From an optimization exercise on the open Yosys and OpenROAD flow, aimed at small area; shortcuts taken in it are not production practice. Function was checked by simulation only, so behaviour that the tests miss may differ from the original. Some runs may be left out. An edit can pass the tests and still lose a function that they never use. Power is estimated from default activity; no workload was simulated.

Run 1, zoomed window:
The bar under the picture is 5 µm long. Window x 117 to 137, y 168 to 188 µm. Cells in grey, sequential cells in the stronger grey; small squares are vias.
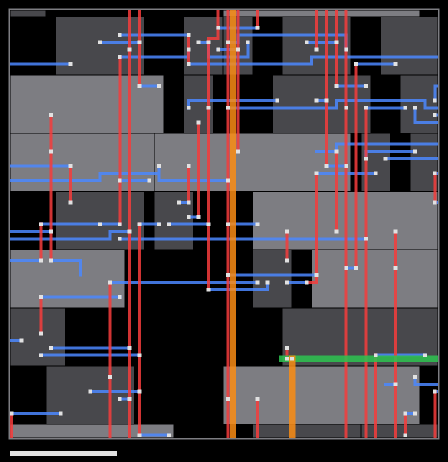
Run 1, where the registers sit:
Other sequential cells in the stronger grey, the rest of the logic in the fainter grey.
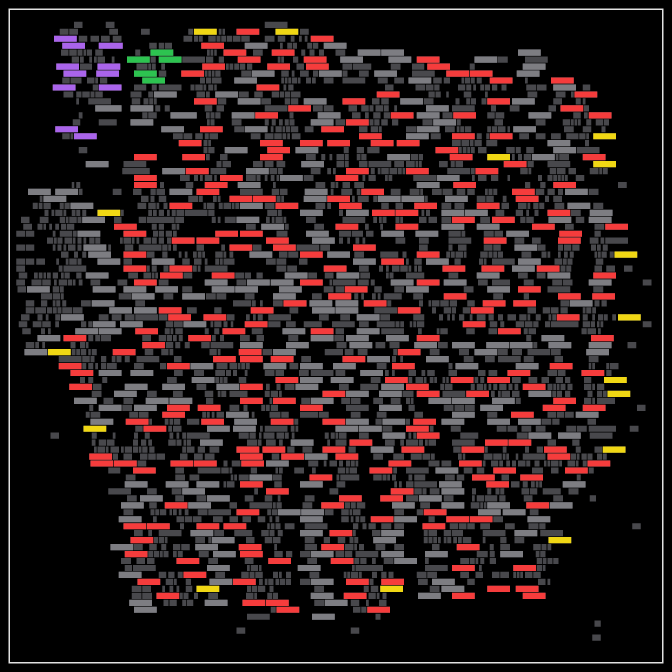
Run 1, gate families picked out:
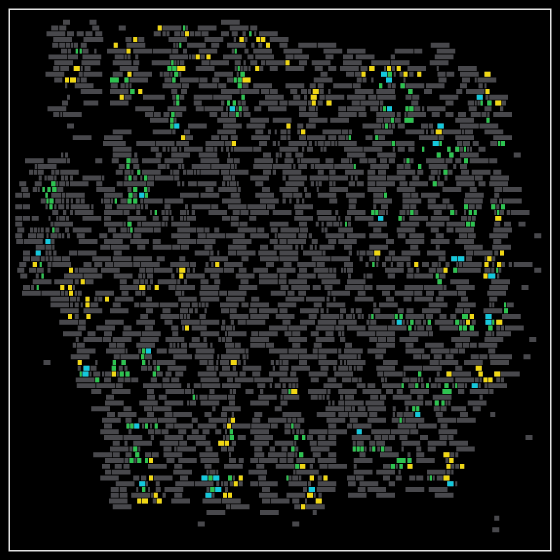
$ cat flow/design.v
module PWMConvert(GCK, Vsync, mode, rst, OUT, data, addr, en);
input            GCK;
input            Vsync;
input            mode;
input            rst;
input     [15:0] data;
output    [15:0] OUT;
output    [ 8:0] addr;
output           en;
reg       [15:0] OUT;
reg              en;
reg       [10:0] rd_addr;
reg       [15:0] rd_reg     [0:15];
reg       [15:0] out_buffer [0:15];
reg       [ 2:0] out_cs;
reg       [ 2:0] out_ns;
reg              push_reg;
reg              rd_addr_add;
reg              push_buffer;
reg              r_push_reg;
reg              r_push_buffer;
reg              r_carry_60;
reg       [ 4:0] cnt;
parameter [ 2:0] OUT_IDLE   = 3'b000,
                 OUT_ACTION = 3'b001,
                 OUT_SEND   = 3'b010,
                 OUT_PUSH   = 3'b011,
                 OUT_STALL  = 3'b100;
integer i;
always @(posedge GCK or posedge rst) begin
  if (rst) out_cs <= OUT_IDLE;
  else     out_cs <= out_ns;
end
always @(*) begin
  out_ns = out_cs;
  case (out_cs)
    OUT_IDLE: begin
      out_ns = OUT_ACTION;
    end
    OUT_ACTION: begin
      if (cnt[4]) out_ns = OUT_SEND;
    end
    OUT_SEND: begin
      if (~Vsync) out_ns = OUT_PUSH;
    end
    OUT_PUSH: begin
      out_ns = OUT_STALL;
    end
    OUT_STALL: begin
      out_ns = OUT_IDLE;
    end
  endcase
end
always @(*) begin
  push_reg     = 1'b0;
  rd_addr_add  = 1'b0;
  push_buffer  = 1'b0;
  case (out_cs)
    OUT_ACTION: begin
      push_reg = 1'b1;
      rd_addr_add  = 1'b1;
    end
    OUT_PUSH: begin
      push_buffer  = 1'b1;
    end
  endcase
end
always @(posedge GCK or posedge rst) begin
  if (rst) begin
    r_push_reg     <= 1'b0;
    r_carry_60     <= 1'b0;
    r_push_buffer  <= 1'b0;
  end
  else begin
    r_push_reg     <= push_reg;  
    r_carry_60     <= ~rd_addr[9];
    r_push_buffer  <= push_buffer;
  end
end
assign addr = rd_addr[8:0];
always @(posedge GCK or posedge rst) begin
  if (rst)      cnt <= 5'b0;
  else begin
    if (~Vsync) cnt <= 5'b1;
    else        cnt <= cnt + 5'b1;
  end
end
always @(posedge GCK or posedge rst) begin
  if (rst)    en <= 1'b0;
  else begin
    if (mode) en <= rd_addr[10];
    else      en <= rd_addr[9];
  end
end
always @(posedge GCK or posedge rst) begin
  if (rst)           rd_addr <= 11'h10;
  else begin
    if (rd_addr_add) rd_addr <= rd_addr + 11'b1;
  end
end
always @(posedge GCK or posedge rst) begin
  if (rst) begin
    for (i = 0; i < 16; i = i + 1) begin
      rd_reg[i] <= 15'b0;
    end
  end
  else begin
    if (r_push_reg) begin
      rd_reg[15] <= mode ? {1'b0, data[15:1]} + (data[0] & r_carry_60) : data;
      for (i = 0; i < 15; i = i + 1) begin
        rd_reg[i] <= rd_reg[i + 1];
      end
    end
  end
end
always @(posedge GCK or posedge rst) begin
  if (rst) begin
    OUT <= 16'b0;
    for (i = 0; i < 16; i = i + 1) begin
      out_buffer[i] <= 16'b0;
    end
  end
  else begin
    for (i = 0; i < 16; i = i + 1) begin
      {OUT[i], out_buffer[i]} <= r_push_buffer ? ({1'b1, ~rd_reg[i]}) : {OUT[i], out_buffer[i]} + 17'b1;
    end
  end
end
endmodule
$ cat flow/run.sh
#!/bin/bash
# synth_recipe.tcl (not shown) runs the flow's synth.tcl, then flattens the netlist and writes it again
# the make line also repeats each setting of config.mk as NAME=value (left out here)
make -C /OpenROAD-flow-scripts/flow DESIGN_CONFIG=/design/flow/config.mk WORK_HOME=/design/flow/orfs CLKGATE_MAP_FILE= SYNTH_SCRIPT=/design/flow/synth_recipe.tcl finish
$ cat flow/config.mk
export PLATFORM = sky130hd
export DESIGN_NAME = PWMConvert
export DESIGN_NICKNAME = PWMConvert
export VERILOG_FILES = /design/flow/design.v
export SDC_FILE = /design/flow/constraint.sdc
export NUM_CORES = 4
export LEC_CHECK = 0
export CAP_MARGIN = 20
export CORE_MARGIN = 2
export CORE_UTILIZATION = 40
export SLEW_MARGIN = 20
$ cat flow/constraint.sdc
create_clock -name core_clock -period 4.0 [get_ports {GCK}]
set_input_delay 0.8000 -clock core_clock [delete_from_list [all_inputs] [get_ports {GCK}]]
set_output_delay 0.8000 -clock core_clock [all_outputs]
set_load 0.01 [all_outputs]
==> out/metrics.cfg, run 1 <==
[routing]
detail_route.wirelength.met1_um = 24930
remaining_drc_errors = 0
route.met3.wl_um = 1633
wl_final_um = 51770
routed-via-count = 16200
firstDrtPassIters = 5
detail_route.vias_per_cell = 5.289
wire_per_inst_um = 16.90
detailedRoute.firstIterationViolations = 825
met2_wirelength_from_detailed_routing_um = 24300
antenna_violating_nets_post_route = 0

[final_layout]
layout.non_clock_inverters = 58
sequential_cell_total = 551
filler_cells_inserted = 5647
num-clock-buffers = 85
multi_input_cells = 1435
combined_area_of_the_multi_input_logic_cells_mm2 = 0.01071
num-nonclk-buffers = 75
area_dominant_class = registers
final_cells = 3063
seq_share = 0.4814
area_share_clock_buf_inv = 0.06932
layout.area.seq_mm2 = 0.01380
final_core_util = 0.4627
num_antenna_cells = 0
finish.net_count = 2220

[global_route]
antenna_violations_before_repair = 0
maximum_number_of_pins_on_one_net_before_global_route_repair = 98
grt_pass1_wl_um = 87310
gr-usage-met2 = 0.2669
groute.layer.met3.usage = 0.02347
grt_pass1_vias = 16280
global_route.usage.met1 = 0.2334

[worst_setup_path]
ff2ff_path_depth = 4
worstSetupEndpoint = addr[4]
r2r_slack_ps = 1710
worst_setup_path_start_kind = flop
critical_path.endpoint_type = primary output
timing.critical_path.max_delay_family = flip-flops
reg2reg_to = out_buffer[1][12]$_DFF_PP0_
timing.critical_path.buf_inv = 1
cp_cell_sequence = clkdlybuf4s50_1
arrival_ps = 1730
worst_ep_required_time_ps = 3200
criticalPathCategory = reg -> out
path_depth = 1

[power]
cellPowerDensity_mw_per_mm2 = 619.5
p_leak_uw = 0.01258
max-vdd-ir-drop_mv = 0.3563

[clocking]
clk_pin_slew_worst_paths_ps = 60
post-cts-setup-buffers = 0
cts_max_level = 2
tritoncts_clock_tree = yes
cts_inserted_buffers = 59
cts_hold_repair.buffers = 0
cts_sinks = 551
cts_resized = 0
cts.root.buffer_cell = clkbuf_16

[synth]
post_synth_edffs = 0
synth_most_common_cell = dfrtp_1
ys_warn_count = 3
yosysSeqAreaShare = 0.5486
dominantRegCellSynth = dfrtp_1
synth_top_area_frac = 0.5476
synth_area_mm2 = 0.02513
synth.top_cells.by_count = dfrtp_1, mux2_2, nand2_1, mux2i_1, xnor2_1
ys_ff_latch = 551
synth_area_leader_cell = dfrtp_1
postSynthCellCount = 2137
syn_area_per_cell_um2 = 11.76
post_synth_num_cell_types = 51
synth_async_sr_flop_share = 1.000

[status]
status = finished clean

[sta]
tns_ps = 0
timing.clock.skew_ps = 16.03
drv_slew = 0
min_period_ps = 2529
hold_slack_ps = 446.6
worstMarginPinSlew_ps = 1036
relSlewSlack = 0.3094
postLayoutSetupSlackWorst_ps = 1471
hold_viol = 0

[die]
die_w_um = 254.7
die_h_um = 254.7
n_tap_cell = 837
initial_cell_density_of_the_core = 0.4058
design.core.area_mm2 = 0.06194
io_pins = 46

[hold_path]
min_path_type = reg -> reg
hold_start = rd_reg[0][7]$_DFFE_PP0P_
hold_path_end = out_buffer[0][7]$_DFF_PP0_
hold_depth = 1

[placement]
pre_cts_ws_ps = 1177
gpl_wtd_cong = 0.8274
detailed_place.area_mm2 = 0.02667
io_buffers = 45
place_inst = 2956

[run]
drv.max_cap_violation_count = 0

Notes on 'zoomed window' above:
Key: met4 = orange; met2 = red; met1 = blue; met3 = green
Sequential cells in the window: 7. 22 logic cells have their middle in the window. Most frequent: dfrtp_1 (7), mux2_2 (5), o21ai_0 (4). Netlist names of flops here include rd_reg (4), out_buffer (3).

Notes on 'where the registers sit' above:
Key: rd_addr = purple [sequential cells 11, where top left]; OUT = yellow [sequential cells 16, where all over the die]; out_buffer = red [sequential cells 256]; cnt = green [sequential cells 5, where top left]
Another 263 sequential cells are not coloured.

Notes on 'gate families picked out' above:
Key: AND-OR and OR-AND gates = cyan [cells 32, where all over the die]; AND and OR gates = yellow [cells 104, where all over the die]; NOR gates = green [cells 180, where all over the die]
most common library cell in the layout ignoring fill and taps: dfrtp_1
proportion of cell area occupied by multi-input gates: 0.3738

run 1: report_power, final:
part           switching, µW  internal (µW)  total (µW)
Combinational           1510           1850        3370
Clock                   2230           3320        5550
Sequential              1650           7190        8840
run 1: cells by family (layout without fill, tap and decap cells):
kind of cell             Yosys count  count (layout)  share of synthesized area
AND/OR/NAND/NOR                  606             606                     0.1271
buffers and inverters            151             240                    0.02514
flip-flops                       551             551                     0.5486
adder cells (fa/ha/maj)           21              21                    0.01035
XOR/XNOR                         190             190                    0.06621
multiplexers                     394             394                     0.1692
AO/OA/AOI/OAI                    224             224                    0.05336
run 1: cell usage in the layout, fill, tap and decap left out, types with 30 or more instances in the layout:
| cell type | n |
|---|---|
| a31oi_1 | 30 |
| clkbuf_16 | 59 |
| clkdlybuf4s50_1 | 45 |
| dfrtp_1 | 548 |
| inv_1 | 56 |
| mux2_2 | 246 |
| mux2i_1 | 148 |
| nand2_1 | 180 |
| nand3_1 | 86 |
| nand4_1 | 46 |
| nor2_1 | 41 |
| nor3_1 | 72 |
| nor4_1 | 56 |
| o21ai_0 | 111 |
| xnor2_1 | 145 |
| xor2_1 | 45 |
Run 1, cell area per tile:
25 x 25 tiles, from dark blue (low) to red (high), 0 to 100% covered.
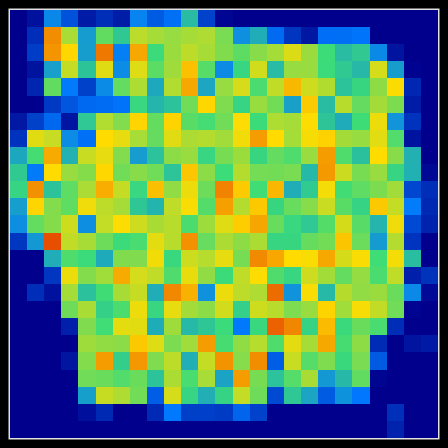

==> run 1 -> run 2 <==
==> flow/design.v (replaced) <==
module PWMConvert(GCK, Vsync, mode, rst, OUT, data, addr, en);
input            GCK;
input            Vsync;
input            mode;
input            rst;
input     [15:0] data;
output    [15:0] OUT;
output    [ 8:0] addr;
output           en;
reg       [15:0] OUT;
reg       [15:0] S;         
reg       [ 6:0] Q;         
reg       [ 1:0] lc;        
reg              pf_d;      
reg              p9_d;      
reg       [ 4:0] early [0:15];
reg       [ 4:0] c     [0:15];
integer i;
wire l1   = ~Vsync & (lc == 2'd0);
wire xfer = ~Vsync & (lc == 2'd2);
wire pf   = (S[15:4] == 12'd0);
always @(posedge GCK or posedge rst) begin
  if (rst) begin
    lc   <= 2'd3;
    S    <= 16'd0;
    Q    <= 7'd1;
    pf_d <= 1'b0;
    p9_d <= 1'b0;
  end
  else begin
    lc   <= Vsync ? 2'd0 : lc + 2'd1;
    S    <= l1 ? 16'd0 : S + 16'd1;
    if (l1) Q <= Q + 7'd1;
    pf_d <= pf;
    p9_d <= base[5];
  end
end
wire [6:0] base = pf ? Q : Q - 7'd1;
assign addr = {base[4:0], S[3:0]};
assign en   = mode ? base[6] : base[5];
wire [15:0] m   = mode ? {1'b0, data[15:1]} : data;
wire        cin = mode & data[0] & ~p9_d;
wire [15:0] v   = m + cin;
wire [17:0] d   = {2'b0, v} + 18'd1 - {2'b0, S};
wire arm   = (d[17:4] == 14'd0);              
wire early_ok = d[17] | (d[16:4] == 13'd0);   
wire [4:0] k = pf_d ? v[4:0] : d[4:0];
reg  [4:0] lfsr_pre;
always @(*) begin
  case (k)
      5'd0: lfsr_pre = 5'h00;
      5'd1: lfsr_pre = 5'h10;
      5'd2: lfsr_pre = 5'h18;
      5'd3: lfsr_pre = 5'h0c;
      5'd4: lfsr_pre = 5'h06;
      5'd5: lfsr_pre = 5'h13;
      5'd6: lfsr_pre = 5'h09;
      5'd7: lfsr_pre = 5'h14;
      5'd8: lfsr_pre = 5'h1a;
      5'd9: lfsr_pre = 5'h0d;
      5'd10: lfsr_pre = 5'h16;
      5'd11: lfsr_pre = 5'h1b;
      5'd12: lfsr_pre = 5'h1d;
      5'd13: lfsr_pre = 5'h1e;
      5'd14: lfsr_pre = 5'h0f;
      5'd15: lfsr_pre = 5'h17;
      5'd16: lfsr_pre = 5'h0b;
      5'd17: lfsr_pre = 5'h15;
      5'd18: lfsr_pre = 5'h0a;
      5'd19: lfsr_pre = 5'h05;
      5'd20: lfsr_pre = 5'h02;
      5'd21: lfsr_pre = 5'h11;
      5'd22: lfsr_pre = 5'h08;
      5'd23: lfsr_pre = 5'h04;
      5'd24: lfsr_pre = 5'h12;
      5'd25: lfsr_pre = 5'h19;
      5'd26: lfsr_pre = 5'h1c;
      5'd27: lfsr_pre = 5'h0e;
      5'd28: lfsr_pre = 5'h07;
      5'd29: lfsr_pre = 5'h03;
      5'd30: lfsr_pre = 5'h01;
      default: lfsr_pre = 5'h00;
  endcase
end
wire [4:0] bus = (pf_d & ~early_ok) ? 5'h1f : lfsr_pre;
always @(posedge GCK) begin
  for (i = 0; i < 16; i = i + 1) begin
    if (pf_d && S[3:0] == ((i + 1) & 15)) early[i] <= bus;
    if (xfer)
      c[i] <= early[i];
    else if (~pf_d && arm && S[3:0] == ((i + 1) & 15))
      c[i] <= bus;
    else
      c[i] <= {c[i][3:0], ~(c[i][4] ^ c[i][2])};
  end
end
always @(posedge GCK or posedge rst) begin
  if (rst) OUT <= 16'b0;
  else begin
    for (i = 0; i < 16; i = i + 1) begin
      if (xfer)              OUT[i] <= 1'b1;
      else if (c[i] == 5'd0) OUT[i] <= 1'b0;
    end
  end
end
endmodule
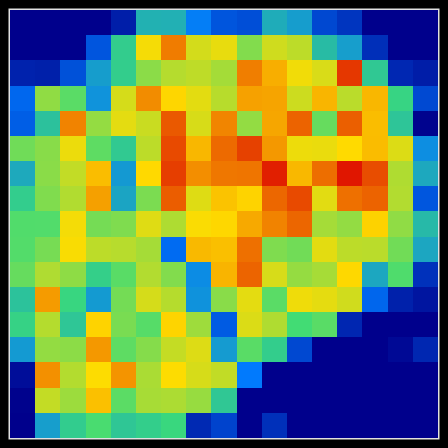
Run 2: cell area per tile
17 x 17 tiles, from dark blue (low) to red (high), 0 to 100% covered.
The densest ninth of the die: middle. The mean over all tiles is 50%. The fullest tile reaches 98%. 21% of the tiles are over 75% full. The emptiest ninth of the die: bottom right.

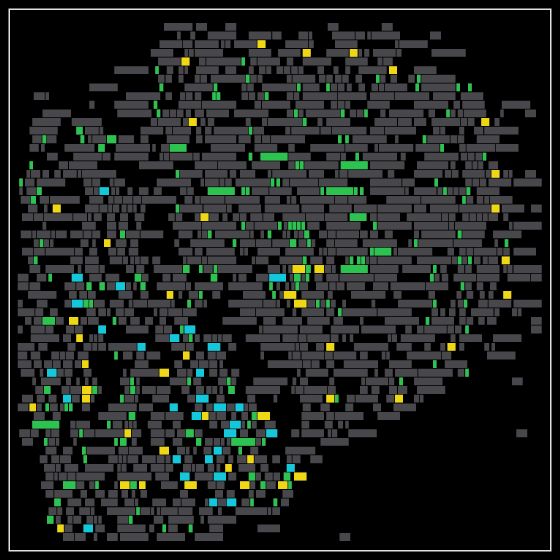
Run 2: gate families picked out
Key: AND and OR gates = yellow [cells 44, where all over the die]; AND-OR and OR-AND gates = cyan [cells 30]; NOR gates = green [cells 168, where all over the die]
proportion of cell area occupied by multi-input gates: 0.4020
most common library cell in the layout ignoring fill and taps: buf_4

==> run 2 against run 1 <==
- the layout now fails its checks (negative setup slack)
- combinational power fell by 2%
- area after synthesis shrank 56%
- die area fell by 56%
- critical path depth grew 20
- sequential share of layout area shrank 14 points
- power down 50%
- sequential power shrank 63%
- highest routed layer unchanged
==> out/metrics.cfg, run 2 <==
[sta]
tns_ps = -138380
hold_viol = 0
timing.clock.skew_ps = 11.79
hold_slack_ps = 440.2
finalSetupViolCount = 160
worstMarginPinSlew_ps = 1310
postLayoutSetupSlackWorst_ps = -936.6
min_period_ps = 4937

[synth]
synth_async_sr_flop_share = 0.2118
synth.top_cells.by_count = nor2_1, nand2_1, o21ai_0, dfxtp_1, edfxtp_1
synth_compound_gate_area_share = 0.1839
synth_top_area_frac = 0.2183
ys_ff_latch = 203
dominantRegCellSynth = edfxtp_1
synth_area_leader_cell = edfxtp_1
post_synth_edffs = 80
synthXorXnorAreaFrac = 0.03979
post_synth_and_or_nand_nor_area_fraction = 0.1905
yosysSeqAreaShare = 0.4619
post_synth_fa_ha_maj_area_fraction = 0.05707
synth_top_family_by_area = simple AND/OR/NAND/NOR gates
synth.mux.area_fraction = 0.01603
ys_warn_count = 3
postSynthCellCount = 1177
synth_area_mm2 = 0.01101

[clocking]
cts_inserted_buffers = 23
cts_max_level = 1
clk_pin_slew_worst_paths_ps = 60
cts_hold_repair.buffers = 0
cts_resized = 75
post-cts-setup-buffers = 20
tritoncts_clock_tree = yes

[routing]
detail_route.vias_per_cell = 5.842
wire_per_inst_um = 19.38
met2_wirelength_from_detailed_routing_um = 15280
route.met3.wl_um = 2378
wl_final_um = 32910
antenna_violating_nets_post_route = 0
routed-via-count = 9920
firstDrtPassIters = 5
remaining_drc_errors = 0
detail_route.wirelength.met1_um = 14380

[placement]
gpl_wtd_cong = 0.8728
detailed_place.area_mm2 = 0.01282

[final_layout]
final_core_util = 0.5464
num_antenna_cells = 0
finish.net_count = 1409
mostFrequentLayoutCells = buf_4, nor2_1, nand2_1, dfxtp_1, edfxtp_1

[global_route]
global_route.usage.met1 = 0.2995
antenna_violations_before_repair = 0
gr-usage-met2 = 0.3659
groute.layer.met3.usage = 0.03628
grt_pass1_vias = 9652

[run]
drv.max_cap_violation_count = 0

[die]
io_pins = 46
design.core.area_mm2 = 0.02695
die_h_um = 169.9
die_w_um = 169.9
initial_cell_density_of_the_core = 0.4084

[power]
p_leak_uw = 0.005594
cellPowerDensity_mw_per_mm2 = 606.9
sw_frac_of_total = 0.3371
power.combinational.fraction = 0.371
largestPowerGroup = combinational cells
combinationalPower_uw = 3310
clock_power_share = 0.263
power.switching_uw = 3013
pwr.group.clock_uw = 2350
power.sequential.fraction = 0.366
totalPowerFinal_uw = 8937
max-vdd-ir-drop_mv = 0.4049

[status]
status = failed layout checks
check-failures = negative setup slack

[worst_setup_path]
worst_ep_required_time_ps = 4260
criticalPathCategory = in -> reg
worst_setup_path_start_kind = input pin
timing.critical_path.buf_inv = 2
timing.critical_path.max_delay_family = simple AND/OR/NAND/NOR gates
critical_path.endpoint_type = flop
arrival_ps = 5190
cp_cell_sequence = buf_8 -> mux2_4 -> ha_4 -> nand3_4 -> a211o_1 -> nor4b_4 -> nand3_2 -> nor2_4 -> nand2_2 -> a21oi_2 -> a311oi_2 -> ha_2 -> fa_2 -> o32ai_2 -> or4_4 -> nor4_4 -> and4_4 -> and3_4 -> a21o_4 -> buf_8 -> nand2b_4

[hold_path]
min_path_type = reg -> reg

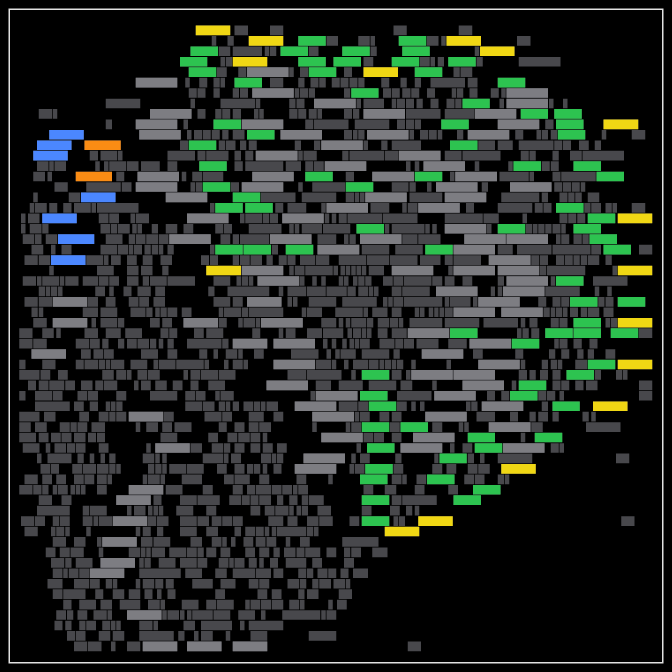
Run 2: where the registers sit
Other sequential cells in the stronger grey, the rest of the logic in the fainter grey.
Key: OUT = yellow [sequential cells 16, where all over the die]; c = green [sequential cells 80]; lc = orange [sequential cells 2]; Q = blue [sequential cells 7]
Another 98 sequential cells are not coloured.

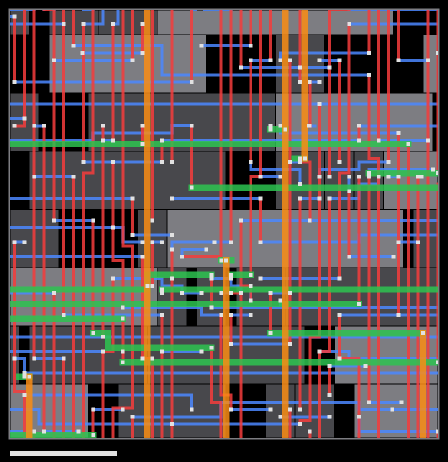
Run 2: zoomed window
The bar under the picture is 5 µm long. Window x 75 to 95, y 109 to 129 µm. Cells in grey, sequential cells in the stronger grey; small squares are vias.
Key: met3 = green; met2 = red; met4 = orange; met1 = blue
Most frequent: nor2_1 (5), dfxtp_1 (3). 22 logic cells have their middle in the window. Sequential cells in the window: 5. Netlist names of flops here include c (3), early (2).

run 2: path summary, 6_finish.rpt:
check                                   endpoint                    from  slack (ps)  cells past startpoint
setup / recovery           early[3][3]$_DFFE_PP_                    mode        -940                     21
max in group asynchronous        lc[1]$_DFF_PP1_                     rst        2620                      3
hold / removal                  c[14][2]$_DFF_P_  early[14][2]$_DFFE_PP_         440                      2
setup reg to reg           early[3][3]$_DFFE_PP_          p9_d$_DFF_PP0_        -860                     20
hold reg to reg                 c[14][2]$_DFF_P_  early[14][2]$_DFFE_PP_         440                      2
min in group asynchronous    OUT[13]$_DFFE_PP0P_                     rst         560                      2
run 2: logic make-up (layout without fill, tap and decap cells):
family                   after synthesis  count (layout)
AND/OR/NAND/NOR                      427             429
AO/OA/AOI/OAI                        303             303
flip-flops                           203             203
buffers and inverters                128             306
XOR/XNOR                              50              50
adder cells (fa/ha/maj)               49              49
multiplexers                          17              17
run 2: cell type report:
class,instances,area [µm²]
Tap cell,341,426.7
Clock buffer,28,634.4
Clock inverter,14,211.5
Fill cell,2342,12230
Inverter,41,153.9
Timing Repair Buffer,223,2296
Sequential cell,203,5084
Multi-Input combinational cell,848,5919
Run 2, track usage over the die:
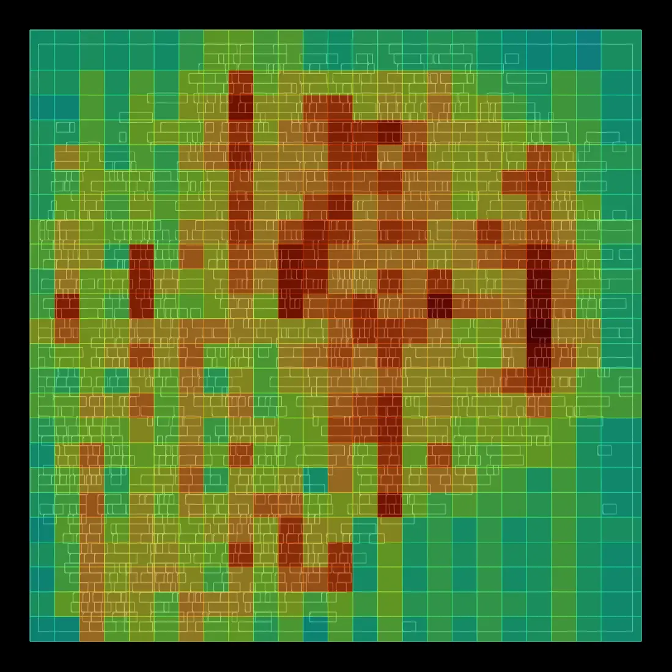

==> run 2 -> run 3 <==
==> flow/design.v (replaced) <==
module PWMConvert(GCK, Vsync, mode, rst, OUT, data, addr, en);
input            GCK;
input            Vsync;
input            mode;
input            rst;
input     [15:0] data;
output    [15:0] OUT;
output    [ 8:0] addr;
output           en;
reg       [15:0] OUT;
reg       [15:0] R;         
reg       [ 6:0] Q;         
reg       [ 1:0] lc;        
reg              pf;        
reg              p9_d;      
reg       [ 4:0] early [0:15];
reg       [ 4:0] cs    [0:15];
integer i;
wire l1   = ~Vsync & (lc == 2'd0);
wire xfer = ~Vsync & (lc == 2'd2);
wire [6:0] base = pf ? Q : Q - 7'd1;
always @(posedge GCK or posedge rst) begin
  if (rst) begin
    lc   <= 2'd3;
    R    <= 16'hffff;
    Q    <= 7'd1;
    pf   <= 1'b1;
    p9_d <= 1'b0;
  end
  else begin
    lc   <= Vsync ? 2'd0 : lc + 2'd1;
    R    <= l1 ? 16'hffff : R + 16'd1;
    if (l1) Q <= Q + 7'd1;
    pf   <= l1 | (pf & (R[3:0] != 4'd14));
    p9_d <= base[5];
  end
end
assign addr = {base[4:0], R[3:0]};
assign en   = mode ? base[6] : base[5];
wire        pf_d = (R[15:4] == 12'd0);            
wire [15:0] m    = mode ? {1'b0, data[15:1]} : data;
wire        cin  = mode & data[0] & ~p9_d;
wire [ 4:0] vl5  = {1'b0, m[3:0]} + {4'b0, cin};   
wire [11:0] mh   = m[15:4];
wire [11:0] Rh   = R[15:4];
reg  [11:0] tp, tm;
integer b;
always @(*) begin
  tp[0] = 1'b1;
  tm[0] = 1'b1;
  for (b = 1; b < 12; b = b + 1) begin
    tp[b] = tp[b-1] &  Rh[b-1];
    tm[b] = tm[b-1] & ~Rh[b-1];
  end
end
wire [11:0] x   = mh ^ Rh;
wire        eqA = (x == 12'd0);    
wire        eqP = (x == tp);       
wire        eqM = (x == tm);       
wire        hi0 = vl5[4] ? eqM : eqA;    
wire        hi1 = vl5[4] ? eqA : eqP;    
wire        lge = (vl5[3:0] >= R[3:0]);
wire arm      = (hi0 & lge) | (hi1 & ~lge);       
wire early_ok = hi0 | (hi1 & ~lge);               
wire [4:0] v5 = {m[4] ^ vl5[4], vl5[3:0]};
wire [4:0] k  = pf_d ? v5 : v5 - R[4:0];
reg  [4:0] lfsr_pre;
always @(*) begin
  case (k)
      5'd0: lfsr_pre = 5'h00;
      5'd1: lfsr_pre = 5'h0f;
      5'd2: lfsr_pre = 5'h08;
      5'd3: lfsr_pre = 5'h1b;
      5'd4: lfsr_pre = 5'h02;
      5'd5: lfsr_pre = 5'h0e;
      5'd6: lfsr_pre = 5'h18;
      5'd7: lfsr_pre = 5'h13;
      5'd8: lfsr_pre = 5'h16;
      5'd9: lfsr_pre = 5'h04;
      5'd10: lfsr_pre = 5'h0d;
      5'd11: lfsr_pre = 5'h09;
      5'd12: lfsr_pre = 5'h0b;
      5'd13: lfsr_pre = 5'h0a;
      5'd14: lfsr_pre = 5'h1a;
      5'd15: lfsr_pre = 5'h12;
      5'd16: lfsr_pre = 5'h06;
      5'd17: lfsr_pre = 5'h0c;
      5'd18: lfsr_pre = 5'h19;
      5'd19: lfsr_pre = 5'h03;
      5'd20: lfsr_pre = 5'h1e;
      5'd21: lfsr_pre = 5'h10;
      5'd22: lfsr_pre = 5'h07;
      5'd23: lfsr_pre = 5'h1c;
      5'd24: lfsr_pre = 5'h11;
      5'd25: lfsr_pre = 5'h17;
      5'd26: lfsr_pre = 5'h14;
      5'd27: lfsr_pre = 5'h05;
      5'd28: lfsr_pre = 5'h1d;
      5'd29: lfsr_pre = 5'h01;
      5'd30: lfsr_pre = 5'h1f;
      default: lfsr_pre = 5'h00;
  endcase
end
wire [4:0] bus = (pf_d & ~early_ok) ? 5'h15 : lfsr_pre;
always @(posedge GCK) begin
  if (pf_d) begin
    early[15] <= ~bus;
    for (i = 0; i < 15; i = i + 1) early[i] <= early[i + 1];
  end
  for (i = 0; i < 16; i = i + 1) begin
    if (xfer)
      cs[i] <= ~early[(i + 1) & 15];
    else if (~pf_d && arm && R[3:0] == ((i + 1) & 15))
      cs[i] <= bus;
    else
      cs[i] <= {~cs[i][3:0], ~(cs[i][4] ^ cs[i][2])};
  end
end
always @(posedge GCK or posedge rst) begin
  if (rst) OUT <= 16'b0;
  else begin
    for (i = 0; i < 16; i = i + 1) begin
      if (xfer)               OUT[i] <= 1'b1;
      else if (cs[i] == 5'd0) OUT[i] <= 1'b0;
    end
  end
end
endmodule
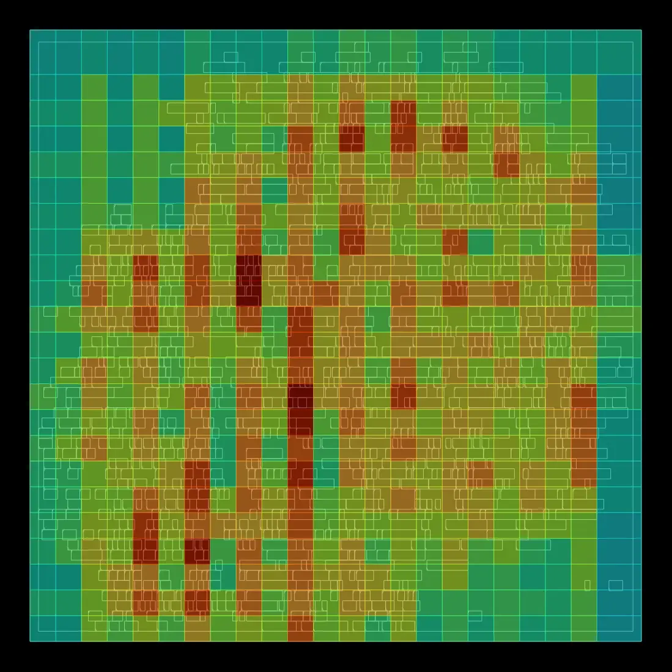
Run 3: track usage over the die
met2 routing resource usage after global routing: 0.3123
GRT Total Usage: 0.1871
final core utilization: 0.5071

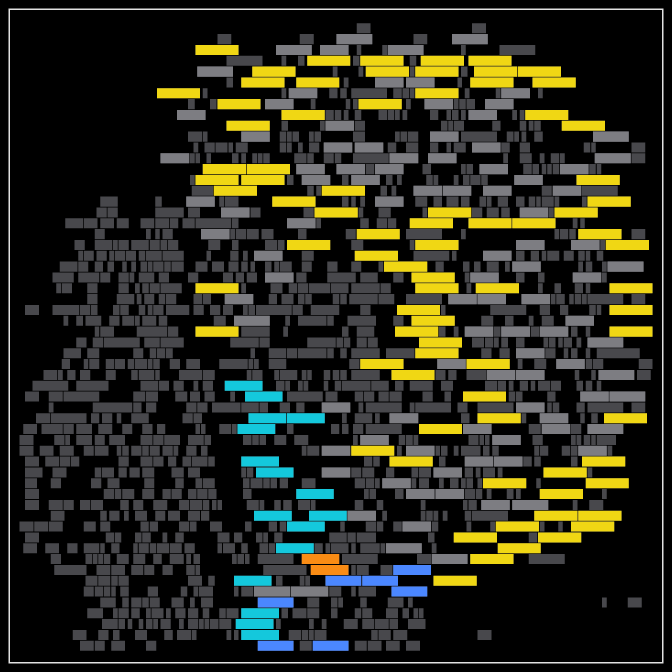
Run 3: where the registers sit
Other sequential cells in the stronger grey, the rest of the logic in the fainter grey.
sequential cell power: 3400 µW
proportion of cell area occupied by registers: 0.4009
sequential standard cell area: 0.005105 mm²

==> run 3 against run 2 <==
- now clean on timing, DRC and antenna
- via count shrank 18%
- critical path depth fell by 7
- worst hold slack better by 6.3 ps
- critical endpoint is now cs[15][0]$_DFF_P_
- largest cell class is now registers
==> out/metrics.cfg, run 3 <==
[worst_setup_path]
critical_path.endpoint_type = flop
reg2reg_to = cs[15][0]$_DFF_P_
timing.critical_path.max_delay_family = simple AND/OR/NAND/NOR gates
worstSetupEndpoint = cs[15][0]$_DFF_P_
critical_path.startpoint = mode
worst_setup_path_start_kind = input pin
timing.critical_path.buf_inv = 5
criticalPathCategory = in -> reg

[power]
power.sequential.fraction = 0.314
power.switching_uw = 4165
largestPowerGroup = combinational cells
clock_power_share = 0.188
pwr.group.clock_uw = 2040
max-vdd-ir-drop_mv = 0.4604
cell_internal_pwr_uw = 6687

[synth]
synth_most_common_cell = nand2_1
synth_top_area_frac = 0.2354
post_synth_num_cell_types = 73
synth_area_mm2 = 0.01020
yosysSeqAreaShare = 0.5003
syn_area_per_cell_um2 = 9.745
postSynthCellCount = 1047
dominantRegCellSynth = edfxtp_1
post_synth_edffs = 80

[sta]
hold_slack_ps = 446.5
drv_slew = 0
hold_viol = 0
timing.clock.skew_ps = 20.05

[routing]
met2_wirelength_from_detailed_routing_um = 11530
antenna_violating_nets_post_route = 0
detail_route.wirelength.met1_um = 11780
detail_route.vias_per_cell = 5.371
wl_final_um = 24590
detailedRoute.firstIterationViolations = 511

[clocking]
cts_inserted_buffers = 22
clk_pin_slew_worst_paths_ps = 60
cts_max_level = 1
cts.root.buffer_cell = clkbuf_16

[status]
status = finished clean

[die]
initial_cell_density_of_the_core = 0.4064
die_w_um = 163.7

[final_layout]
num_antenna_cells = 0
filler_cells_inserted = 2376
finish.net_count = 1210

[hold_path]
hold_start = early[1][4]$_DFFE_PP_
hold_path_end = early[0][4]$_DFFE_PP_

[global_route]
global_route.usage.met1 = 0.2599
antenna_violations_before_repair = 0
grt_pass1_vias = 7876

[run]
drv.max_cap_violation_count = 0

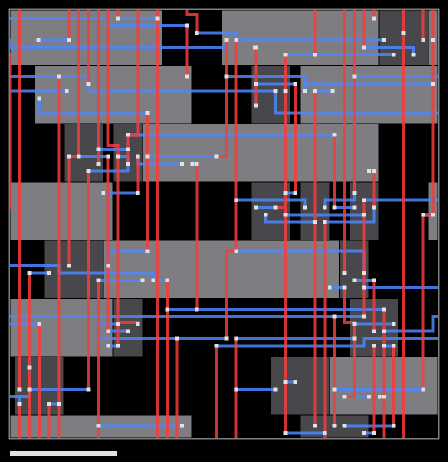
Run 3: zoomed window
The bar under the picture is 5 µm long. Window x 72 to 92, y 105 to 125 µm. Cells in grey, sequential cells in the stronger grey; small squares are vias.
Key: met1 = blue; met2 = red
Netlist names of flops here include cs (5), early (2). Sequential cells in the window: 7. Most frequent: nand2_1 (5), dfxtp_1 (5). 20 logic cells have their middle in the window.

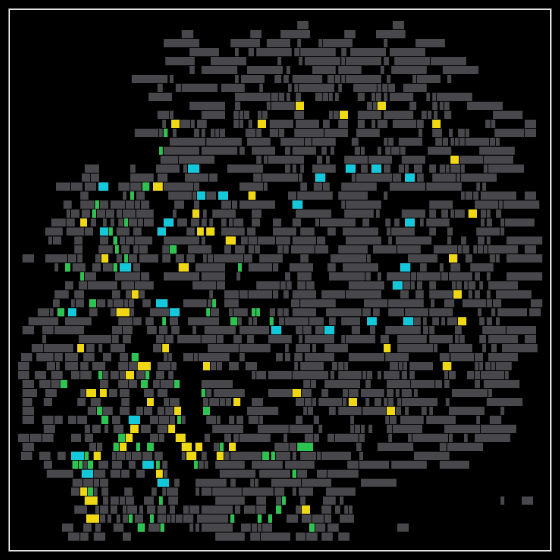
Run 3: gate families picked out
Key: NOR gates = green [cells 63]; AND and OR gates = yellow [cells 53, where all over the die]; AND-OR and OR-AND gates = cyan [cells 28]
non-filler instance count after layout: 1513
most common library cell in the layout ignoring fill and taps: nand2_1

[run 3: cell families (layout without fill, tap and decap cells)]
| kind of cell | Yosys count | count (layout) | share of synthesized area |
|---|---|---|---|
| buf+inv | 99 | 235 | 0.04279 |
| fa+ha+maj | 22 | 22 | 0.02771 |
| mux | 31 | 31 | 0.03213 |
| simple gates | 354 | 354 | 0.1611 |
| xor+xnor | 57 | 57 | 0.04893 |
| flops | 203 | 203 | 0.5003 |
| compound gates | 281 | 281 | 0.1870 |
[run 3: timing repair]
item,CTS,global route
setup buffers,3,0
pin swaps,3,1
gates resized for setup,4,15
endpoints found under the setup margin,42,65
[run 3: area by class of cell]
| class | instances | area share |
|---|---|---|
| clock buffer | 32 | 0.05021 |
| clock inverter | 7 | 0.007959 |
| inverter | 27 | 0.008450 |
| multi-input combinational | 745 | 0.3827 |
| sequential | 203 | 0.4009 |
| tap | 330 | 0.03243 |
| timing repair buffer | 169 | 0.1173 |
[run 3: through the flow]
step	cell area (µm²)	worst slack, ps	cells	TNS, ps
after floorplan	10440	-214.5	1047	-7622
after global placement	11900	-605.0	1471	-41210
after detailed placement	11900	-604.2	1471	-43400
after CTS	12680	84.59	1513	0
after global routing	12730	3.166	1513	0
final	12730	193.6	1513	0
Run 3, cell area per tile:
16 x 16 tiles, from dark blue (low) to red (high), 0 to 100% covered.
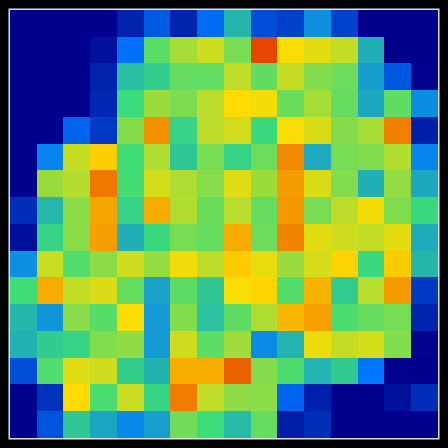

==> run 3 -> run 4 <==
--- a/flow/design.v
+++ b/flow/design.v
@@ -13,4 +13,6 @@
 reg       [ 1:0] lc;        
 reg              pf;        
+reg              pf_d;      
+reg              xfer;      
 reg              p9_d;      
 reg       [ 4:0] early [0:15];
@@ -18,25 +20,28 @@
 integer i;
 wire l1   = ~Vsync & (lc == 2'd0);
-wire xfer = ~Vsync & (lc == 2'd2);
 wire [6:0] base = pf ? Q : Q - 7'd1;
 always @(posedge GCK or posedge rst) begin
   if (rst) begin
     lc   <= 2'd3;
-    R    <= 16'hffff;
     Q    <= 7'd1;
     pf   <= 1'b1;
+    pf_d <= 1'b0;
+    xfer <= 1'b0;
     p9_d <= 1'b0;
   end
   else begin
     lc   <= Vsync ? 2'd0 : lc + 2'd1;
-    R    <= l1 ? 16'hffff : R + 16'd1;
     if (l1) Q <= Q + 7'd1;
     pf   <= l1 | (pf & (R[3:0] != 4'd14));
+    pf_d <= pf;
+    xfer <= ~Vsync & (lc == 2'd1);
     p9_d <= base[5];
   end
 end
+always @(posedge GCK) begin
+  R <= (l1 | rst) ? 16'hffff : R + 16'd1;
+end
 assign addr = {base[4:0], R[3:0]};
 assign en   = mode ? base[6] : base[5];
-wire        pf_d = (R[15:4] == 12'd0);            
 wire [15:0] m    = mode ? {1'b0, data[15:1]} : data;
 wire        cin  = mode & data[0] & ~p9_d;
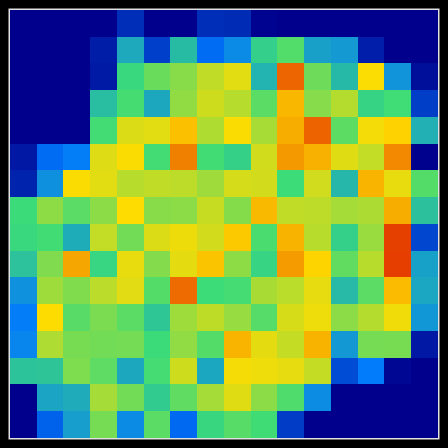
Run 4: cell area per tile
16 x 16 tiles, from dark blue (low) to red (high), 0 to 100% covered.
The fullest tile reaches 93%. 16% of the tiles are nearly empty. The emptiest ninth of the die: top left. The mean over all tiles is 46%.

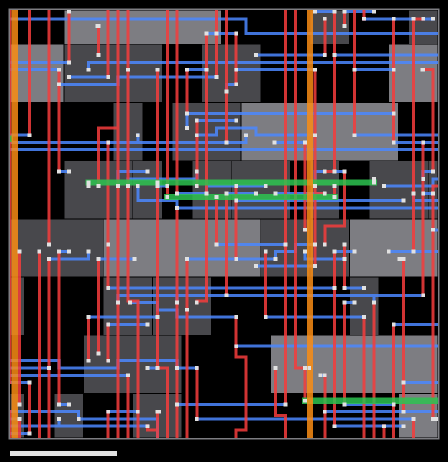
Run 4: zoomed window
The bar under the picture is 5 µm long. Window x 72 to 92, y 104 to 124 µm. Cells in grey, sequential cells in the stronger grey; small squares are vias.
Key: met3 = green; met4 = orange; met2 = red; met1 = blue
Sequential cells in the window: 4. Most frequent: nand2_1 (3), dfxtp_1 (3). Netlist names of flops here include cs (3), early (1). 25 logic cells have their middle in the window.

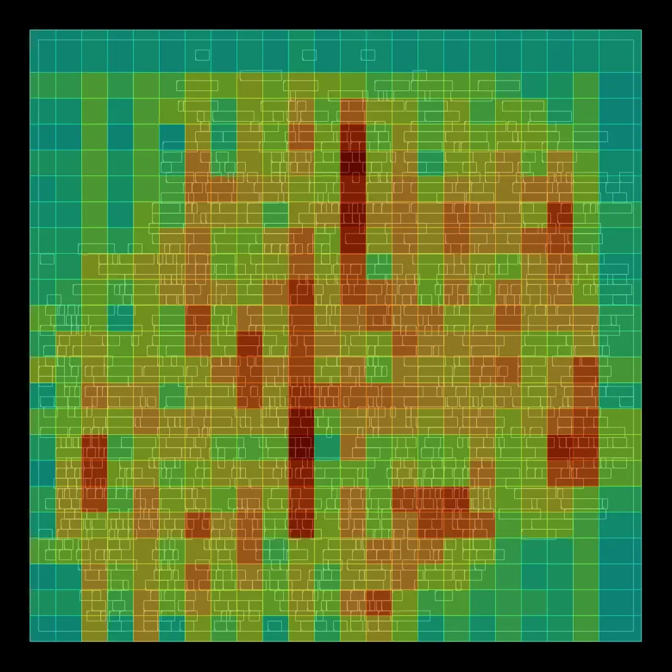
Run 4: track usage over the die
WL per Instance: 18.47 µm
GRT Total Usage: 0.1968
met2 routing resource usage after global routing: 0.3309
met1 usage in global routing: 0.2748
busiest metal layer after global routing: met2

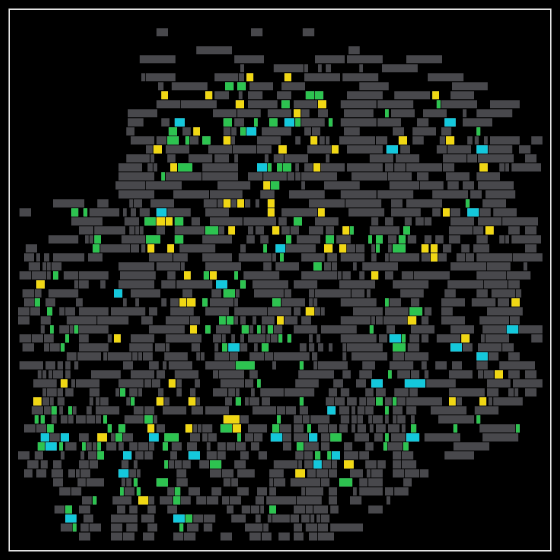
Run 4: gate families picked out
Key: NOR gates = green [cells 134, where all over the die]; AND and OR gates = yellow [cells 68]; AND-OR and OR-AND gates = cyan [cells 34, where all over the die]

==> run 4 against run 3 <==
- the layout now fails its checks (negative setup slack)
- power is 18% lower
- critical path depth is 4 higher
- via count is 1.6% lower
- register-to-register slack worse by 420 ps
- wire length is 7.8% higher
- clock power is 5% lower
- critical endpoint is now cs[10][0]$_DFF_P_
- highest routed layer unchanged
==> out/metrics.cfg, run 4 <==
[worst_setup_path]
worstSetupEndpoint = cs[10][0]$_DFF_P_
path_depth = 18
timing.critical_path.max_delay_family = compound AO/OA/AOI/OAI gates
worst_ep_required_time_ps = 4380
crit-reg2reg-launch = p9_d$_DFF_PP0_
arrival_ps = 4430
timing.critical_path.buf_inv = 4
worst_setup_path_start_kind = input pin
r2r_slack_ps = 60
criticalPathCategory = in -> reg
reg2reg_to = cs[10][0]$_DFF_P_
critical_path.startpoint = mode

[sta]
timing.clock.skew_ps = 7.223
finalSetupViolCount = 10
hold_slack_ps = 439.9
min_period_ps = 4049
postLayoutSetupSlackWorst_ps = -49.03
hold_viol = 0
drv_slew = 0

[synth]
post_synth_and_or_nand_nor_area_fraction = 0.1719
ys_warn_count = 3
synth_compound_gate_area_share = 0.1626
syn_area_per_cell_um2 = 10.51
synth_top_area_frac = 0.2372
synth_async_sr_flop_share = 0.1415
ys_ff_latch = 205
synth_area_leader_cell = edfxtp_1
postSynthCellCount = 964
yosysSeqAreaShare = 0.4991
post_synth_num_cell_types = 81
synth_most_common_cell = dfxtp_1
synth.top_cells.by_count = dfxtp_1, nand2_1, edfxtp_1, nor2_1, xnor2_1
synth_area_mm2 = 0.01013
post_synth_edffs = 80
synth.mux.area_fraction = 0.03435

[final_layout]
final_core_util = 0.5084
num_antenna_cells = 0
finish.net_count = 1132

[routing]
routed-via-count = 8001
detail_route.vias_per_cell = 5.572
detailedRoute.firstIterationViolations = 818
firstDrtPassIters = 6
wl_final_um = 26520
antenna_violating_nets_post_route = 0
remaining_drc_errors = 0

[die]
io_pins = 46
die_w_um = 163.1
die_h_um = 163.1
initial_cell_density_of_the_core = 0.4045
design.core.area_mm2 = 0.02504

[global_route]
grt_pass1_vias = 7797
grt_pass1_wl_um = 41900
antenna_violations_before_repair = 0

[clocking]
clk_pin_slew_worst_paths_ps = 60
cts_inserted_buffers = 22
tritoncts_clock_tree = yes
cts_sinks = 205

[hold_path]
hold_path_end = cs[10][2]$_DFF_P_
hold_depth = 1
hold_start = cs[10][1]$_DFF_P_

[placement]
io_buffers = 45
pre_cts_ws_ps = -848.3
gpl_wtd_cong = 0.8354
place_inst = 1372
detailed_place.area_mm2 = 0.01159

[power]
cellPowerDensity_mw_per_mm2 = 695.6
p_leak_uw = 0.004966
max-vdd-ir-drop_mv = 0.3544

[run]
drv.max_cap_violation_count = 0

[status]
status = failed layout checks
check-failures = negative setup slack

==> run 4: per-layer routing <==
layer,routed length (µm),part of all wire,vias to the layer above,track usage
met2,12700,0.48,211,0.3309
met3,1281,0.048,31,0.02514
met4,399,0.015,0,0.03660
li1,-,-,3844,-
met1,12130,0.46,3915,0.2748
met5,0,0,-,0
==> run 4: repair_timing <==
action,CTS,global route
setup buffers,11,12
cloned,0,1
endpoints found under the hold margin,0,0
endpoints found under the setup margin,85,79
pin swaps,12,27
hold buffers,0,0
resized for setup,24,46
==> run 4: kinds of logic after synthesis <==
| logic type | after synthesis |
|---|---|
| compound gates | 206 |
| fa+ha+maj | 22 |
| simple gates | 335 |
| buf+inv | 94 |
| mux | 33 |
| flops | 205 |
| xor+xnor | 69 |
==> run 4: cell type report <==
cell class	instances	area, µm²
Timing Repair Buffer	169	1468
Clock inverter	3	15.01
Multi-Input combinational cell	665	4992
Fill cell	2295	12310
Tap cell	330	412.9
Inverter	27	101.3
Sequential cell	205	5060
Clock buffer	37	679.4
==> run 4: where the power goes <==
part / switching (µW) / internal (µW) / leakage, µW
sequential: 687 / 3270 / 0.00192
combinational: 1460 / 1490 / 0.00271
clock: 789 / 1150 / 0.000341
Run 4, where the registers sit:
Other sequential cells in the stronger grey, the rest of the logic in the fainter grey.
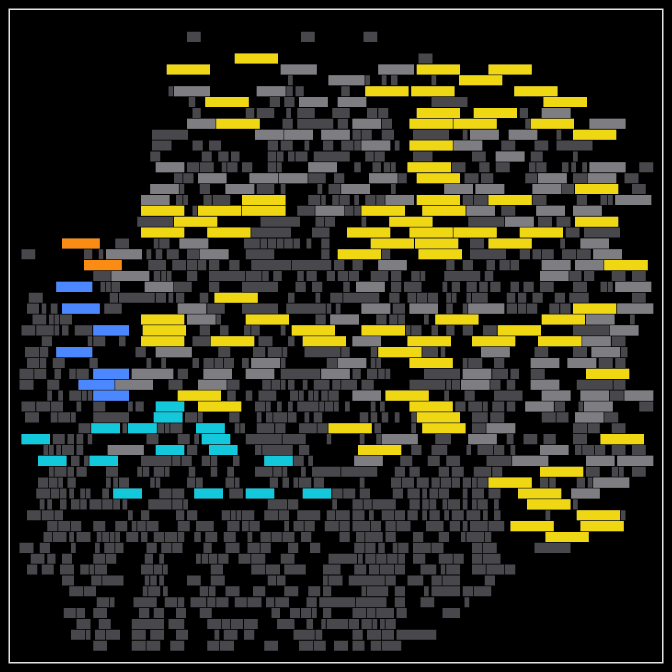

==> run 4 -> run 5 <==
--- a/flow/config.mk
+++ b/flow/config.mk
@@ -9,3 +9,5 @@
 export CORE_MARGIN = 2
 export CORE_UTILIZATION = 40
+export CTS_BUF_LIST = sky130_fd_sc_hd__clkbuf_4
+export GPL_TIMING_DRIVEN = 0
 export SLEW_MARGIN = 20
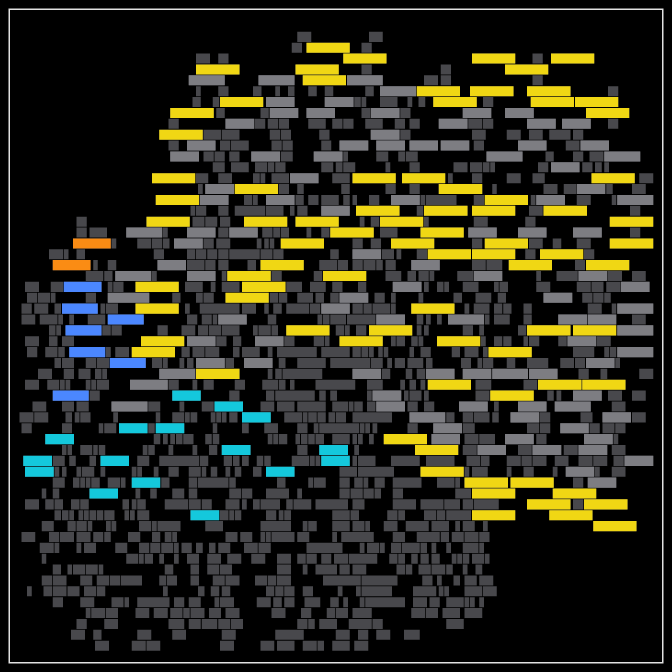
Run 5: where the registers sit
Other sequential cells in the stronger grey, the rest of the logic in the fainter grey.
Key: lc = orange [sequential cells 2]; R = cyan [sequential cells 16]; Q = blue [sequential cells 7, where left middle]; early = yellow [sequential cells 80, where all over the die]
Another 100 sequential cells are not coloured.
proportion of cell area occupied by registers: 0.3986
final core utilization: 0.5068

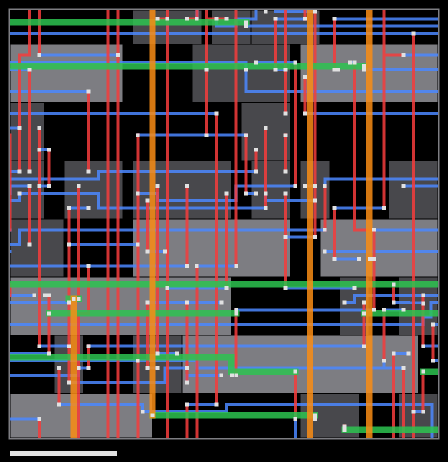
Run 5: zoomed window
The bar under the picture is 5 µm long. Window x 72 to 92, y 104 to 124 µm. Cells in grey, sequential cells in the stronger grey; small squares are vias.
Key: met3 = green; met4 = orange; met1 = blue; met2 = red
Netlist names of flops here include early (4), cs (2). 25 logic cells have their middle in the window. Most frequent: clkbuf_4 (4), edfxtp_1 (4), nand2_1 (3). Sequential cells in the window: 6.

==> run 5 against run 4 <==
- the run now finishes clean
- core utilization shrank 0.15 points
- register-to-register slack gained 50 ps
- area after synthesis is the same
- largest cell class is now multi-input gates
==> out/metrics.cfg, run 5 <==
[routing]
highest_layer = met4
detailedRoute.firstIterationViolations = 693
detail_route.wirelength.met1_um = 12970
firstDrtPassIters = 7

[clocking]
post-cts-setup-buffers = 30

[global_route]
grt_pass1_wl_um = 44470
global_route.usage.total = 0.2131
gr-usage-met2 = 0.3355

[hold_path]
hold_depth = 1
min_path_type = reg -> reg
hold_start = cs[10][0]$_DFF_P_

[die]
die_w_um = 163.1
die_h_um = 163.1
io_pins = 46

[worst_setup_path]
worst_setup_path_start_kind = input pin
r2r_slack_ps = 110
crit-reg2reg-launch = p9_d$_DFF_PP0_
cp_cell_sequence = buf_12 -> mux2_4 -> ha_4 -> a311oi_4 -> a211oi_2 -> ha_1 -> nor2_2 -> a21oi_2 -> a41o_1 -> or4b_4 -> nor3_4 -> a31oi_4 -> buf_12 -> buf_6 -> o32a_1 -> buf_6 -> a311o_1
arrival_ps = 4440

[placement]
pre_cts_ws_ps = -1969
gpl_wtd_cong = 0.8633
io_buffers = 45

[synth]
dominantRegCellSynth = dfxtp_1
post_synth_num_cell_types = 81
postSynthCellCount = 964

[sta]
timing.clock.skew_ps = 35.99
min_period_ps = 3918
tns_ps = 0

[power]
combinationalPower_uw = 2980
cellPowerDensity_mw_per_mm2 = 682.7
largestPowerGroup = sequential cells
max-vdd-ir-drop_mv = 0.3787
power.sequential.fraction = 0.447
power.combinational.fraction = 0.344

[final_layout]
combined_area_of_the_multi_input_logic_cells_mm2 = 0.005244
filler_cells_inserted = 2314
mostFrequentLayoutCells = dfxtp_1, nand2_1, clkbuf_4, edfxtp_1, nor2_1
finish.net_count = 1131
finish.instance_area_mm2 = 0.01269

[status]
status = finished clean

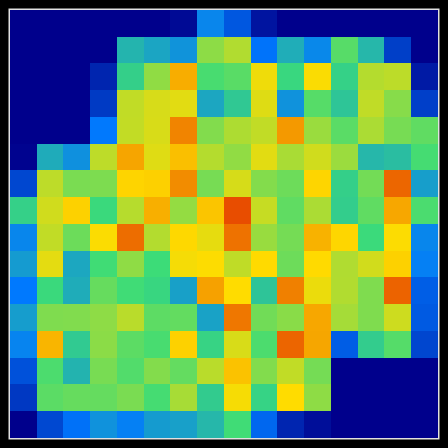
Run 5: cell area per tile
16 x 16 tiles, from dark blue (low) to red (high), 0 to 100% covered.
The densest ninth of the die: middle. 13% of the tiles are over 75% full. 16% of the tiles are nearly empty.
initial cell density of the core: 0.4045
area of the placeable core: 0.02504 mm²

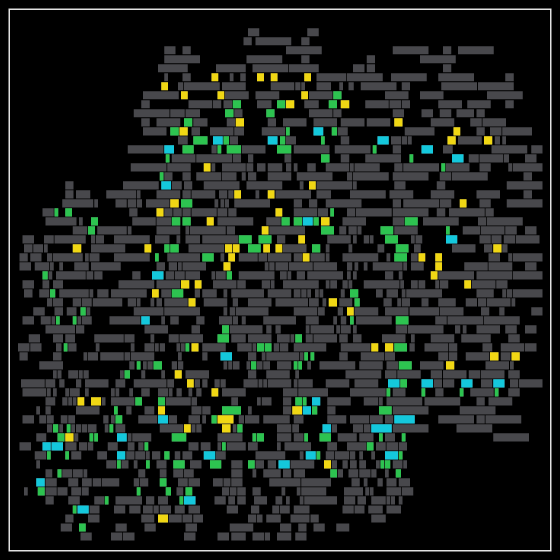
Run 5: gate families picked out
Key: AND-OR and OR-AND gates = cyan [cells 34]; NOR gates = green [cells 134]; AND and OR gates = yellow [cells 68]
most common library cell in the layout ignoring fill and taps: dfxtp_1
proportion of cell area occupied by multi-input gates: 0.4132
non-filler instance count after layout: 1461

run 5: cells by family (layout without fill, tap and decap cells):
family | Yosys count | after routing | synth area share
flops | 205 | 205 | 0.4991
fa+ha+maj | 22 | 22 | 0.02792
buf+inv | 94 | 261 | 0.04299
simple gates | 335 | 335 | 0.1719
mux | 33 | 33 | 0.03435
compound gates | 206 | 206 | 0.1626
xor+xnor | 69 | 69 | 0.06116
run 5: cell type report:
cell class,instances,area share
inverter,27,0.009170
multi-input combinational,665,0.4132
timing repair buffer,80,0.06803
buffer,59,0.02445
sequential,205,0.3986
tap,330,0.03254
clock buffer,85,0.05029
clock inverter,10,0.003648
run 5: how the worst max path moves through the flow:
stage,cells after the start,end,from,slack (ps)
2_1_floorplan,19,cs[7][4]$_DFF_P_,mode,-580
3_3_place_gp,20,cs[5][0]$_DFF_P_,mode,-1950
3_5_place_dp,21,cs[9][1]$_DFF_P_,mode,-1970
4_1_cts,20,cs[14][0]$_DFF_P_,mode,-240
5_1_grt,18,cs[10][3]$_DFF_P_,p9_d$_DFF_PP0_,-50
6_report,17,cs[14][0]$_DFF_P_,mode,80
Run 5, track usage over the die:
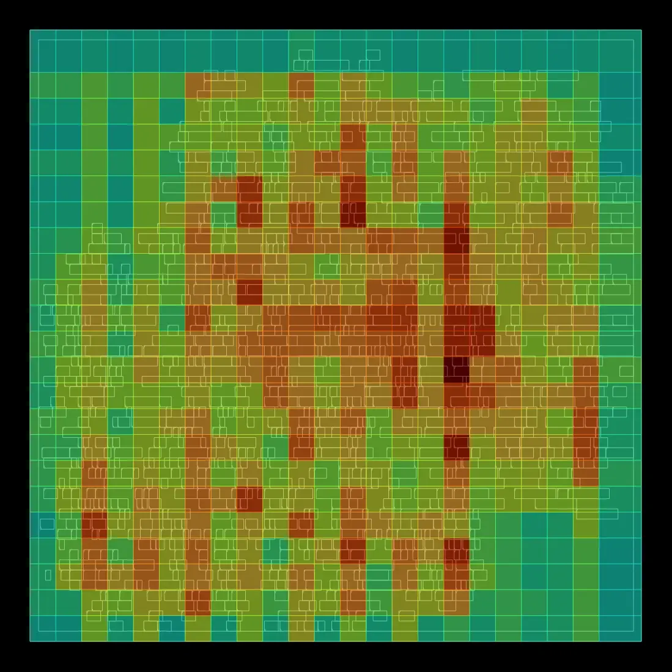

==> run 5 -> run 6 <==
--- a/flow/design.v
+++ b/flow/design.v
@@ -9,16 +9,20 @@
 output           en;
 reg       [15:0] OUT;
-reg       [15:0] R;         
+reg       [15:0] T;         
 reg       [ 6:0] Q;         
 reg       [ 1:0] lc;        
 reg              pf;        
 reg              pf_d;      
+reg              p9_d;      
 reg              xfer;      
-reg              p9_d;      
+reg              sh_r;      
+reg              ld_r;      
+reg       [ 4:0] bus_r;     
 reg       [ 4:0] early [0:15];
 reg       [ 4:0] cs    [0:15];
 integer i;
-wire l1   = ~Vsync & (lc == 2'd0);
-wire [6:0] base = pf ? Q : Q - 7'd1;
+wire       l1    = ~Vsync & (lc == 2'd0);
+wire       pfrd  = l1 | pf;
+wire [6:0] base  = l1 ? Q + 7'd1 : pf ? Q : Q - 7'd1;
 always @(posedge GCK or posedge rst) begin
   if (rst) begin
@@ -33,6 +37,6 @@
     lc   <= Vsync ? 2'd0 : lc + 2'd1;
     if (l1) Q <= Q + 7'd1;
-    pf   <= l1 | (pf & (R[3:0] != 4'd14));
-    pf_d <= pf;
+    pf   <= l1 | (pf & (T[3:0] != 4'd14));
+    pf_d <= pfrd;
     xfer <= ~Vsync & (lc == 2'd1);
     p9_d <= base[5];
@@ -40,7 +44,9 @@
 end
 always @(posedge GCK) begin
-  R <= (l1 | rst) ? 16'hffff : R + 16'd1;
+  if (rst)     T <= 16'hffff;
+  else if (l1) T <= 16'd0;
+  else         T <= T + 16'd1;
 end
-assign addr = {base[4:0], R[3:0]};
+assign addr = {base[4:0], l1 ? 4'd15 : T[3:0]};
 assign en   = mode ? base[6] : base[5];
 wire [15:0] m    = mode ? {1'b0, data[15:1]} : data;
@@ -48,5 +54,5 @@
 wire [ 4:0] vl5  = {1'b0, m[3:0]} + {4'b0, cin};   
 wire [11:0] mh   = m[15:4];
-wire [11:0] Rh   = R[15:4];
+wire [11:0] Th   = T[15:4];
 reg  [11:0] tp, tm;
 integer b;
@@ -55,9 +61,9 @@
   tm[0] = 1'b1;
   for (b = 1; b < 12; b = b + 1) begin
-    tp[b] = tp[b-1] &  Rh[b-1];
-    tm[b] = tm[b-1] & ~Rh[b-1];
+    tp[b] = tp[b-1] &  Th[b-1];
+    tm[b] = tm[b-1] & ~Th[b-1];
   end
 end
-wire [11:0] x   = mh ^ Rh;
+wire [11:0] x   = mh ^ Th;
 wire        eqA = (x == 12'd0);    
 wire        eqP = (x == tp);       
@@ -65,9 +71,9 @@
 wire        hi0 = vl5[4] ? eqM : eqA;    
 wire        hi1 = vl5[4] ? eqA : eqP;    
-wire        lge = (vl5[3:0] >= R[3:0]);
+wire        lge = (vl5[3:0] >= T[3:0]);
 wire arm      = (hi0 & lge) | (hi1 & ~lge);       
 wire early_ok = hi0 | (hi1 & ~lge);               
 wire [4:0] v5 = {m[4] ^ vl5[4], vl5[3:0]};
-wire [4:0] k  = pf_d ? v5 : v5 - R[4:0];
+wire [4:0] k  = pf_d ? v5 : v5 - T[4:0];
 reg  [4:0] lfsr_pre;
 always @(*) begin
@@ -107,8 +113,12 @@
   endcase
 end
-wire [4:0] bus = (pf_d & ~early_ok) ? 5'h15 : lfsr_pre;
 always @(posedge GCK) begin
-  if (pf_d) begin
-    early[15] <= ~bus;
+  sh_r  <= pf_d;
+  ld_r  <= ~pf_d & arm;
+  bus_r <= (pf_d & ~early_ok) ? 5'h15 : lfsr_pre;
+end
+always @(posedge GCK) begin
+  if (sh_r) begin
+    early[15] <= ~bus_r;
     for (i = 0; i < 15; i = i + 1) early[i] <= early[i + 1];
   end
@@ -116,6 +126,6 @@
     if (xfer)
       cs[i] <= ~early[(i + 1) & 15];
-    else if (~pf_d && arm && R[3:0] == ((i + 1) & 15))
-      cs[i] <= bus;
+    else if (ld_r && T[3:0] == ((i + 2) & 15))
+      cs[i] <= bus_r;
     else
       cs[i] <= {~cs[i][3:0], ~(cs[i][4] ^ cs[i][2])};
--- a/flow/config.mk
+++ b/flow/config.mk
@@ -9,5 +9,5 @@
 export CORE_MARGIN = 2
 export CORE_UTILIZATION = 40
-export CTS_BUF_LIST = sky130_fd_sc_hd__clkbuf_4
-export GPL_TIMING_DRIVEN = 0
+export CTS_BUF_LIST = sky130_fd_sc_hd__clkbuf_4 sky130_fd_sc_hd__clkbuf_8
+export CTS_CLUSTER_SIZE = 30
 export SLEW_MARGIN = 20
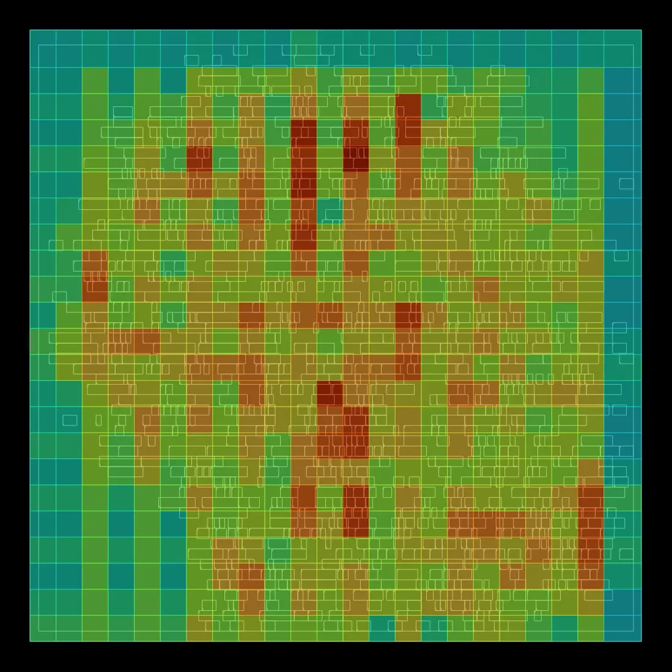
Run 6: track usage over the die
met1 usage in global routing: 0.2444
met3 global-route usage: 0.02962
GRT Total Usage: 0.1782
final core utilization: 0.4805
WL per Instance: 16.26 µm

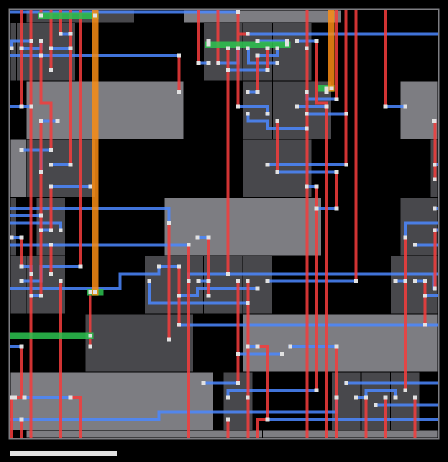
Run 6: zoomed window
The bar under the picture is 5 µm long. Window x 71 to 91, y 103 to 123 µm. Cells in grey, sequential cells in the stronger grey; small squares are vias.
Key: met4 = orange; met3 = green; met2 = red; met1 = blue
Sequential cells in the window: 4. Most frequent: nor2_1 (9), a21oi_1 (4), a211oi_1 (3). Netlist names of flops here include cs (2), early (2). 25 logic cells have their middle in the window.

==> run 6 against run 5 <==
- still clean
- synthesized cell count grew 5.2%
- core utilization shrank 2.6 points
- worst hold slack worse by 6.3 ps
- via count shrank 8.4%
- maximum frequency increased by 1.7%
- flip-flop and latch count rose by 7
- combinational power decreased by about 30%
- clock power up 23%
- sequential power rose by 3%
- first-iteration DRC count is 31% lower
- design area down 7.6%
- largest power group unchanged
==> out/metrics.cfg, run 6 <==
[worst_setup_path]
worst_setup_path_start_kind = input pin
worst_ep_required_time_ps = 4410
arrival_ps = 4260

[routing]
detailedRoute.firstIterationViolations = 477
detail_route.wirelength.met1_um = 11030
remaining_drc_errors = 0
highest_layer = met4
met2_wirelength_from_detailed_routing_um = 10780
routed-via-count = 7472
antenna_violating_nets_post_route = 0

[placement]
gpl_wtd_cong = 0.9074
place_inst = 1357
io_buffers = 45
pre_cts_ws_ps = -382.0
detailed_place.area_mm2 = 0.01085

[synth]
ys_warn_count = 3
yosysSeqAreaShare = 0.5221
post_synth_num_cell_types = 77
post_synth_and_or_nand_nor_area_fraction = 0.1591
ys_ff_latch = 212
post_synth_fa_ha_maj_area_fraction = 0.02967
synth_area_mm2 = 0.009951
synth.top_cells.by_count = nor2_1, a21oi_1, dfxtp_1, edfxtp_1, nand2_1
dominantRegCellSynth = dfxtp_1
synth_async_sr_flop_share = 0.1368
synth.mux.area_fraction = 0.03169
synth_area_leader_cell = edfxtp_1
synth_top_family_by_area = simple AND/OR/NAND/NOR gates
post_synth_edffs = 80
syn_area_per_cell_um2 = 9.813
synthXorXnorAreaFrac = 0.05960
synth_most_common_cell = nor2_1
postSynthCellCount = 1014
synth_top_area_frac = 0.2414

[die]
n_tap_cell = 324
die_w_um = 161.7
io_pins = 46

[final_layout]
area_dominant_class = registers
final_common_cell = nor2_1
proportion_of_cell_area_occupied_by_multi_input_gates = 0.3756
layout.buffer.nonclock.area_share = 0.06619
num_antenna_cells = 0
mostFrequentLayoutCells = nor2_1, a21oi_1, dfxtp_1, edfxtp_1, nand2_1
num-nonclk-buffers = 84
filler_cells_inserted = 2301
final_cells = 1428
finish.net_count = 1117
finish.instance_area_mm2 = 0.01172
combined_area_of_the_multi_input_logic_cells_mm2 = 0.004402
multi_input_cells = 711

[power]
totalPowerFinal_uw = 8272
pwr.group.clock_uw = 2210
sw_frac_of_total = 0.3218
cell_internal_pwr_uw = 5610
largestPowerGroup = sequential cells
power.sequential.fraction = 0.481
clock_power_share = 0.267
power.switching_uw = 2662

[sta]
relSlewSlack = 0.3573
worstMarginPinSlew_ps = 964.0
drv_slew = 0
finalSetupViolCount = 0
postLayoutSetupSlackWorst_ps = 148.6
hold_viol = 0
hold_slack_ps = 420.3
min_period_ps = 3851

[global_route]
maximum_number_of_pins_on_one_net_before_global_route_repair = 100
grt_pass1_vias = 7145
grt_pass1_wl_um = 37520

[status]
status = finished clean

[clocking]
cts_max_level = 2
cts_resized = 0
tritoncts_clock_tree = yes
cts_sinks = 212
clk_pin_slew_worst_paths_ps = 60

[run]
drv.max_cap_violation_count = 0

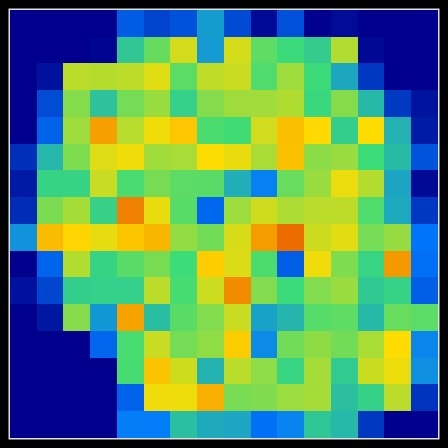
Run 6: cell area per tile
16 x 16 tiles, from dark blue (low) to red (high), 0 to 100% covered.
7.8% of the tiles are over 75% full. The emptiest ninth of the die: bottom left. The mean over all tiles is 43%.
area of the placeable core: 0.02439 mm²
initial cell density of the core: 0.4080

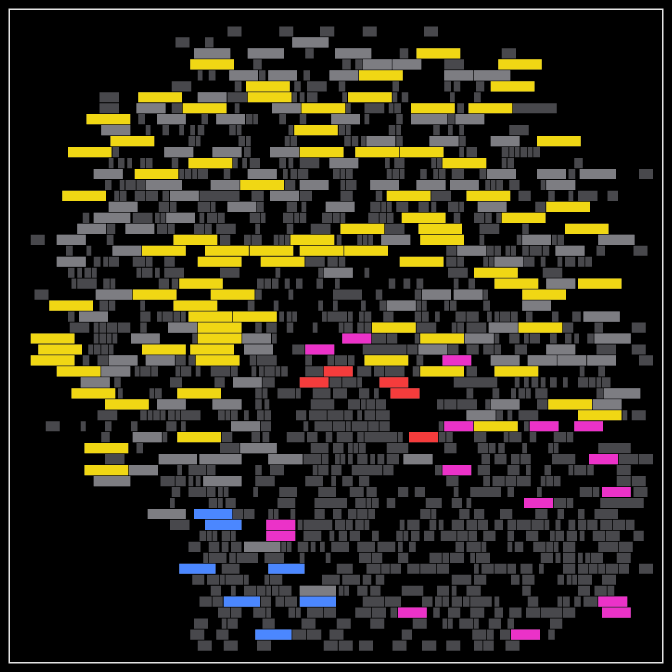
Run 6: where the registers sit
Other sequential cells in the stronger grey, the rest of the logic in the fainter grey.
sequential standard cell area: 0.005202 mm²
proportion of cell area occupied by registers: 0.4439

==> run 6: cell count changes after synthesis, sizes merged, moves of 22 or more <==
| cell | before | now |
|---|---|---|
| a222oi | 28 | 0 |
| nor2 | 67 | 168 |
| a21oi | 15 | 135 |
| nand2 | 91 | 47 |
| a31oi | 25 | 3 |
| and2 | 28 | 3 |
==> run 6: path summary, 6_finish.rpt <==
kind,startpoint,end,slack [ps],cells past startpoint
setup / recovery,mode,bus_r[4]$_SDFF_PP1_,150,12
hold / removal,early[0][2]$_DFFE_PP_,cs[15][2]$_DFF_P_,420,1
setup reg to reg,p9_d$_DFF_PP0_,bus_r[4]$_SDFF_PP1_,1050,11
hold reg to reg,early[0][2]$_DFFE_PP_,cs[15][2]$_DFF_P_,420,1
max in group asynchronous,rst,OUT[9]$_DFFE_PP0P_,2570,3
min in group asynchronous,rst,OUT[11]$_DFFE_PP0P_,770,2
==> run 6: worst max-delay path: stages <==
cell and delay [ps]:
clkdlybuf4s50_1 610, mux2_2 370, ha_1 190, ha_1 300, ha_1 290, nor2b_1 130, o21ai_0 200, nor3b_1 430
o31a_2 250, mux2_1 350, nor3_1 210, o32ai_2 120
Run 6, gate families picked out:
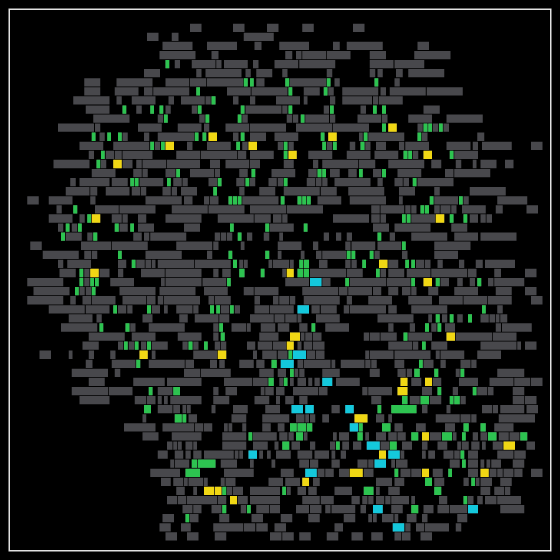

==> run 6 -> run 7 <==
--- a/flow/config.mk
+++ b/flow/config.mk
@@ -9,5 +9,3 @@
 export CORE_MARGIN = 2
 export CORE_UTILIZATION = 40
-export CTS_BUF_LIST = sky130_fd_sc_hd__clkbuf_4 sky130_fd_sc_hd__clkbuf_8
-export CTS_CLUSTER_SIZE = 30
 export SLEW_MARGIN = 20
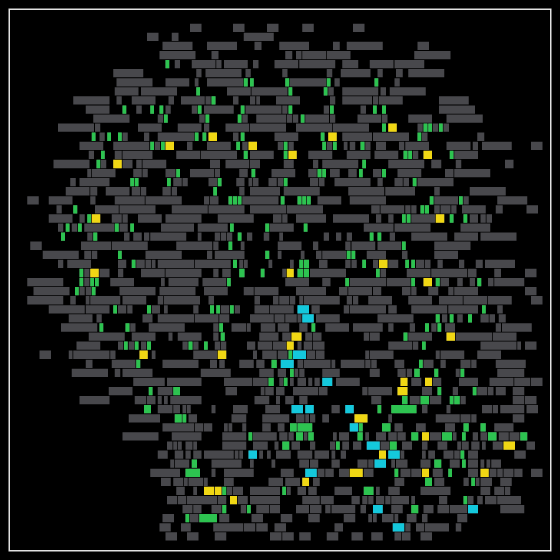
Run 7: gate families picked out
Key: AND-OR and OR-AND gates = cyan [cells 17, where bottom middle]; NOR gates = green [cells 203, where all over the die]; AND and OR gates = yellow [cells 33]
non-filler instance count after layout: 1402
most common library cell in the layout ignoring fill and taps: nor2_1
proportion of cell area occupied by multi-input gates: 0.3779

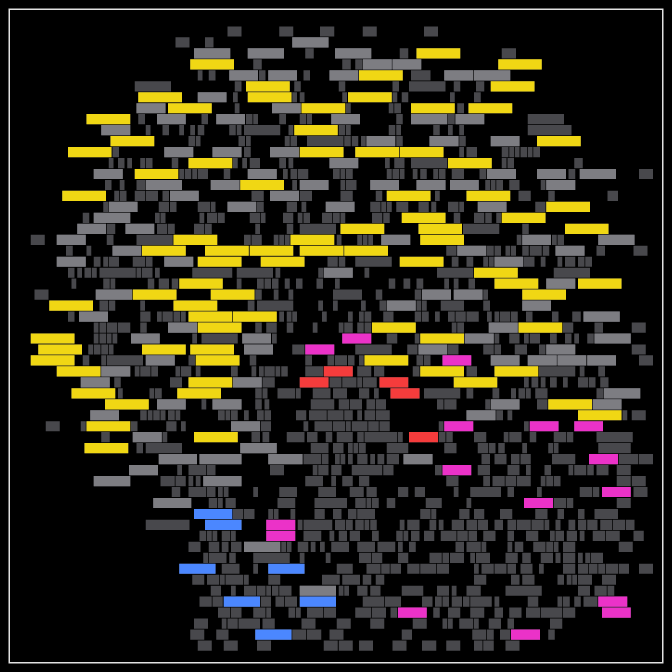
Run 7: where the registers sit
Other sequential cells in the stronger grey, the rest of the logic in the fainter grey.
final core utilization: 0.4781
proportion of cell area occupied by registers: 0.4461

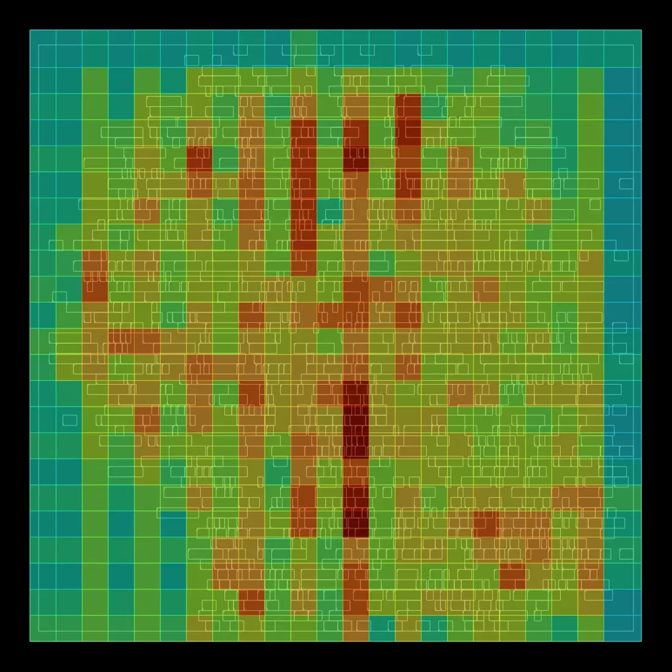
Run 7: track usage over the die
GRT Total Usage: 0.1765
met2 routing resource usage after global routing: 0.2910
met1 usage in global routing: 0.2455
WL per Instance: 16.31 µm

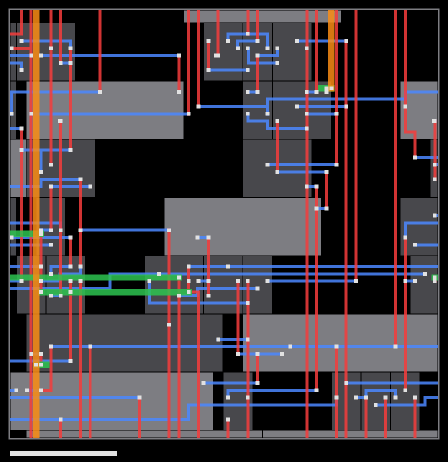
Run 7: zoomed window
The bar under the picture is 5 µm long. Window x 71 to 91, y 103 to 123 µm. Cells in grey, sequential cells in the stronger grey; small squares are vias.
Key: met2 = red; met1 = blue; met4 = orange; met3 = green
24 logic cells have their middle in the window. Netlist names of flops here include cs (2), early (2). Sequential cells in the window: 4. Most frequent: nor2_1 (8), a21oi_1 (4).

==> run 7 against run 6 <==
- still clean
- maximum frequency down 0.32%
- first-iteration DRC count fell by 5.0%
- design area fell by 0.50%
- power decreased by 0.83%
- worst setup slack worse by 12 ps
- flip-flop and latch count stayed put
- final cell count is 1.8% lower
- combinational power about the same
- global-route usage shrank 0.17 points
- critical path depth decreased by 1
- area after synthesis is the same
- critical path type is now reg -> out
==> out/metrics.cfg, run 7 <==
[synth]
post_synth_edffs = 80
post_synth_num_cell_types = 77
ys_ff_latch = 212
dominantRegCellSynth = dfxtp_1
syn_area_per_cell_um2 = 9.813
synth_area_leader_cell = edfxtp_1
synth.top_cells.by_count = nor2_1, a21oi_1, dfxtp_1, edfxtp_1, nand2_1
synth_top_area_frac = 0.2414
yosysSeqAreaShare = 0.5221
synth_area_mm2 = 0.009951
postSynthCellCount = 1014
synth_async_sr_flop_share = 0.1368
synth_most_common_cell = nor2_1
ys_warn_count = 3

[worst_setup_path]
cp_cell_sequence = inv_1 -> ha_1 -> nor2b_1 -> nor2_1 -> inv_1 -> nor4b_2 -> buf_4 -> a21oi_1 -> xnor2_1 -> mux2_2 -> clkdlybuf4s50_1
worstSetupEndpoint = en
path_depth = 11
worst_path_most_repeated_cell = inv_1
reg2reg_to = bus_r[4]$_SDFF_PP1_
r2r_slack_ps = 1170
worst_setup_path_start_kind = flop
worst_ep_required_time_ps = 3200
timing.critical_path.buf_inv = 4
arrival_ps = 3060
timing.critical_path.max_delay_family = buffers and inverters
criticalPathCategory = reg -> out
ff2ff_path_depth = 11
cpPeakStageDelay_ps = 540
critical_path.startpoint = lc[0]$_DFF_PP1_
critical_path.endpoint_type = primary output
crit-reg2reg-launch = p9_d$_DFF_PP0_
timing.critical_path.slowest_stage_cell = dfstp_2

[clocking]
cts_inserted_buffers = 24
cts_sinks = 212
cts.root.buffer_cell = clkbuf_16
cts_hold_repair.buffers = 0
cts_buffer_depth = 3
tritoncts_clock_tree = yes
cts_max_level = 1

[routing]
detailedRoute.firstIterationViolations = 453
antenna_violating_nets_post_route = 0
remaining_drc_errors = 0
wl_final_um = 22870
detail_route.vias_per_cell = 5.267
firstDrtPassIters = 5
routed-via-count = 7384

[placement]
place_inst = 1357
io_buffers = 45
detailed_place.area_mm2 = 0.01085

[final_layout]
combined_area_of_the_multi_input_logic_cells_mm2 = 0.004407
area_dominant_class = registers
mostFrequentLayoutCells = nor2_1, a21oi_1, dfxtp_1, edfxtp_1, nand2_1
multi_input_cells = 711
filler_cells_inserted = 2307
num_antenna_cells = 0
area_share_clock_buf_inv = 0.06599
finish.net_count = 1103
layout.non_clock_inverters = 27
num-clock-buffers = 32
sequential_cell_total = 212
layout.buffer.nonclock.area_share = 0.06652
layout.area.seq_mm2 = 0.005202
finish.instance_area_mm2 = 0.01166

[sta]
worstMarginPinSlew_ps = 963.6
min_period_ps = 3864
timing.clock.skew_ps = 21.09
relSlewSlack = 0.3567
drv_slew = 0
finalSetupViolCount = 0
hold_viol = 0

[power]
totalPowerFinal_uw = 8204
power.switching_uw = 2621
sw_frac_of_total = 0.3195
max-vdd-ir-drop_mv = 0.3044
cell_internal_pwr_uw = 5582
p_leak_uw = 0.004500
cellPowerDensity_mw_per_mm2 = 703.5
clock_power_share = 0.261
power.sequential.fraction = 0.485

[global_route]
maximum_number_of_pins_on_one_net_before_global_route_repair = 100
grt_pass1_vias = 7051
grt_pass1_wl_um = 37260

[die]
initial_cell_density_of_the_core = 0.4080
n_tap_cell = 324
design.core.area_mm2 = 0.02439
die_w_um = 161.7

[run]
drv.max_cap_violation_count = 0

[hold_path]
hold_path_end = cs[15][2]$_DFF_P_
hold_start = early[0][2]$_DFFE_PP_

[status]
status = finished clean

==> run 7: cell counts after synthesis <==
No cell type changed its count.
==> run 7: per-layer routing <==
metal,routed length [µm],global-route usage,vias to the layer above
li1,-,-,3715
met1,10820,0.2455,3504
met2,10790,0.2910,138
met3,864,0.02656,27
met4,393,0.04385,0
met5,0,0,-
==> run 7: per-stage QoR <==
| stage | hold WS [ps] | worst slack, ps | utilization |
|---|---|---|---|
| floorplan | 345.4 | 5.973 | - |
| global placement | 410.1 | -296.6 | 0.4447 |
| detailed placement | 415.2 | -382.0 | 0.4447 |
| CTS | 423.5 | 51.21 | 0.4762 |
| global route | 429.7 | -9.695 | 0.4781 |
| finish | 423.0 | 136.2 | 0.4781 |
==> run 7: logic make-up after synthesis <==
kind of cell	Yosys count	synth area share
buf+inv	91	0.03898
xor+xnor	66	0.05960
simple gates	335	0.1591
mux	26	0.03168
flops	212	0.5221
compound gates	261	0.1589
fa+ha+maj	23	0.02967
==> run 7: power by group through the flow <==
stage	clock [µW]	combinational, µW	sequential (µW)
2_1_floorplan	0	1570	3720
3_3_place_gp	0	2000	4040
3_5_place_dp	0	2020	4050
4_1_cts	2190	2040	4020
5_1_grt	2280	2360	4100
6_report	2140	2080	3980
Run 7, cell area per tile:
16 x 16 tiles, from dark blue (low) to red (high), 0 to 100% covered.
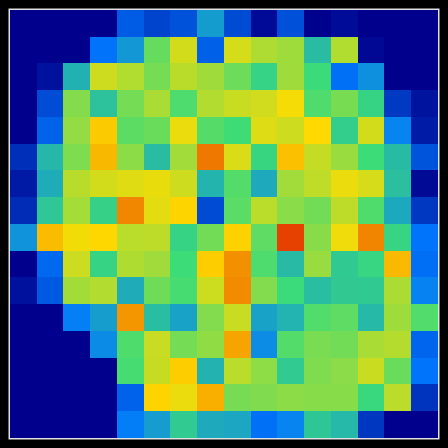

==> run 7 -> run 8 <==
--- a/flow/config.mk
+++ b/flow/config.mk
@@ -9,3 +9,4 @@
 export CORE_MARGIN = 2
 export CORE_UTILIZATION = 40
+export GPL_TIMING_DRIVEN = 0
 export SLEW_MARGIN = 20
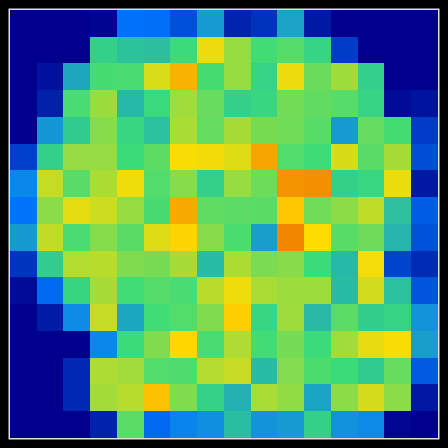
Run 8: cell area per tile
16 x 16 tiles, from dark blue (low) to red (high), 0 to 100% covered.
The mean over all tiles is 43%. The fullest tile reaches 85%. 4.3% of the tiles are over 75% full. The densest ninth of the die: middle. 13% of the tiles are nearly empty.
final core utilization: 0.4805

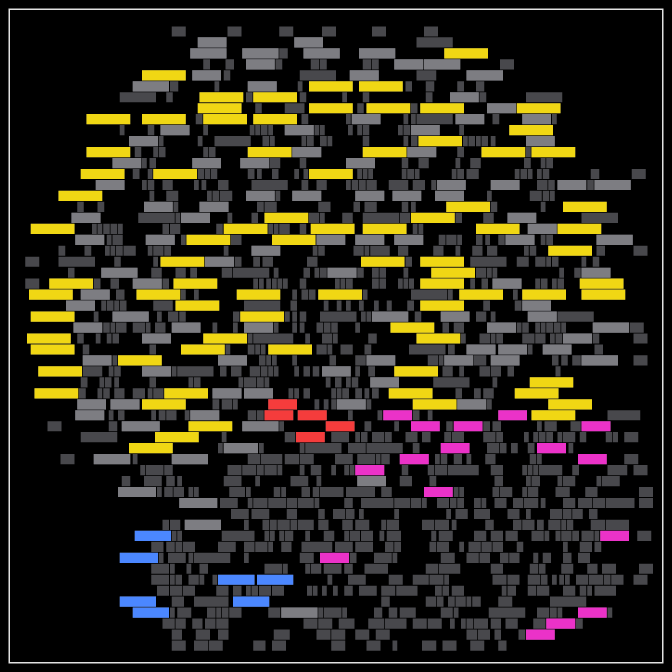
Run 8: where the registers sit
Other sequential cells in the stronger grey, the rest of the logic in the fainter grey.
sequential standard cell area: 0.005199 mm²
proportion of cell area occupied by registers: 0.4436
sequential cell power: 3840 µW

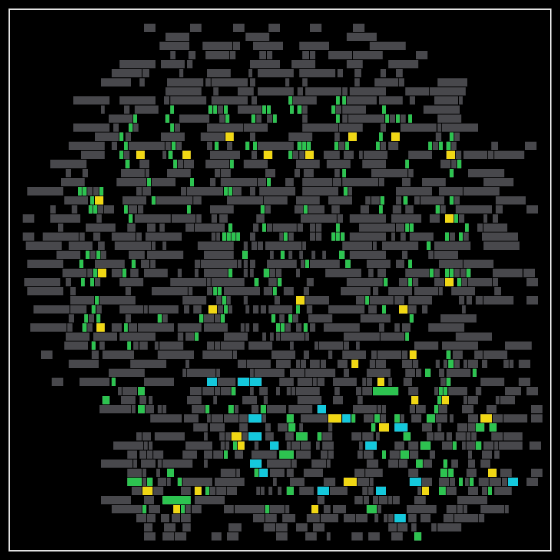
Run 8: gate families picked out
non-filler instance count after layout: 1429
proportion of cell area occupied by multi-input gates: 0.3791

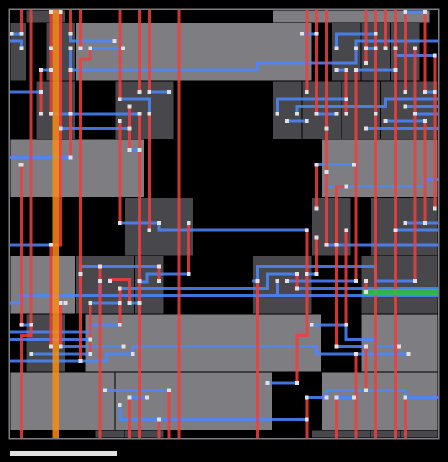
Run 8: zoomed window
The bar under the picture is 5 µm long. Window x 71 to 91, y 103 to 123 µm. Cells in grey, sequential cells in the stronger grey; small squares are vias.
Key: met1 = blue; met4 = orange; met3 = green; met2 = red
Most frequent: nor2_1 (7), a21oi_1 (5), dfxtp_1 (4). 24 logic cells have their middle in the window. Sequential cells in the window: 6. Netlist names of flops here include cs (4), early (2).

==> run 8 against run 7 <==
- clock power barely moved
- sequential power fell by 4%
- first-iteration DRC count fell by 7.5%
- design area rose by 0.49%
- non-clock buffer count rose by 27
- final cell count rose by 1.9%
- die area did not move
- worst hold slack got worse by 0.71 ps
- clock skew fell by 14 ps
- critical endpoint is now addr[8]
- largest power group unchanged
==> out/metrics.cfg, run 8 <==
[status]
status = finished clean

[die]
io_pins = 46
die_h_um = 161.7
n_tap_cell = 324
initial_cell_density_of_the_core = 0.4080

[worst_setup_path]
cpPeakStageDelay_ps = 550
timing.critical_path.max_delay_family = buffers and inverters
crit-reg2reg-launch = p9_d$_DFF_PP0_
worstSetupEndpoint = addr[8]
worst_setup_path_start_kind = input pin
criticalPathCategory = in -> out
ff2ff_path_depth = 11
r2r_slack_ps = 1030
cp_cell_sequence = clkdlybuf4s50_1 -> nor2b_1 -> clkbuf_4 -> nor2_2 -> inv_2 -> nor4b_4 -> nor2_1 -> xnor2_1 -> buf_4 -> clkdlybuf4s50_1
timing.critical_path.buf_inv = 5
timing.critical_path.slowest_stage_cell = clkdlybuf4s50_1

[final_layout]
combined_area_of_the_multi_input_logic_cells_mm2 = 0.004443
finish.net_count = 1130
area_dominant_class = registers
multi_input_cells = 711
layout.non_clock_inverters = 27
finish.instance_area_mm2 = 0.01172
sequential_cell_total = 212
layout.buffer.nonclock.area_share = 0.06833
num_antenna_cells = 0
num-clock-buffers = 38
final_common_cell = nor2_1
filler_cells_inserted = 2289
num-nonclk-buffers = 111

[synth]
ys_warn_count = 3
dominantRegCellSynth = dfxtp_1
post_synth_edffs = 80
synth_async_sr_flop_share = 0.1368
post_synth_num_cell_types = 77
synth_most_common_cell = nor2_1
synth_area_leader_cell = edfxtp_1
syn_area_per_cell_um2 = 9.813
synth_area_mm2 = 0.009951

[clocking]
cts_max_level = 1
post-cts-setup-buffers = 3
clk_pin_slew_worst_paths_ps = 60
cts_inserted_buffers = 24
cts_resized = 14
cts.root.buffer_cell = clkbuf_16

[routing]
wl_final_um = 24610
remaining_drc_errors = 0
wire_per_inst_um = 17.22
detail_route.vias_per_cell = 5.283
firstDrtPassIters = 5
detailedRoute.firstIterationViolations = 419
routed-via-count = 7549

[power]
sw_frac_of_total = 0.3213
power.sequential.fraction = 0.467
cell_internal_pwr_uw = 5585
max-vdd-ir-drop_mv = 0.3399
power.switching_uw = 2644
p_leak_uw = 0.004489
totalPowerFinal_uw = 8230
clock_power_share = 0.256

[placement]
detailed_place.area_mm2 = 0.01085
io_buffers = 44
gpl_wtd_cong = 0.8787

[hold_path]
hold_path_end = sh_r$_DFF_P_
hold_depth = 0
min_path_type = reg -> reg
hold_start = pf_d$_DFF_PP0_

[global_route]
grt_pass1_wl_um = 39260
grt_pass1_vias = 7404

[sta]
finalSetupViolCount = 0
relSlewSlack = 0.3372
drv_slew = 0

[run]
drv.max_cap_violation_count = 0

run 8: cell counts after synthesis:
No cell type changed its count.
run 8: kinds of logic (layout without fill, tap and decap cells):
kind of cell    Yosys count  after routing  share of synthesized area
xor+xnor                 66             66                    0.05960
fa+ha+maj                23             23                    0.02967
simple gates            335            335                     0.1591
compound gates          261            261                     0.1589
buf+inv                  91            182                    0.03898
mux                      26             26                    0.03168
flops                   212            212                     0.5221
run 8: metal layers:
metal	routed length (µm)	vias to the layer above	track usage
li1	-	3743	-
met5	0	-	0
met4	588	0	0.04907
met2	11340	150	0.3061
met3	936	42	0.02375
met1	11750	3614	0.2654
run 8: metrics by stage:
stage	hold slack, ps	setup TNS (ps)	cells	setup WS, ps
2_1_floorplan	345.4	0	1014	5.973
3_5_place_dp	405.6	-6394	1383	-1070
4_1_cts	423.3	0	1428	13.58
3_3_place_gp	406.0	-6251	1382	-1035
5_1_grt	429.4	0	1429	7.638
6_report	422.3	0	1429	222.7
run 8: power groups by stage:
stage	Combinational (µW)	Sequential [µW]	Clock, µW
after global routing	2570	3950	2230
after detailed placement	2240	3860	0
final	2280	3840	2110
after floorplan	1570	3720	0
after CTS	2280	3840	2160
after global placement	2150	3920	0
Run 8, track usage over the die:
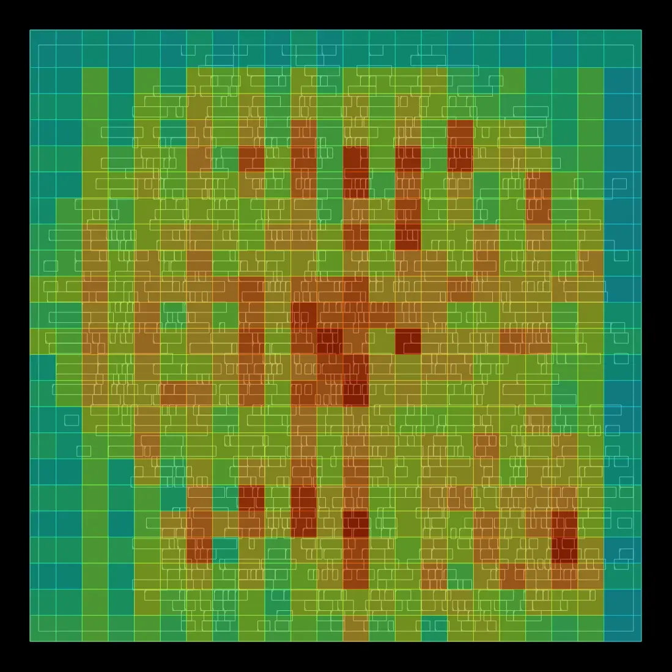

==> run 8 -> run 9 <==
--- a/flow/config.mk
+++ b/flow/config.mk
@@ -9,4 +9,6 @@
 export CORE_MARGIN = 2
 export CORE_UTILIZATION = 40
-export GPL_TIMING_DRIVEN = 0
+export CTS_BUF_LIST = sky130_fd_sc_hd__clkbuf_16
+export CTS_CLUSTER_DIAMETER = 60
+export CTS_CLUSTER_SIZE = 30
 export SLEW_MARGIN = 20
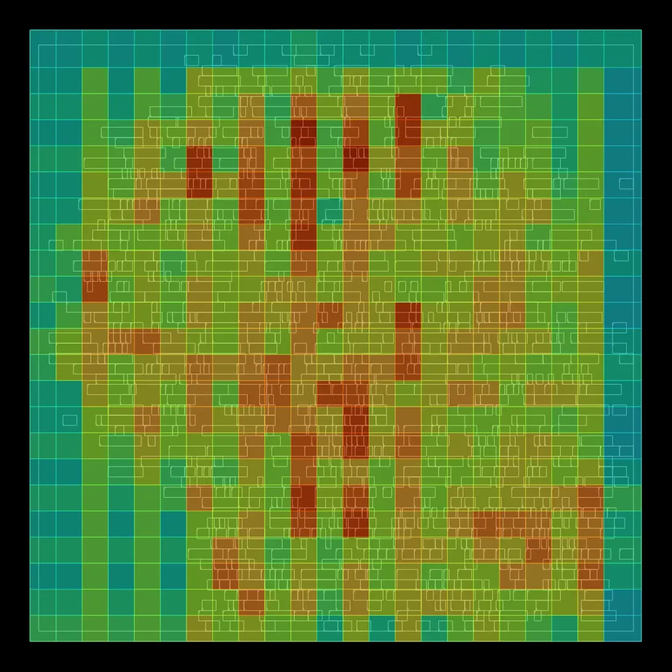
Run 9: track usage over the die
final core utilization: 0.4745
met1 usage in global routing: 0.2440
GRT Total Usage: 0.1748
WL per Instance: 16.49 µm
met2 routing resource usage after global routing: 0.2889

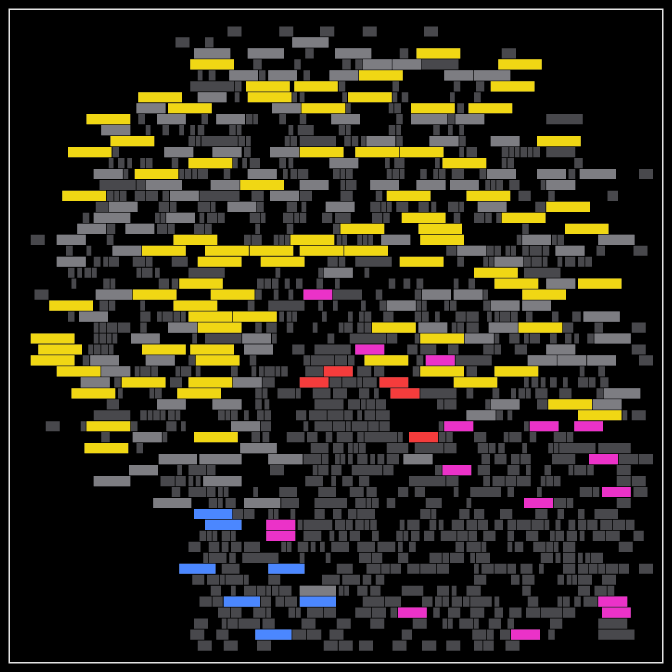
Run 9: where the registers sit
Other sequential cells in the stronger grey, the rest of the logic in the fainter grey.
Key: early = yellow [sequential cells 80]; Q = blue [sequential cells 7]; bus_r = red [sequential cells 5, where middle]; T = magenta [sequential cells 16]

==> run 9 against run 8 <==
- sequential power grew 3%
- clock power shrank 5%
- global-route usage shrank 1.3 points
- worst setup slack lost 71 ps
- maximum frequency shrank 1.8%
- core utilization shrank 0.60 points
- clock-buffer cell count shrank 19
- via count shrank 2.8%
- non-clock buffer count shrank 27
- largest power group unchanged
==> out/metrics.cfg, run 9 <==
[routing]
route.met3.wl_um = 894
detail_route.wirelength.met1_um = 10900
firstDrtPassIters = 4
routed-via-count = 7335
antenna_violating_nets_post_route = 0
remaining_drc_errors = 0
detail_route.vias_per_cell = 5.269
met2_wirelength_from_detailed_routing_um = 10770
detailedRoute.firstIterationViolations = 472
highest_layer = met4

[synth]
synth_area_leader_cell = edfxtp_1
ys_warn_count = 3
yosysSeqAreaShare = 0.5221
synth.mux.area_fraction = 0.03169
syn_area_per_cell_um2 = 9.813
ys_ff_latch = 212
post_synth_fa_ha_maj_area_fraction = 0.02967
synth_most_common_cell = nor2_1
synth_top_family_by_area = simple AND/OR/NAND/NOR gates
post_synth_num_cell_types = 77
dominantRegCellSynth = dfxtp_1
postSynthCellCount = 1014
synthXorXnorAreaFrac = 0.05960
synth_top_area_frac = 0.2414
synthesis.nets = 1057
synth.top_cells.by_count = nor2_1, a21oi_1, dfxtp_1, edfxtp_1, nand2_1
synth_area_mm2 = 0.009951
synth_async_sr_flop_share = 0.1368
post_synth_and_or_nand_nor_area_fraction = 0.1591
synth_compound_gate_area_share = 0.1589

[sta]
hold_viol = 0
drv_slew = 0
worstMarginPinSlew_ps = 969.2
min_period_ps = 3848
postLayoutSetupSlackWorst_ps = 151.8
timing.clock.skew_ps = 12.43
hold_slack_ps = 418.2
tns_ps = 0
finalSetupViolCount = 0

[final_layout]
combined_area_of_the_multi_input_logic_cells_mm2 = 0.004407
layout.area.seq_mm2 = 0.005202
finish.net_count = 1098
filler_cells_inserted = 2294
finish.instance_area_mm2 = 0.01157
num_antenna_cells = 0
final_common_cell = nor2_1
final_cells = 1392
mostFrequentLayoutCells = nor2_1, a21oi_1, dfxtp_1, edfxtp_1, nand2_1

[worst_setup_path]
crit-reg2reg-launch = p9_d$_DFF_PP0_
critical_path.startpoint = lc[0]$_DFF_PP1_
critical_path.endpoint_type = primary output
cpPeakStageDelay_ps = 550
path_depth = 11
worst_setup_path_start_kind = flop
ff2ff_path_depth = 11
r2r_slack_ps = 1100
worstSetupEndpoint = en
cp_cell_sequence = inv_1 -> ha_1 -> nor2b_1 -> nor2_1 -> inv_1 -> nor4b_2 -> buf_4 -> a21oi_1 -> xnor2_1 -> mux2_2 -> clkdlybuf4s50_1
worst_ep_required_time_ps = 3200
criticalPathCategory = reg -> out
timing.critical_path.max_delay_family = buffers and inverters
arrival_ps = 3050
timing.critical_path.slowest_stage_cell = dfstp_2
timing.critical_path.buf_inv = 4
worst_path_most_repeated_cell = inv_1

[power]
sw_frac_of_total = 0.3382
power.combinational.fraction = 0.259
power.switching_uw = 2731
cellPowerDensity_mw_per_mm2 = 697.6
power.sequential.fraction = 0.492
totalPowerFinal_uw = 8073
p_leak_uw = 0.004465
cell_internal_pwr_uw = 5343
max-vdd-ir-drop_mv = 0.2769
clock_power_share = 0.249

[placement]
detailed_place.area_mm2 = 0.01085
place_inst = 1357
pre_cts_ws_ps = -382.0
io_buffers = 45

[run]
drv.max_cap_violation_count = 0

[global_route]
maximum_number_of_pins_on_one_net_before_global_route_repair = 100
grt_pass1_vias = 6962
grt_pass1_wl_um = 36950
grt-ovfl-total = 0
antenna_violations_before_repair = 0

[hold_path]
hold_depth = 1
hold_start = early[0][1]$_DFFE_PP_
min_path_type = reg -> reg
hold_path_end = cs[15][1]$_DFF_P_

[clocking]
cts_inserted_buffers = 19
tritoncts_clock_tree = yes
cts_sinks = 212
clk_pin_slew_worst_paths_ps = 80
cts.root.buffer_cell = clkbuf_16
cts_buffer_depth = 3
post-cts-setup-buffers = 0
cts_max_level = 1

[status]
status = finished clean

[die]
die_w_um = 161.7
io_pins = 46
design.core.area_mm2 = 0.02439
initial_cell_density_of_the_core = 0.4080
die_h_um = 161.7

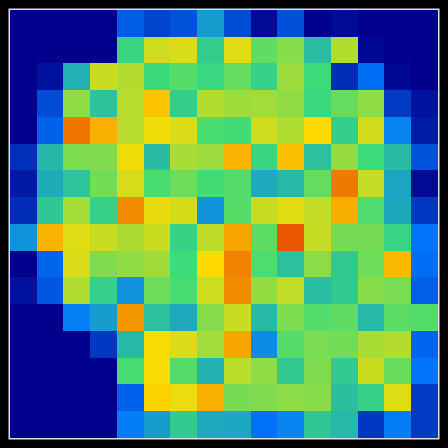
Run 9: cell area per tile
16 x 16 tiles, from dark blue (low) to red (high), 0 to 100% covered.
7.8% of the tiles are over 75% full. The emptiest ninth of the die: bottom left. The densest ninth of the die: middle. The fullest tile reaches 90%. 15% of the tiles are nearly empty.

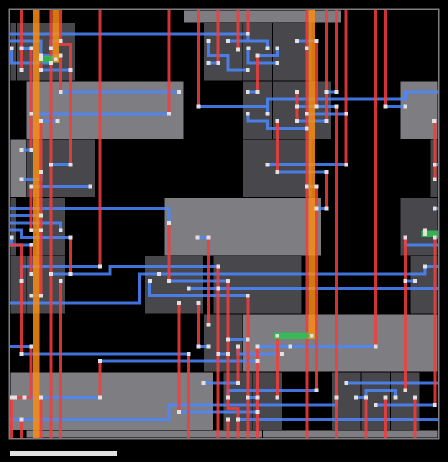
Run 9: zoomed window
The bar under the picture is 5 µm long. Window x 71 to 91, y 103 to 123 µm. Cells in grey, sequential cells in the stronger grey; small squares are vias.
Key: met2 = red; met3 = green; met4 = orange; met1 = blue
Sequential cells in the window: 4. Netlist names of flops here include cs (2), early (2). 24 logic cells have their middle in the window. Most frequent: nor2_1 (9), a21oi_1 (4).

==> run 9: layer usage <==
| metal | up-vias | GRT usage |
|---|---|---|
| met5 | - | 0 |
| met2 | 148 | 0.2889 |
| li1 | 3689 | - |
| met4 | 0 | 0.04023 |
| met1 | 3474 | 0.2440 |
| met3 | 24 | 0.02605 |
==> run 9: final cells by class <==
class | instances | share of cell area
Tap cell | 324 | 0.03503
Sequential cell | 212 | 0.4495
Inverter | 27 | 0.008757
Multi-Input combinational cell | 711 | 0.3808
Timing Repair Buffer | 84 | 0.06703
Clock buffer | 19 | 0.04108
Clock inverter | 15 | 0.01784
==> run 9: power by group through the flow <==
stage / Combinational (µW) / Clock (µW) / Sequential [µW]
CTS: 2040 / 2060 / 4020
global placement: 2000 / 0 / 4040
finish: 2090 / 2010 / 3970
floorplan: 1570 / 0 / 3720
detailed placement: 2020 / 0 / 4050
global route: 2360 / 2130 / 4090
==> run 9: repair_timing <==
item / 4_1_cts / 5_1_grt
setup endpoints to repair: 0 / 2
gates resized for setup: 0 / 3
hold buffers: 0 / 0
Run 9, gate families picked out:
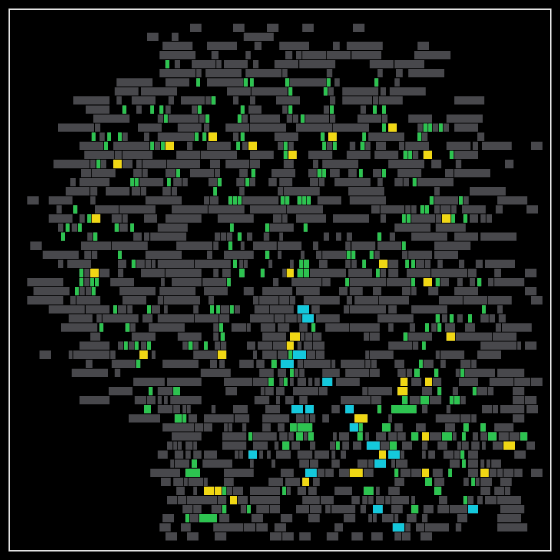

==> run 9 -> run 10 <==
--- a/flow/config.mk
+++ b/flow/config.mk
@@ -9,6 +9,6 @@
 export CORE_MARGIN = 2
 export CORE_UTILIZATION = 40
-export CTS_BUF_LIST = sky130_fd_sc_hd__clkbuf_16
-export CTS_CLUSTER_DIAMETER = 60
-export CTS_CLUSTER_SIZE = 30
+export CTS_BUF_LIST = sky130_fd_sc_hd__clkbuf_8
+export CTS_CLUSTER_DIAMETER = 50
+export CTS_CLUSTER_SIZE = 20
 export SLEW_MARGIN = 20
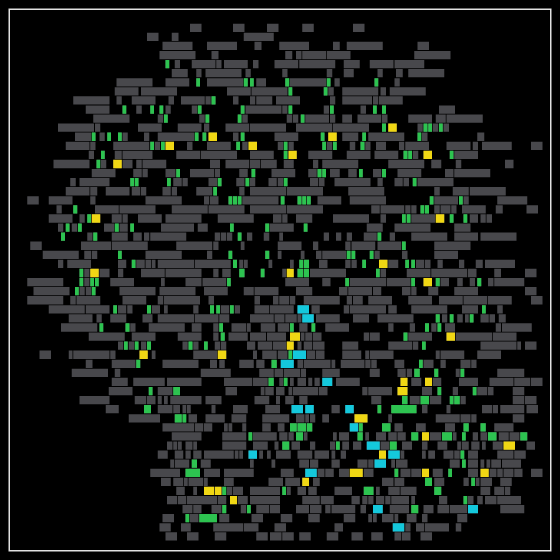
Run 10: gate families picked out
Key: AND and OR gates = yellow [cells 33]; NOR gates = green [cells 203, where all over the die]; AND-OR and OR-AND gates = cyan [cells 17, where bottom middle]

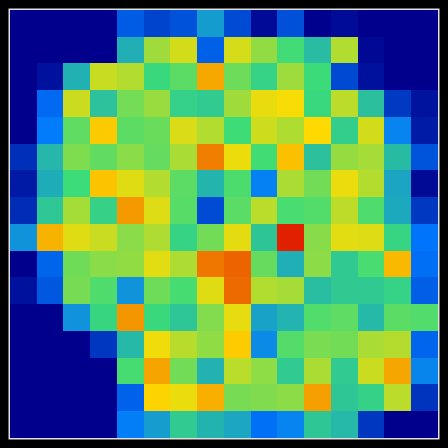
Run 10: cell area per tile
16 x 16 tiles, from dark blue (low) to red (high), 0 to 100% covered.
The emptiest ninth of the die: bottom left. The mean over all tiles is 42%. The fullest tile reaches 96%. 16% of the tiles are nearly empty. The densest ninth of the die: middle. 7.8% of the tiles are over 75% full.
final core utilization: 0.4702

==> run 10 against run 9 <==
- final cell count up 0.79%
- die area is the same
- power down 4.1%
- largest cell class unchanged
==> out/metrics.cfg, run 10 <==
[run]
drv.max_cap_violation_count = 0

[synth]
post_synth_fa_ha_maj_area_fraction = 0.02967
synth.mux.area_fraction = 0.03169
post_synth_num_cell_types = 77
synthesis.nets = 1057
synth_top_family_by_area = simple AND/OR/NAND/NOR gates
synthXorXnorAreaFrac = 0.05960
synth_most_common_cell = nor2_1
syn_area_per_cell_um2 = 9.813
post_synth_edffs = 80
postSynthCellCount = 1014
ys_warn_count = 3
dominantRegCellSynth = dfxtp_1
ys_ff_latch = 212

[worst_setup_path]
ff2ff_path_depth = 11
critical_path.startpoint = mode
worst_ep_required_time_ps = 4430
worst_path_most_repeated_cell = ha_1
crit-reg2reg-launch = p9_d$_DFF_PP0_
timing.critical_path.max_delay_family = adder cells
timing.critical_path.slowest_stage_cell = clkdlybuf4s50_1
critical_path.endpoint_type = flop
path_depth = 12
cp_cell_sequence = clkdlybuf4s50_1 -> mux2_2 -> ha_1 -> ha_1 -> ha_1 -> nor2b_1 -> o21ai_0 -> nor3b_1 -> o31a_2 -> mux2_1 -> nor3_1 -> o32ai_2
arrival_ps = 4280

[die]
initial_cell_density_of_the_core = 0.4080
n_tap_cell = 324
die_h_um = 161.7
io_pins = 46
die_w_um = 161.7

[power]
power.switching_uw = 2683
cellPowerDensity_mw_per_mm2 = 675.3
max-vdd-ir-drop_mv = 0.2436
clock_power_share = 0.218
p_leak_uw = 0.004439
power.sequential.fraction = 0.513
sw_frac_of_total = 0.3465
power.combinational.fraction = 0.269

[final_layout]
num-clock-buffers = 26
filler_cells_inserted = 2306
area_share_clock_buf_inv = 0.05051
sequential_cell_total = 212
finish.net_count = 1104
mostFrequentLayoutCells = nor2_1, a21oi_1, dfxtp_1, edfxtp_1, nand2_1
layout.non_clock_inverters = 27
layout.buffer.nonclock.area_share = 0.06786
area_dominant_class = registers
multi_input_cells = 711
proportion_of_cell_area_occupied_by_multi_input_gates = 0.3838

[global_route]
maximum_number_of_pins_on_one_net_before_global_route_repair = 100
grt-ovfl-total = 0
antenna_violations_before_repair = 0
grt_pass1_wl_um = 37040
groute.layer.met3.usage = 0.02528
grt_pass1_vias = 7005
grt-busiest-layer = met2

[placement]
io_buffers = 45
pre_cts_ws_ps = -382.0
gpl_wtd_cong = 0.9074

[sta]
timing.clock.skew_ps = 25.46
worstMarginPinSlew_ps = 960.4
drv_slew = 0
hold_viol = 0
min_period_ps = 3852
tns_ps = 0
postLayoutSetupSlackWorst_ps = 148.0
relSlewSlack = 0.3589

[routing]
detailedRoute.firstIterationViolations = 418
remaining_drc_errors = 0
met2_wirelength_from_detailed_routing_um = 10630
detail_route.wirelength.met1_um = 10890
routed-via-count = 7408
wl_final_um = 22800
highest_layer = met4
route.met3.wl_um = 952
antenna_violating_nets_post_route = 0

[status]
status = finished clean

[hold_path]
min_path_type = reg -> reg
hold_start = early[0][1]$_DFFE_PP_

[clocking]
cts_sinks = 212
cts_hold_repair.buffers = 0
tritoncts_clock_tree = yes
cts_max_level = 1
cts_resized = 0
cts_buffer_depth = 3
post-cts-setup-buffers = 0
clk_pin_slew_worst_paths_ps = 100

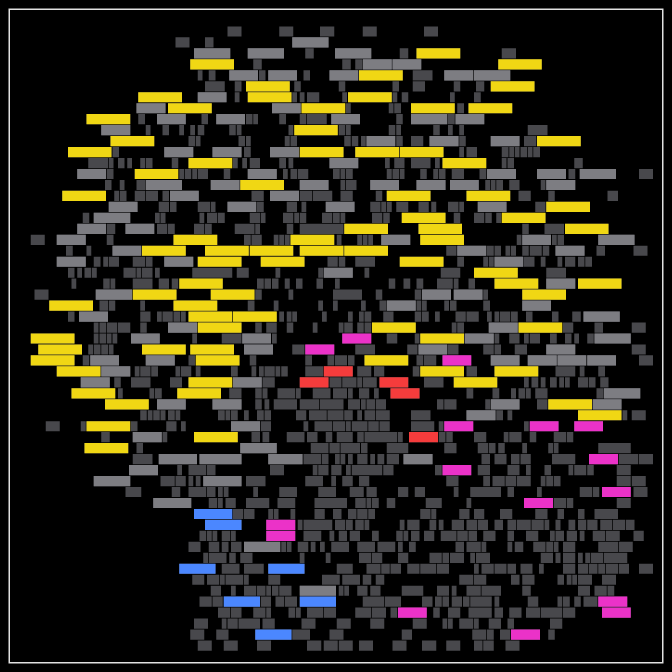
Run 10: where the registers sit
Other sequential cells in the stronger grey, the rest of the logic in the fainter grey.
proportion of cell area occupied by registers: 0.4536
sequential standard cell area: 0.005202 mm²
sequential cell power: 3970 µW

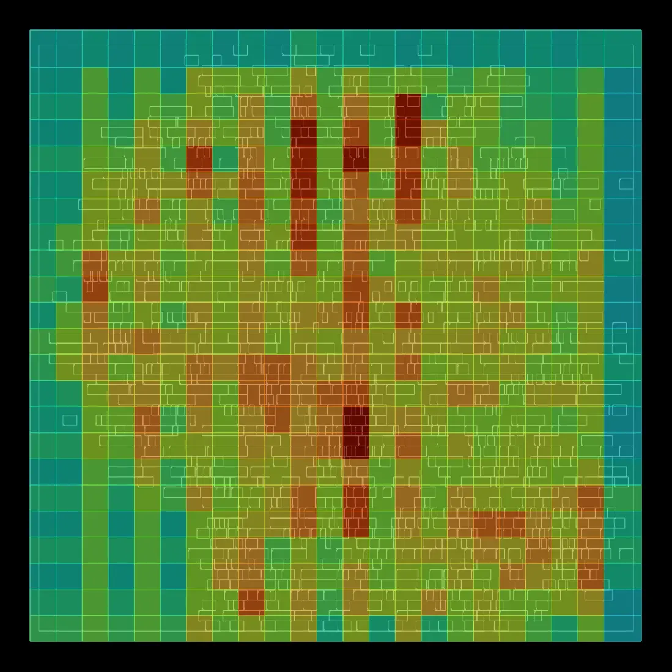
Run 10: track usage over the die
GRT Total Usage: 0.1749
met1 usage in global routing: 0.2453
WL per Instance: 16.25 µm

run 10: changes by cell type in the layout (fill, tap and decap cells not counted), moves of 2 or more:
cell       delta
clkbuf_8     +26
clkbuf_16    -19
clkinv_8      +4
inv_16        -4
clkinv_4      +3
inv_8         -3
inv_6         +2
run 10: power by group through the flow:
stage	sequential, µW	clock (µW)	combinational, µW
final	3970	1690	2080
after global placement	4040	0	2000
after CTS	4020	1730	2040
after detailed placement	4050	0	2020
after global routing	4090	1820	2360
after floorplan	3720	0	1570
run 10: final timing paths:
check	slack (ps)	end
max in group asynchronous	2630	OUT[3]$_DFFE_PP0P_
min	420	cs[15][1]$_DFF_P_
max	150	bus_r[4]$_SDFF_PP1_
min in group asynchronous	710	OUT[12]$_DFFE_PP0P_
min reg2reg	420	cs[15][1]$_DFF_P_
max reg2reg	990	bus_r[4]$_SDFF_PP1_
run 10: per-stage QoR:
step	utilization	total power [µW]	std cells	area (µm²)
final	0.4702	7745	1403	11470
after global routing	0.4702	8273	1403	11470
after CTS	0.4685	7791	1402	11430
after detailed placement	0.4447	6077	1357	10850
after global placement	0.4447	6042	1357	10850
after floorplan	-	5284	1014	9973
Run 10, zoomed window:
The bar under the picture is 5 µm long. Window x 71 to 91, y 103 to 123 µm. Cells in grey, sequential cells in the stronger grey; small squares are vias.
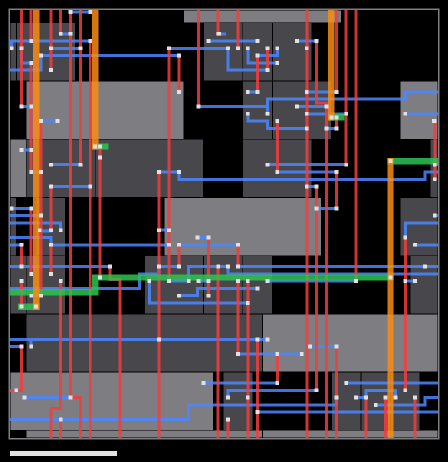

==> run 10 -> run 11 <==
==> flow/flow/run.sh (new file) <==
#!/bin/bash
# The standard layout (standard.sh, unchanged synthesis and steps) with two knobs:
# port buffers use the smallest buffer cell, and CTS inserts no dummy loads.
set -euo pipefail
export BUFFER_PORTS_ARGS="-buffer_cell sky130_fd_sc_hd__buf_1"
export CTS_ARGS="-sink_clustering_enable -repair_clock_nets -sink_clustering_size 20 -sink_clustering_max_diameter 50 -buf_list sky130_fd_sc_hd__clkbuf_8 -dont_use_dummy_load"
bash standard.sh > standard.log 2>&1
==> flow/standard.sh (new file) <==
#!/bin/bash
# synth_recipe.tcl (not shown) runs the flow's synth.tcl, then flattens the netlist and writes it again
# the make line also repeats each setting of config.mk as NAME=value (left out here)
make -C /OpenROAD-flow-scripts/flow DESIGN_CONFIG=/design/flow/config.mk WORK_HOME=/design/flow/orfs CLKGATE_MAP_FILE= SYNTH_SCRIPT=/design/flow/synth_recipe.tcl "${@:-finish}"
removed: flow/run.sh
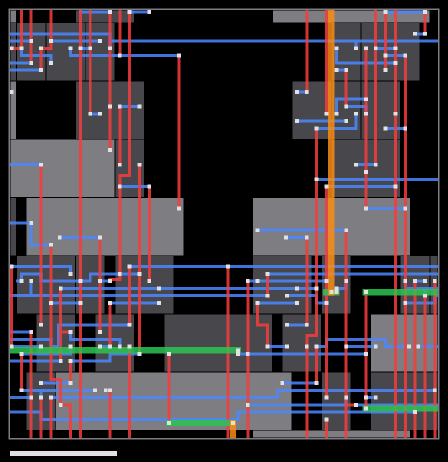
Run 11: zoomed window
The bar under the picture is 5 µm long. Window x 71 to 91, y 103 to 123 µm. Cells in grey, sequential cells in the stronger grey; small squares are vias.
Key: met3 = green; met2 = red; met1 = blue; met4 = orange
Sequential cells in the window: 4. Most frequent: nor2_1 (10), a21oi_1 (6). 28 logic cells have their middle in the window. Netlist names of flops here include cs (3), early (1).

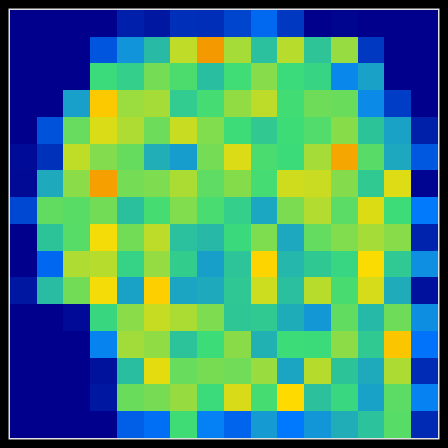
Run 11: cell area per tile
16 x 16 tiles, from dark blue (low) to red (high), 0 to 100% covered.
The mean over all tiles is 39%. 16% of the tiles are nearly empty. The fullest tile reaches 83%. 3.1% of the tiles are over 75% full. The emptiest ninth of the die: bottom left.

==> run 11 against run 10 <==
- worst setup slack gained 230 ps
- clock-buffer cell count shrank 2
- final cell count shrank 3.3%
- first-iteration DRC count grew 0.96%
- critical path depth is the same
- non-clock buffer count shrank 26
- combinational power shrank 12%
- still clean
- area after synthesis is the same
- register-to-register slack lost 160 ps
- flip-flop and latch count is the same
- largest power group unchanged
- critical path type unchanged
- core utilization shrank 3.1 points
- highest routed layer unchanged
- power shrank 9.1%
==> out/metrics.cfg, run 11 <==
[synth]
dominantRegCellSynth = dfxtp_1
syn_area_per_cell_um2 = 9.813
yosysSeqAreaShare = 0.5221
synth_area_leader_cell = edfxtp_1
ys_warn_count = 3
synth_most_common_cell = nor2_1
post_synth_and_or_nand_nor_area_fraction = 0.1591
synth_async_sr_flop_share = 0.1368

[routing]
firstDrtPassIters = 5
routed-via-count = 7185
detail_route.wirelength.met1_um = 11060
wl_final_um = 22620
detailedRoute.firstIterationViolations = 422

[global_route]
grt-ovfl-total = 0
maximum_number_of_pins_on_one_net_before_global_route_repair = 151
grt_pass1_wl_um = 36590
grt_pass1_vias = 6921

[clocking]
cts_max_level = 1
cts.root.buffer_cell = clkbuf_8
post-cts-setup-buffers = 0
cts_resized = 0
cts_inserted_buffers = 24
cts_hold_repair.buffers = 0
clk_pin_slew_worst_paths_ps = 100

[power]
power.switching_uw = 2410
power.sequential.fraction = 0.565
clock_power_share = 0.174

[placement]
gpl_wtd_cong = 0.8461

[worst_setup_path]
crit-reg2reg-launch = p9_d$_DFF_PP0_
timing.critical_path.slowest_stage_cell = xnor2_1
reg2reg_to = bus_r[4]$_SDFF_PP1_
worst_ep_required_time_ps = 4390
timing.critical_path.buf_inv = 2
worstSetupEndpoint = bus_r[4]$_SDFF_PP1_
ff2ff_path_depth = 11

[sta]
min_period_ps = 3619
timing.clock.skew_ps = 76.95
hold_viol = 0

[die]
io_pins = 46
die_h_um = 161.7

[hold_path]
min_path_type = in -> async

[status]
status = finished clean

[final_layout]
mostFrequentLayoutCells = nor2_1, a21oi_1, dfxtp_1, edfxtp_1, nand2_1
final_common_cell = nor2_1

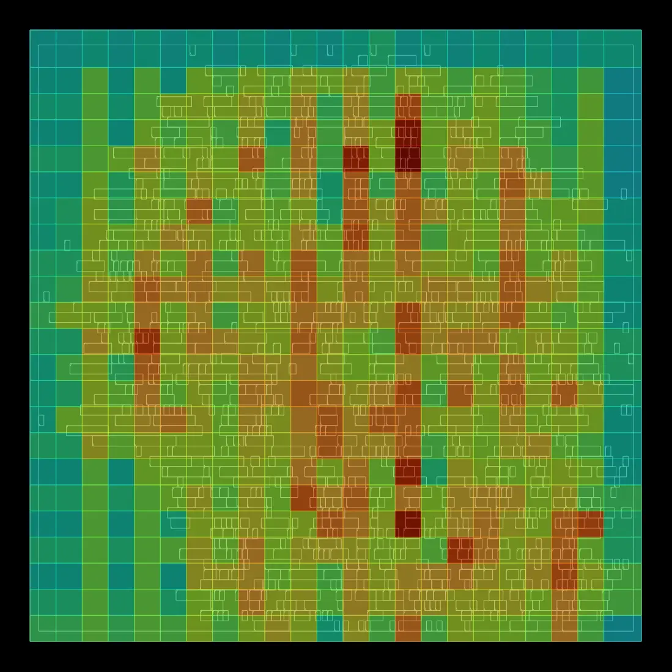
Run 11: track usage over the die
final core utilization: 0.4390
met2 routing resource usage after global routing: 0.2815
met1 usage in global routing: 0.2454

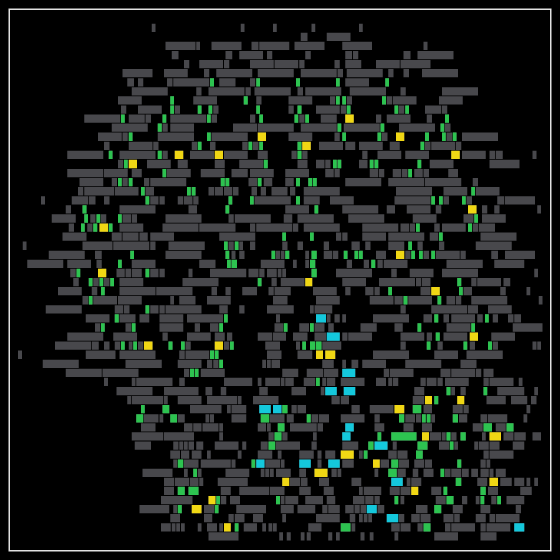
Run 11: gate families picked out
Key: NOR gates = green [cells 203, where all over the die]; AND-OR and OR-AND gates = cyan [cells 17]; AND and OR gates = yellow [cells 33]
proportion of cell area occupied by multi-input gates: 0.4100
non-filler instance count after layout: 1356

run 11: per-stage QoR:
step           total power (µW)    util  cells  hold WS, ps  setup WS [ps]
3_3_place_gp               5839  0.4252   1331        409.4         -22.02
6_report                   7042  0.4390   1356        343.7          381.2
2_1_floorplan              5284       -   1014        345.4          5.973
5_1_grt                    7582  0.4390   1356        372.3          113.3
4_1_cts                    7114  0.4388   1355        344.3          381.1
3_5_place_dp               5864  0.4252   1331        416.5         -95.70
run 11: final cells by class:
type / count / area (µm²)
Clock buffer: 24 / 330.3
Fill cell: 2381 / 13680
Inverter: 27 / 101.3
Multi-Input combinational cell: 711 / 4389
Sequential cell: 212 / 5202
Tap cell: 324 / 405.4
Timing Repair Buffer: 58 / 277.8
run 11: power groups by stage:
stage          Sequential [µW]  Clock [µW]  Combinational [µW]
4_1_cts                   3990        1270                1850
3_5_place_dp              4030           0                1840
2_1_floorplan             3720           0                1570
3_3_place_gp              4020           0                1820
6_report                  3980        1230                1840
5_1_grt                   4110        1350                2120
run 11: routing by layer:
layer | up-vias | global-route usage
li1 | 3613 | -
met4 | 0 | 0.04425
met2 | 128 | 0.2815
met5 | - | 0
met3 | 35 | 0.02426
met1 | 3409 | 0.2454

==> separate check: timing with driven ports <==
The results above use ideal ports. As a check the final layouts listed here were re-extracted and re-timed, cells and wires unchanged. Step 1: set_driving_cell puts a clkbuf_16 on GCK and a buf_2 on each other input, an assumption about the parent block. Step 2 also shifts input and output timing later by t, the mid clock arrival at the registers, as if the neighbouring blocks saw the same clock. Slacks: no drivers / after step 1 / after step 2; pairs: no drivers / after step 1.
run	t (ns)	setup WS [ns]	worst setup path at the end	worst data-port slew with drivers (ns)
run 1	0.669	1.471 / 1.410 / 1.177	input to register	0.03
run 2	0.573	-0.937 / -0.929 / -1.502	input to register	0.05
run 3	0.548	0.194 / 0.223 / -0.324	input to register	0.03
run 4	0.539	-0.049 / -0.047 / -0.586	input to register	0.06
run 5	0.690	0.082 / 0.071 / -0.619	input to register	0.06
run 6	0.554	0.149 / 0.117 / -0.391	input to register	0.05
run 7	0.565	0.136 / 0.085 / -0.264	input to register	0.04
run 8	0.554	0.223 / 0.185 / -0.262	input to register	0.04
run 9	0.548	0.152 / 0.106 / -0.339	input to register	0.04
run 10	0.587	0.148 / 0.164 / -0.423	input to register	0.05
run 11	0.564	0.381 / 0.351 / -0.166	input to register	0.04
Met with ideal ports but missed after step 2: setup timing in 8 of these runs. The setup slack of run 5, which loses most, moves by -0.011 ns with the drivers and by -0.701 ns with both steps.
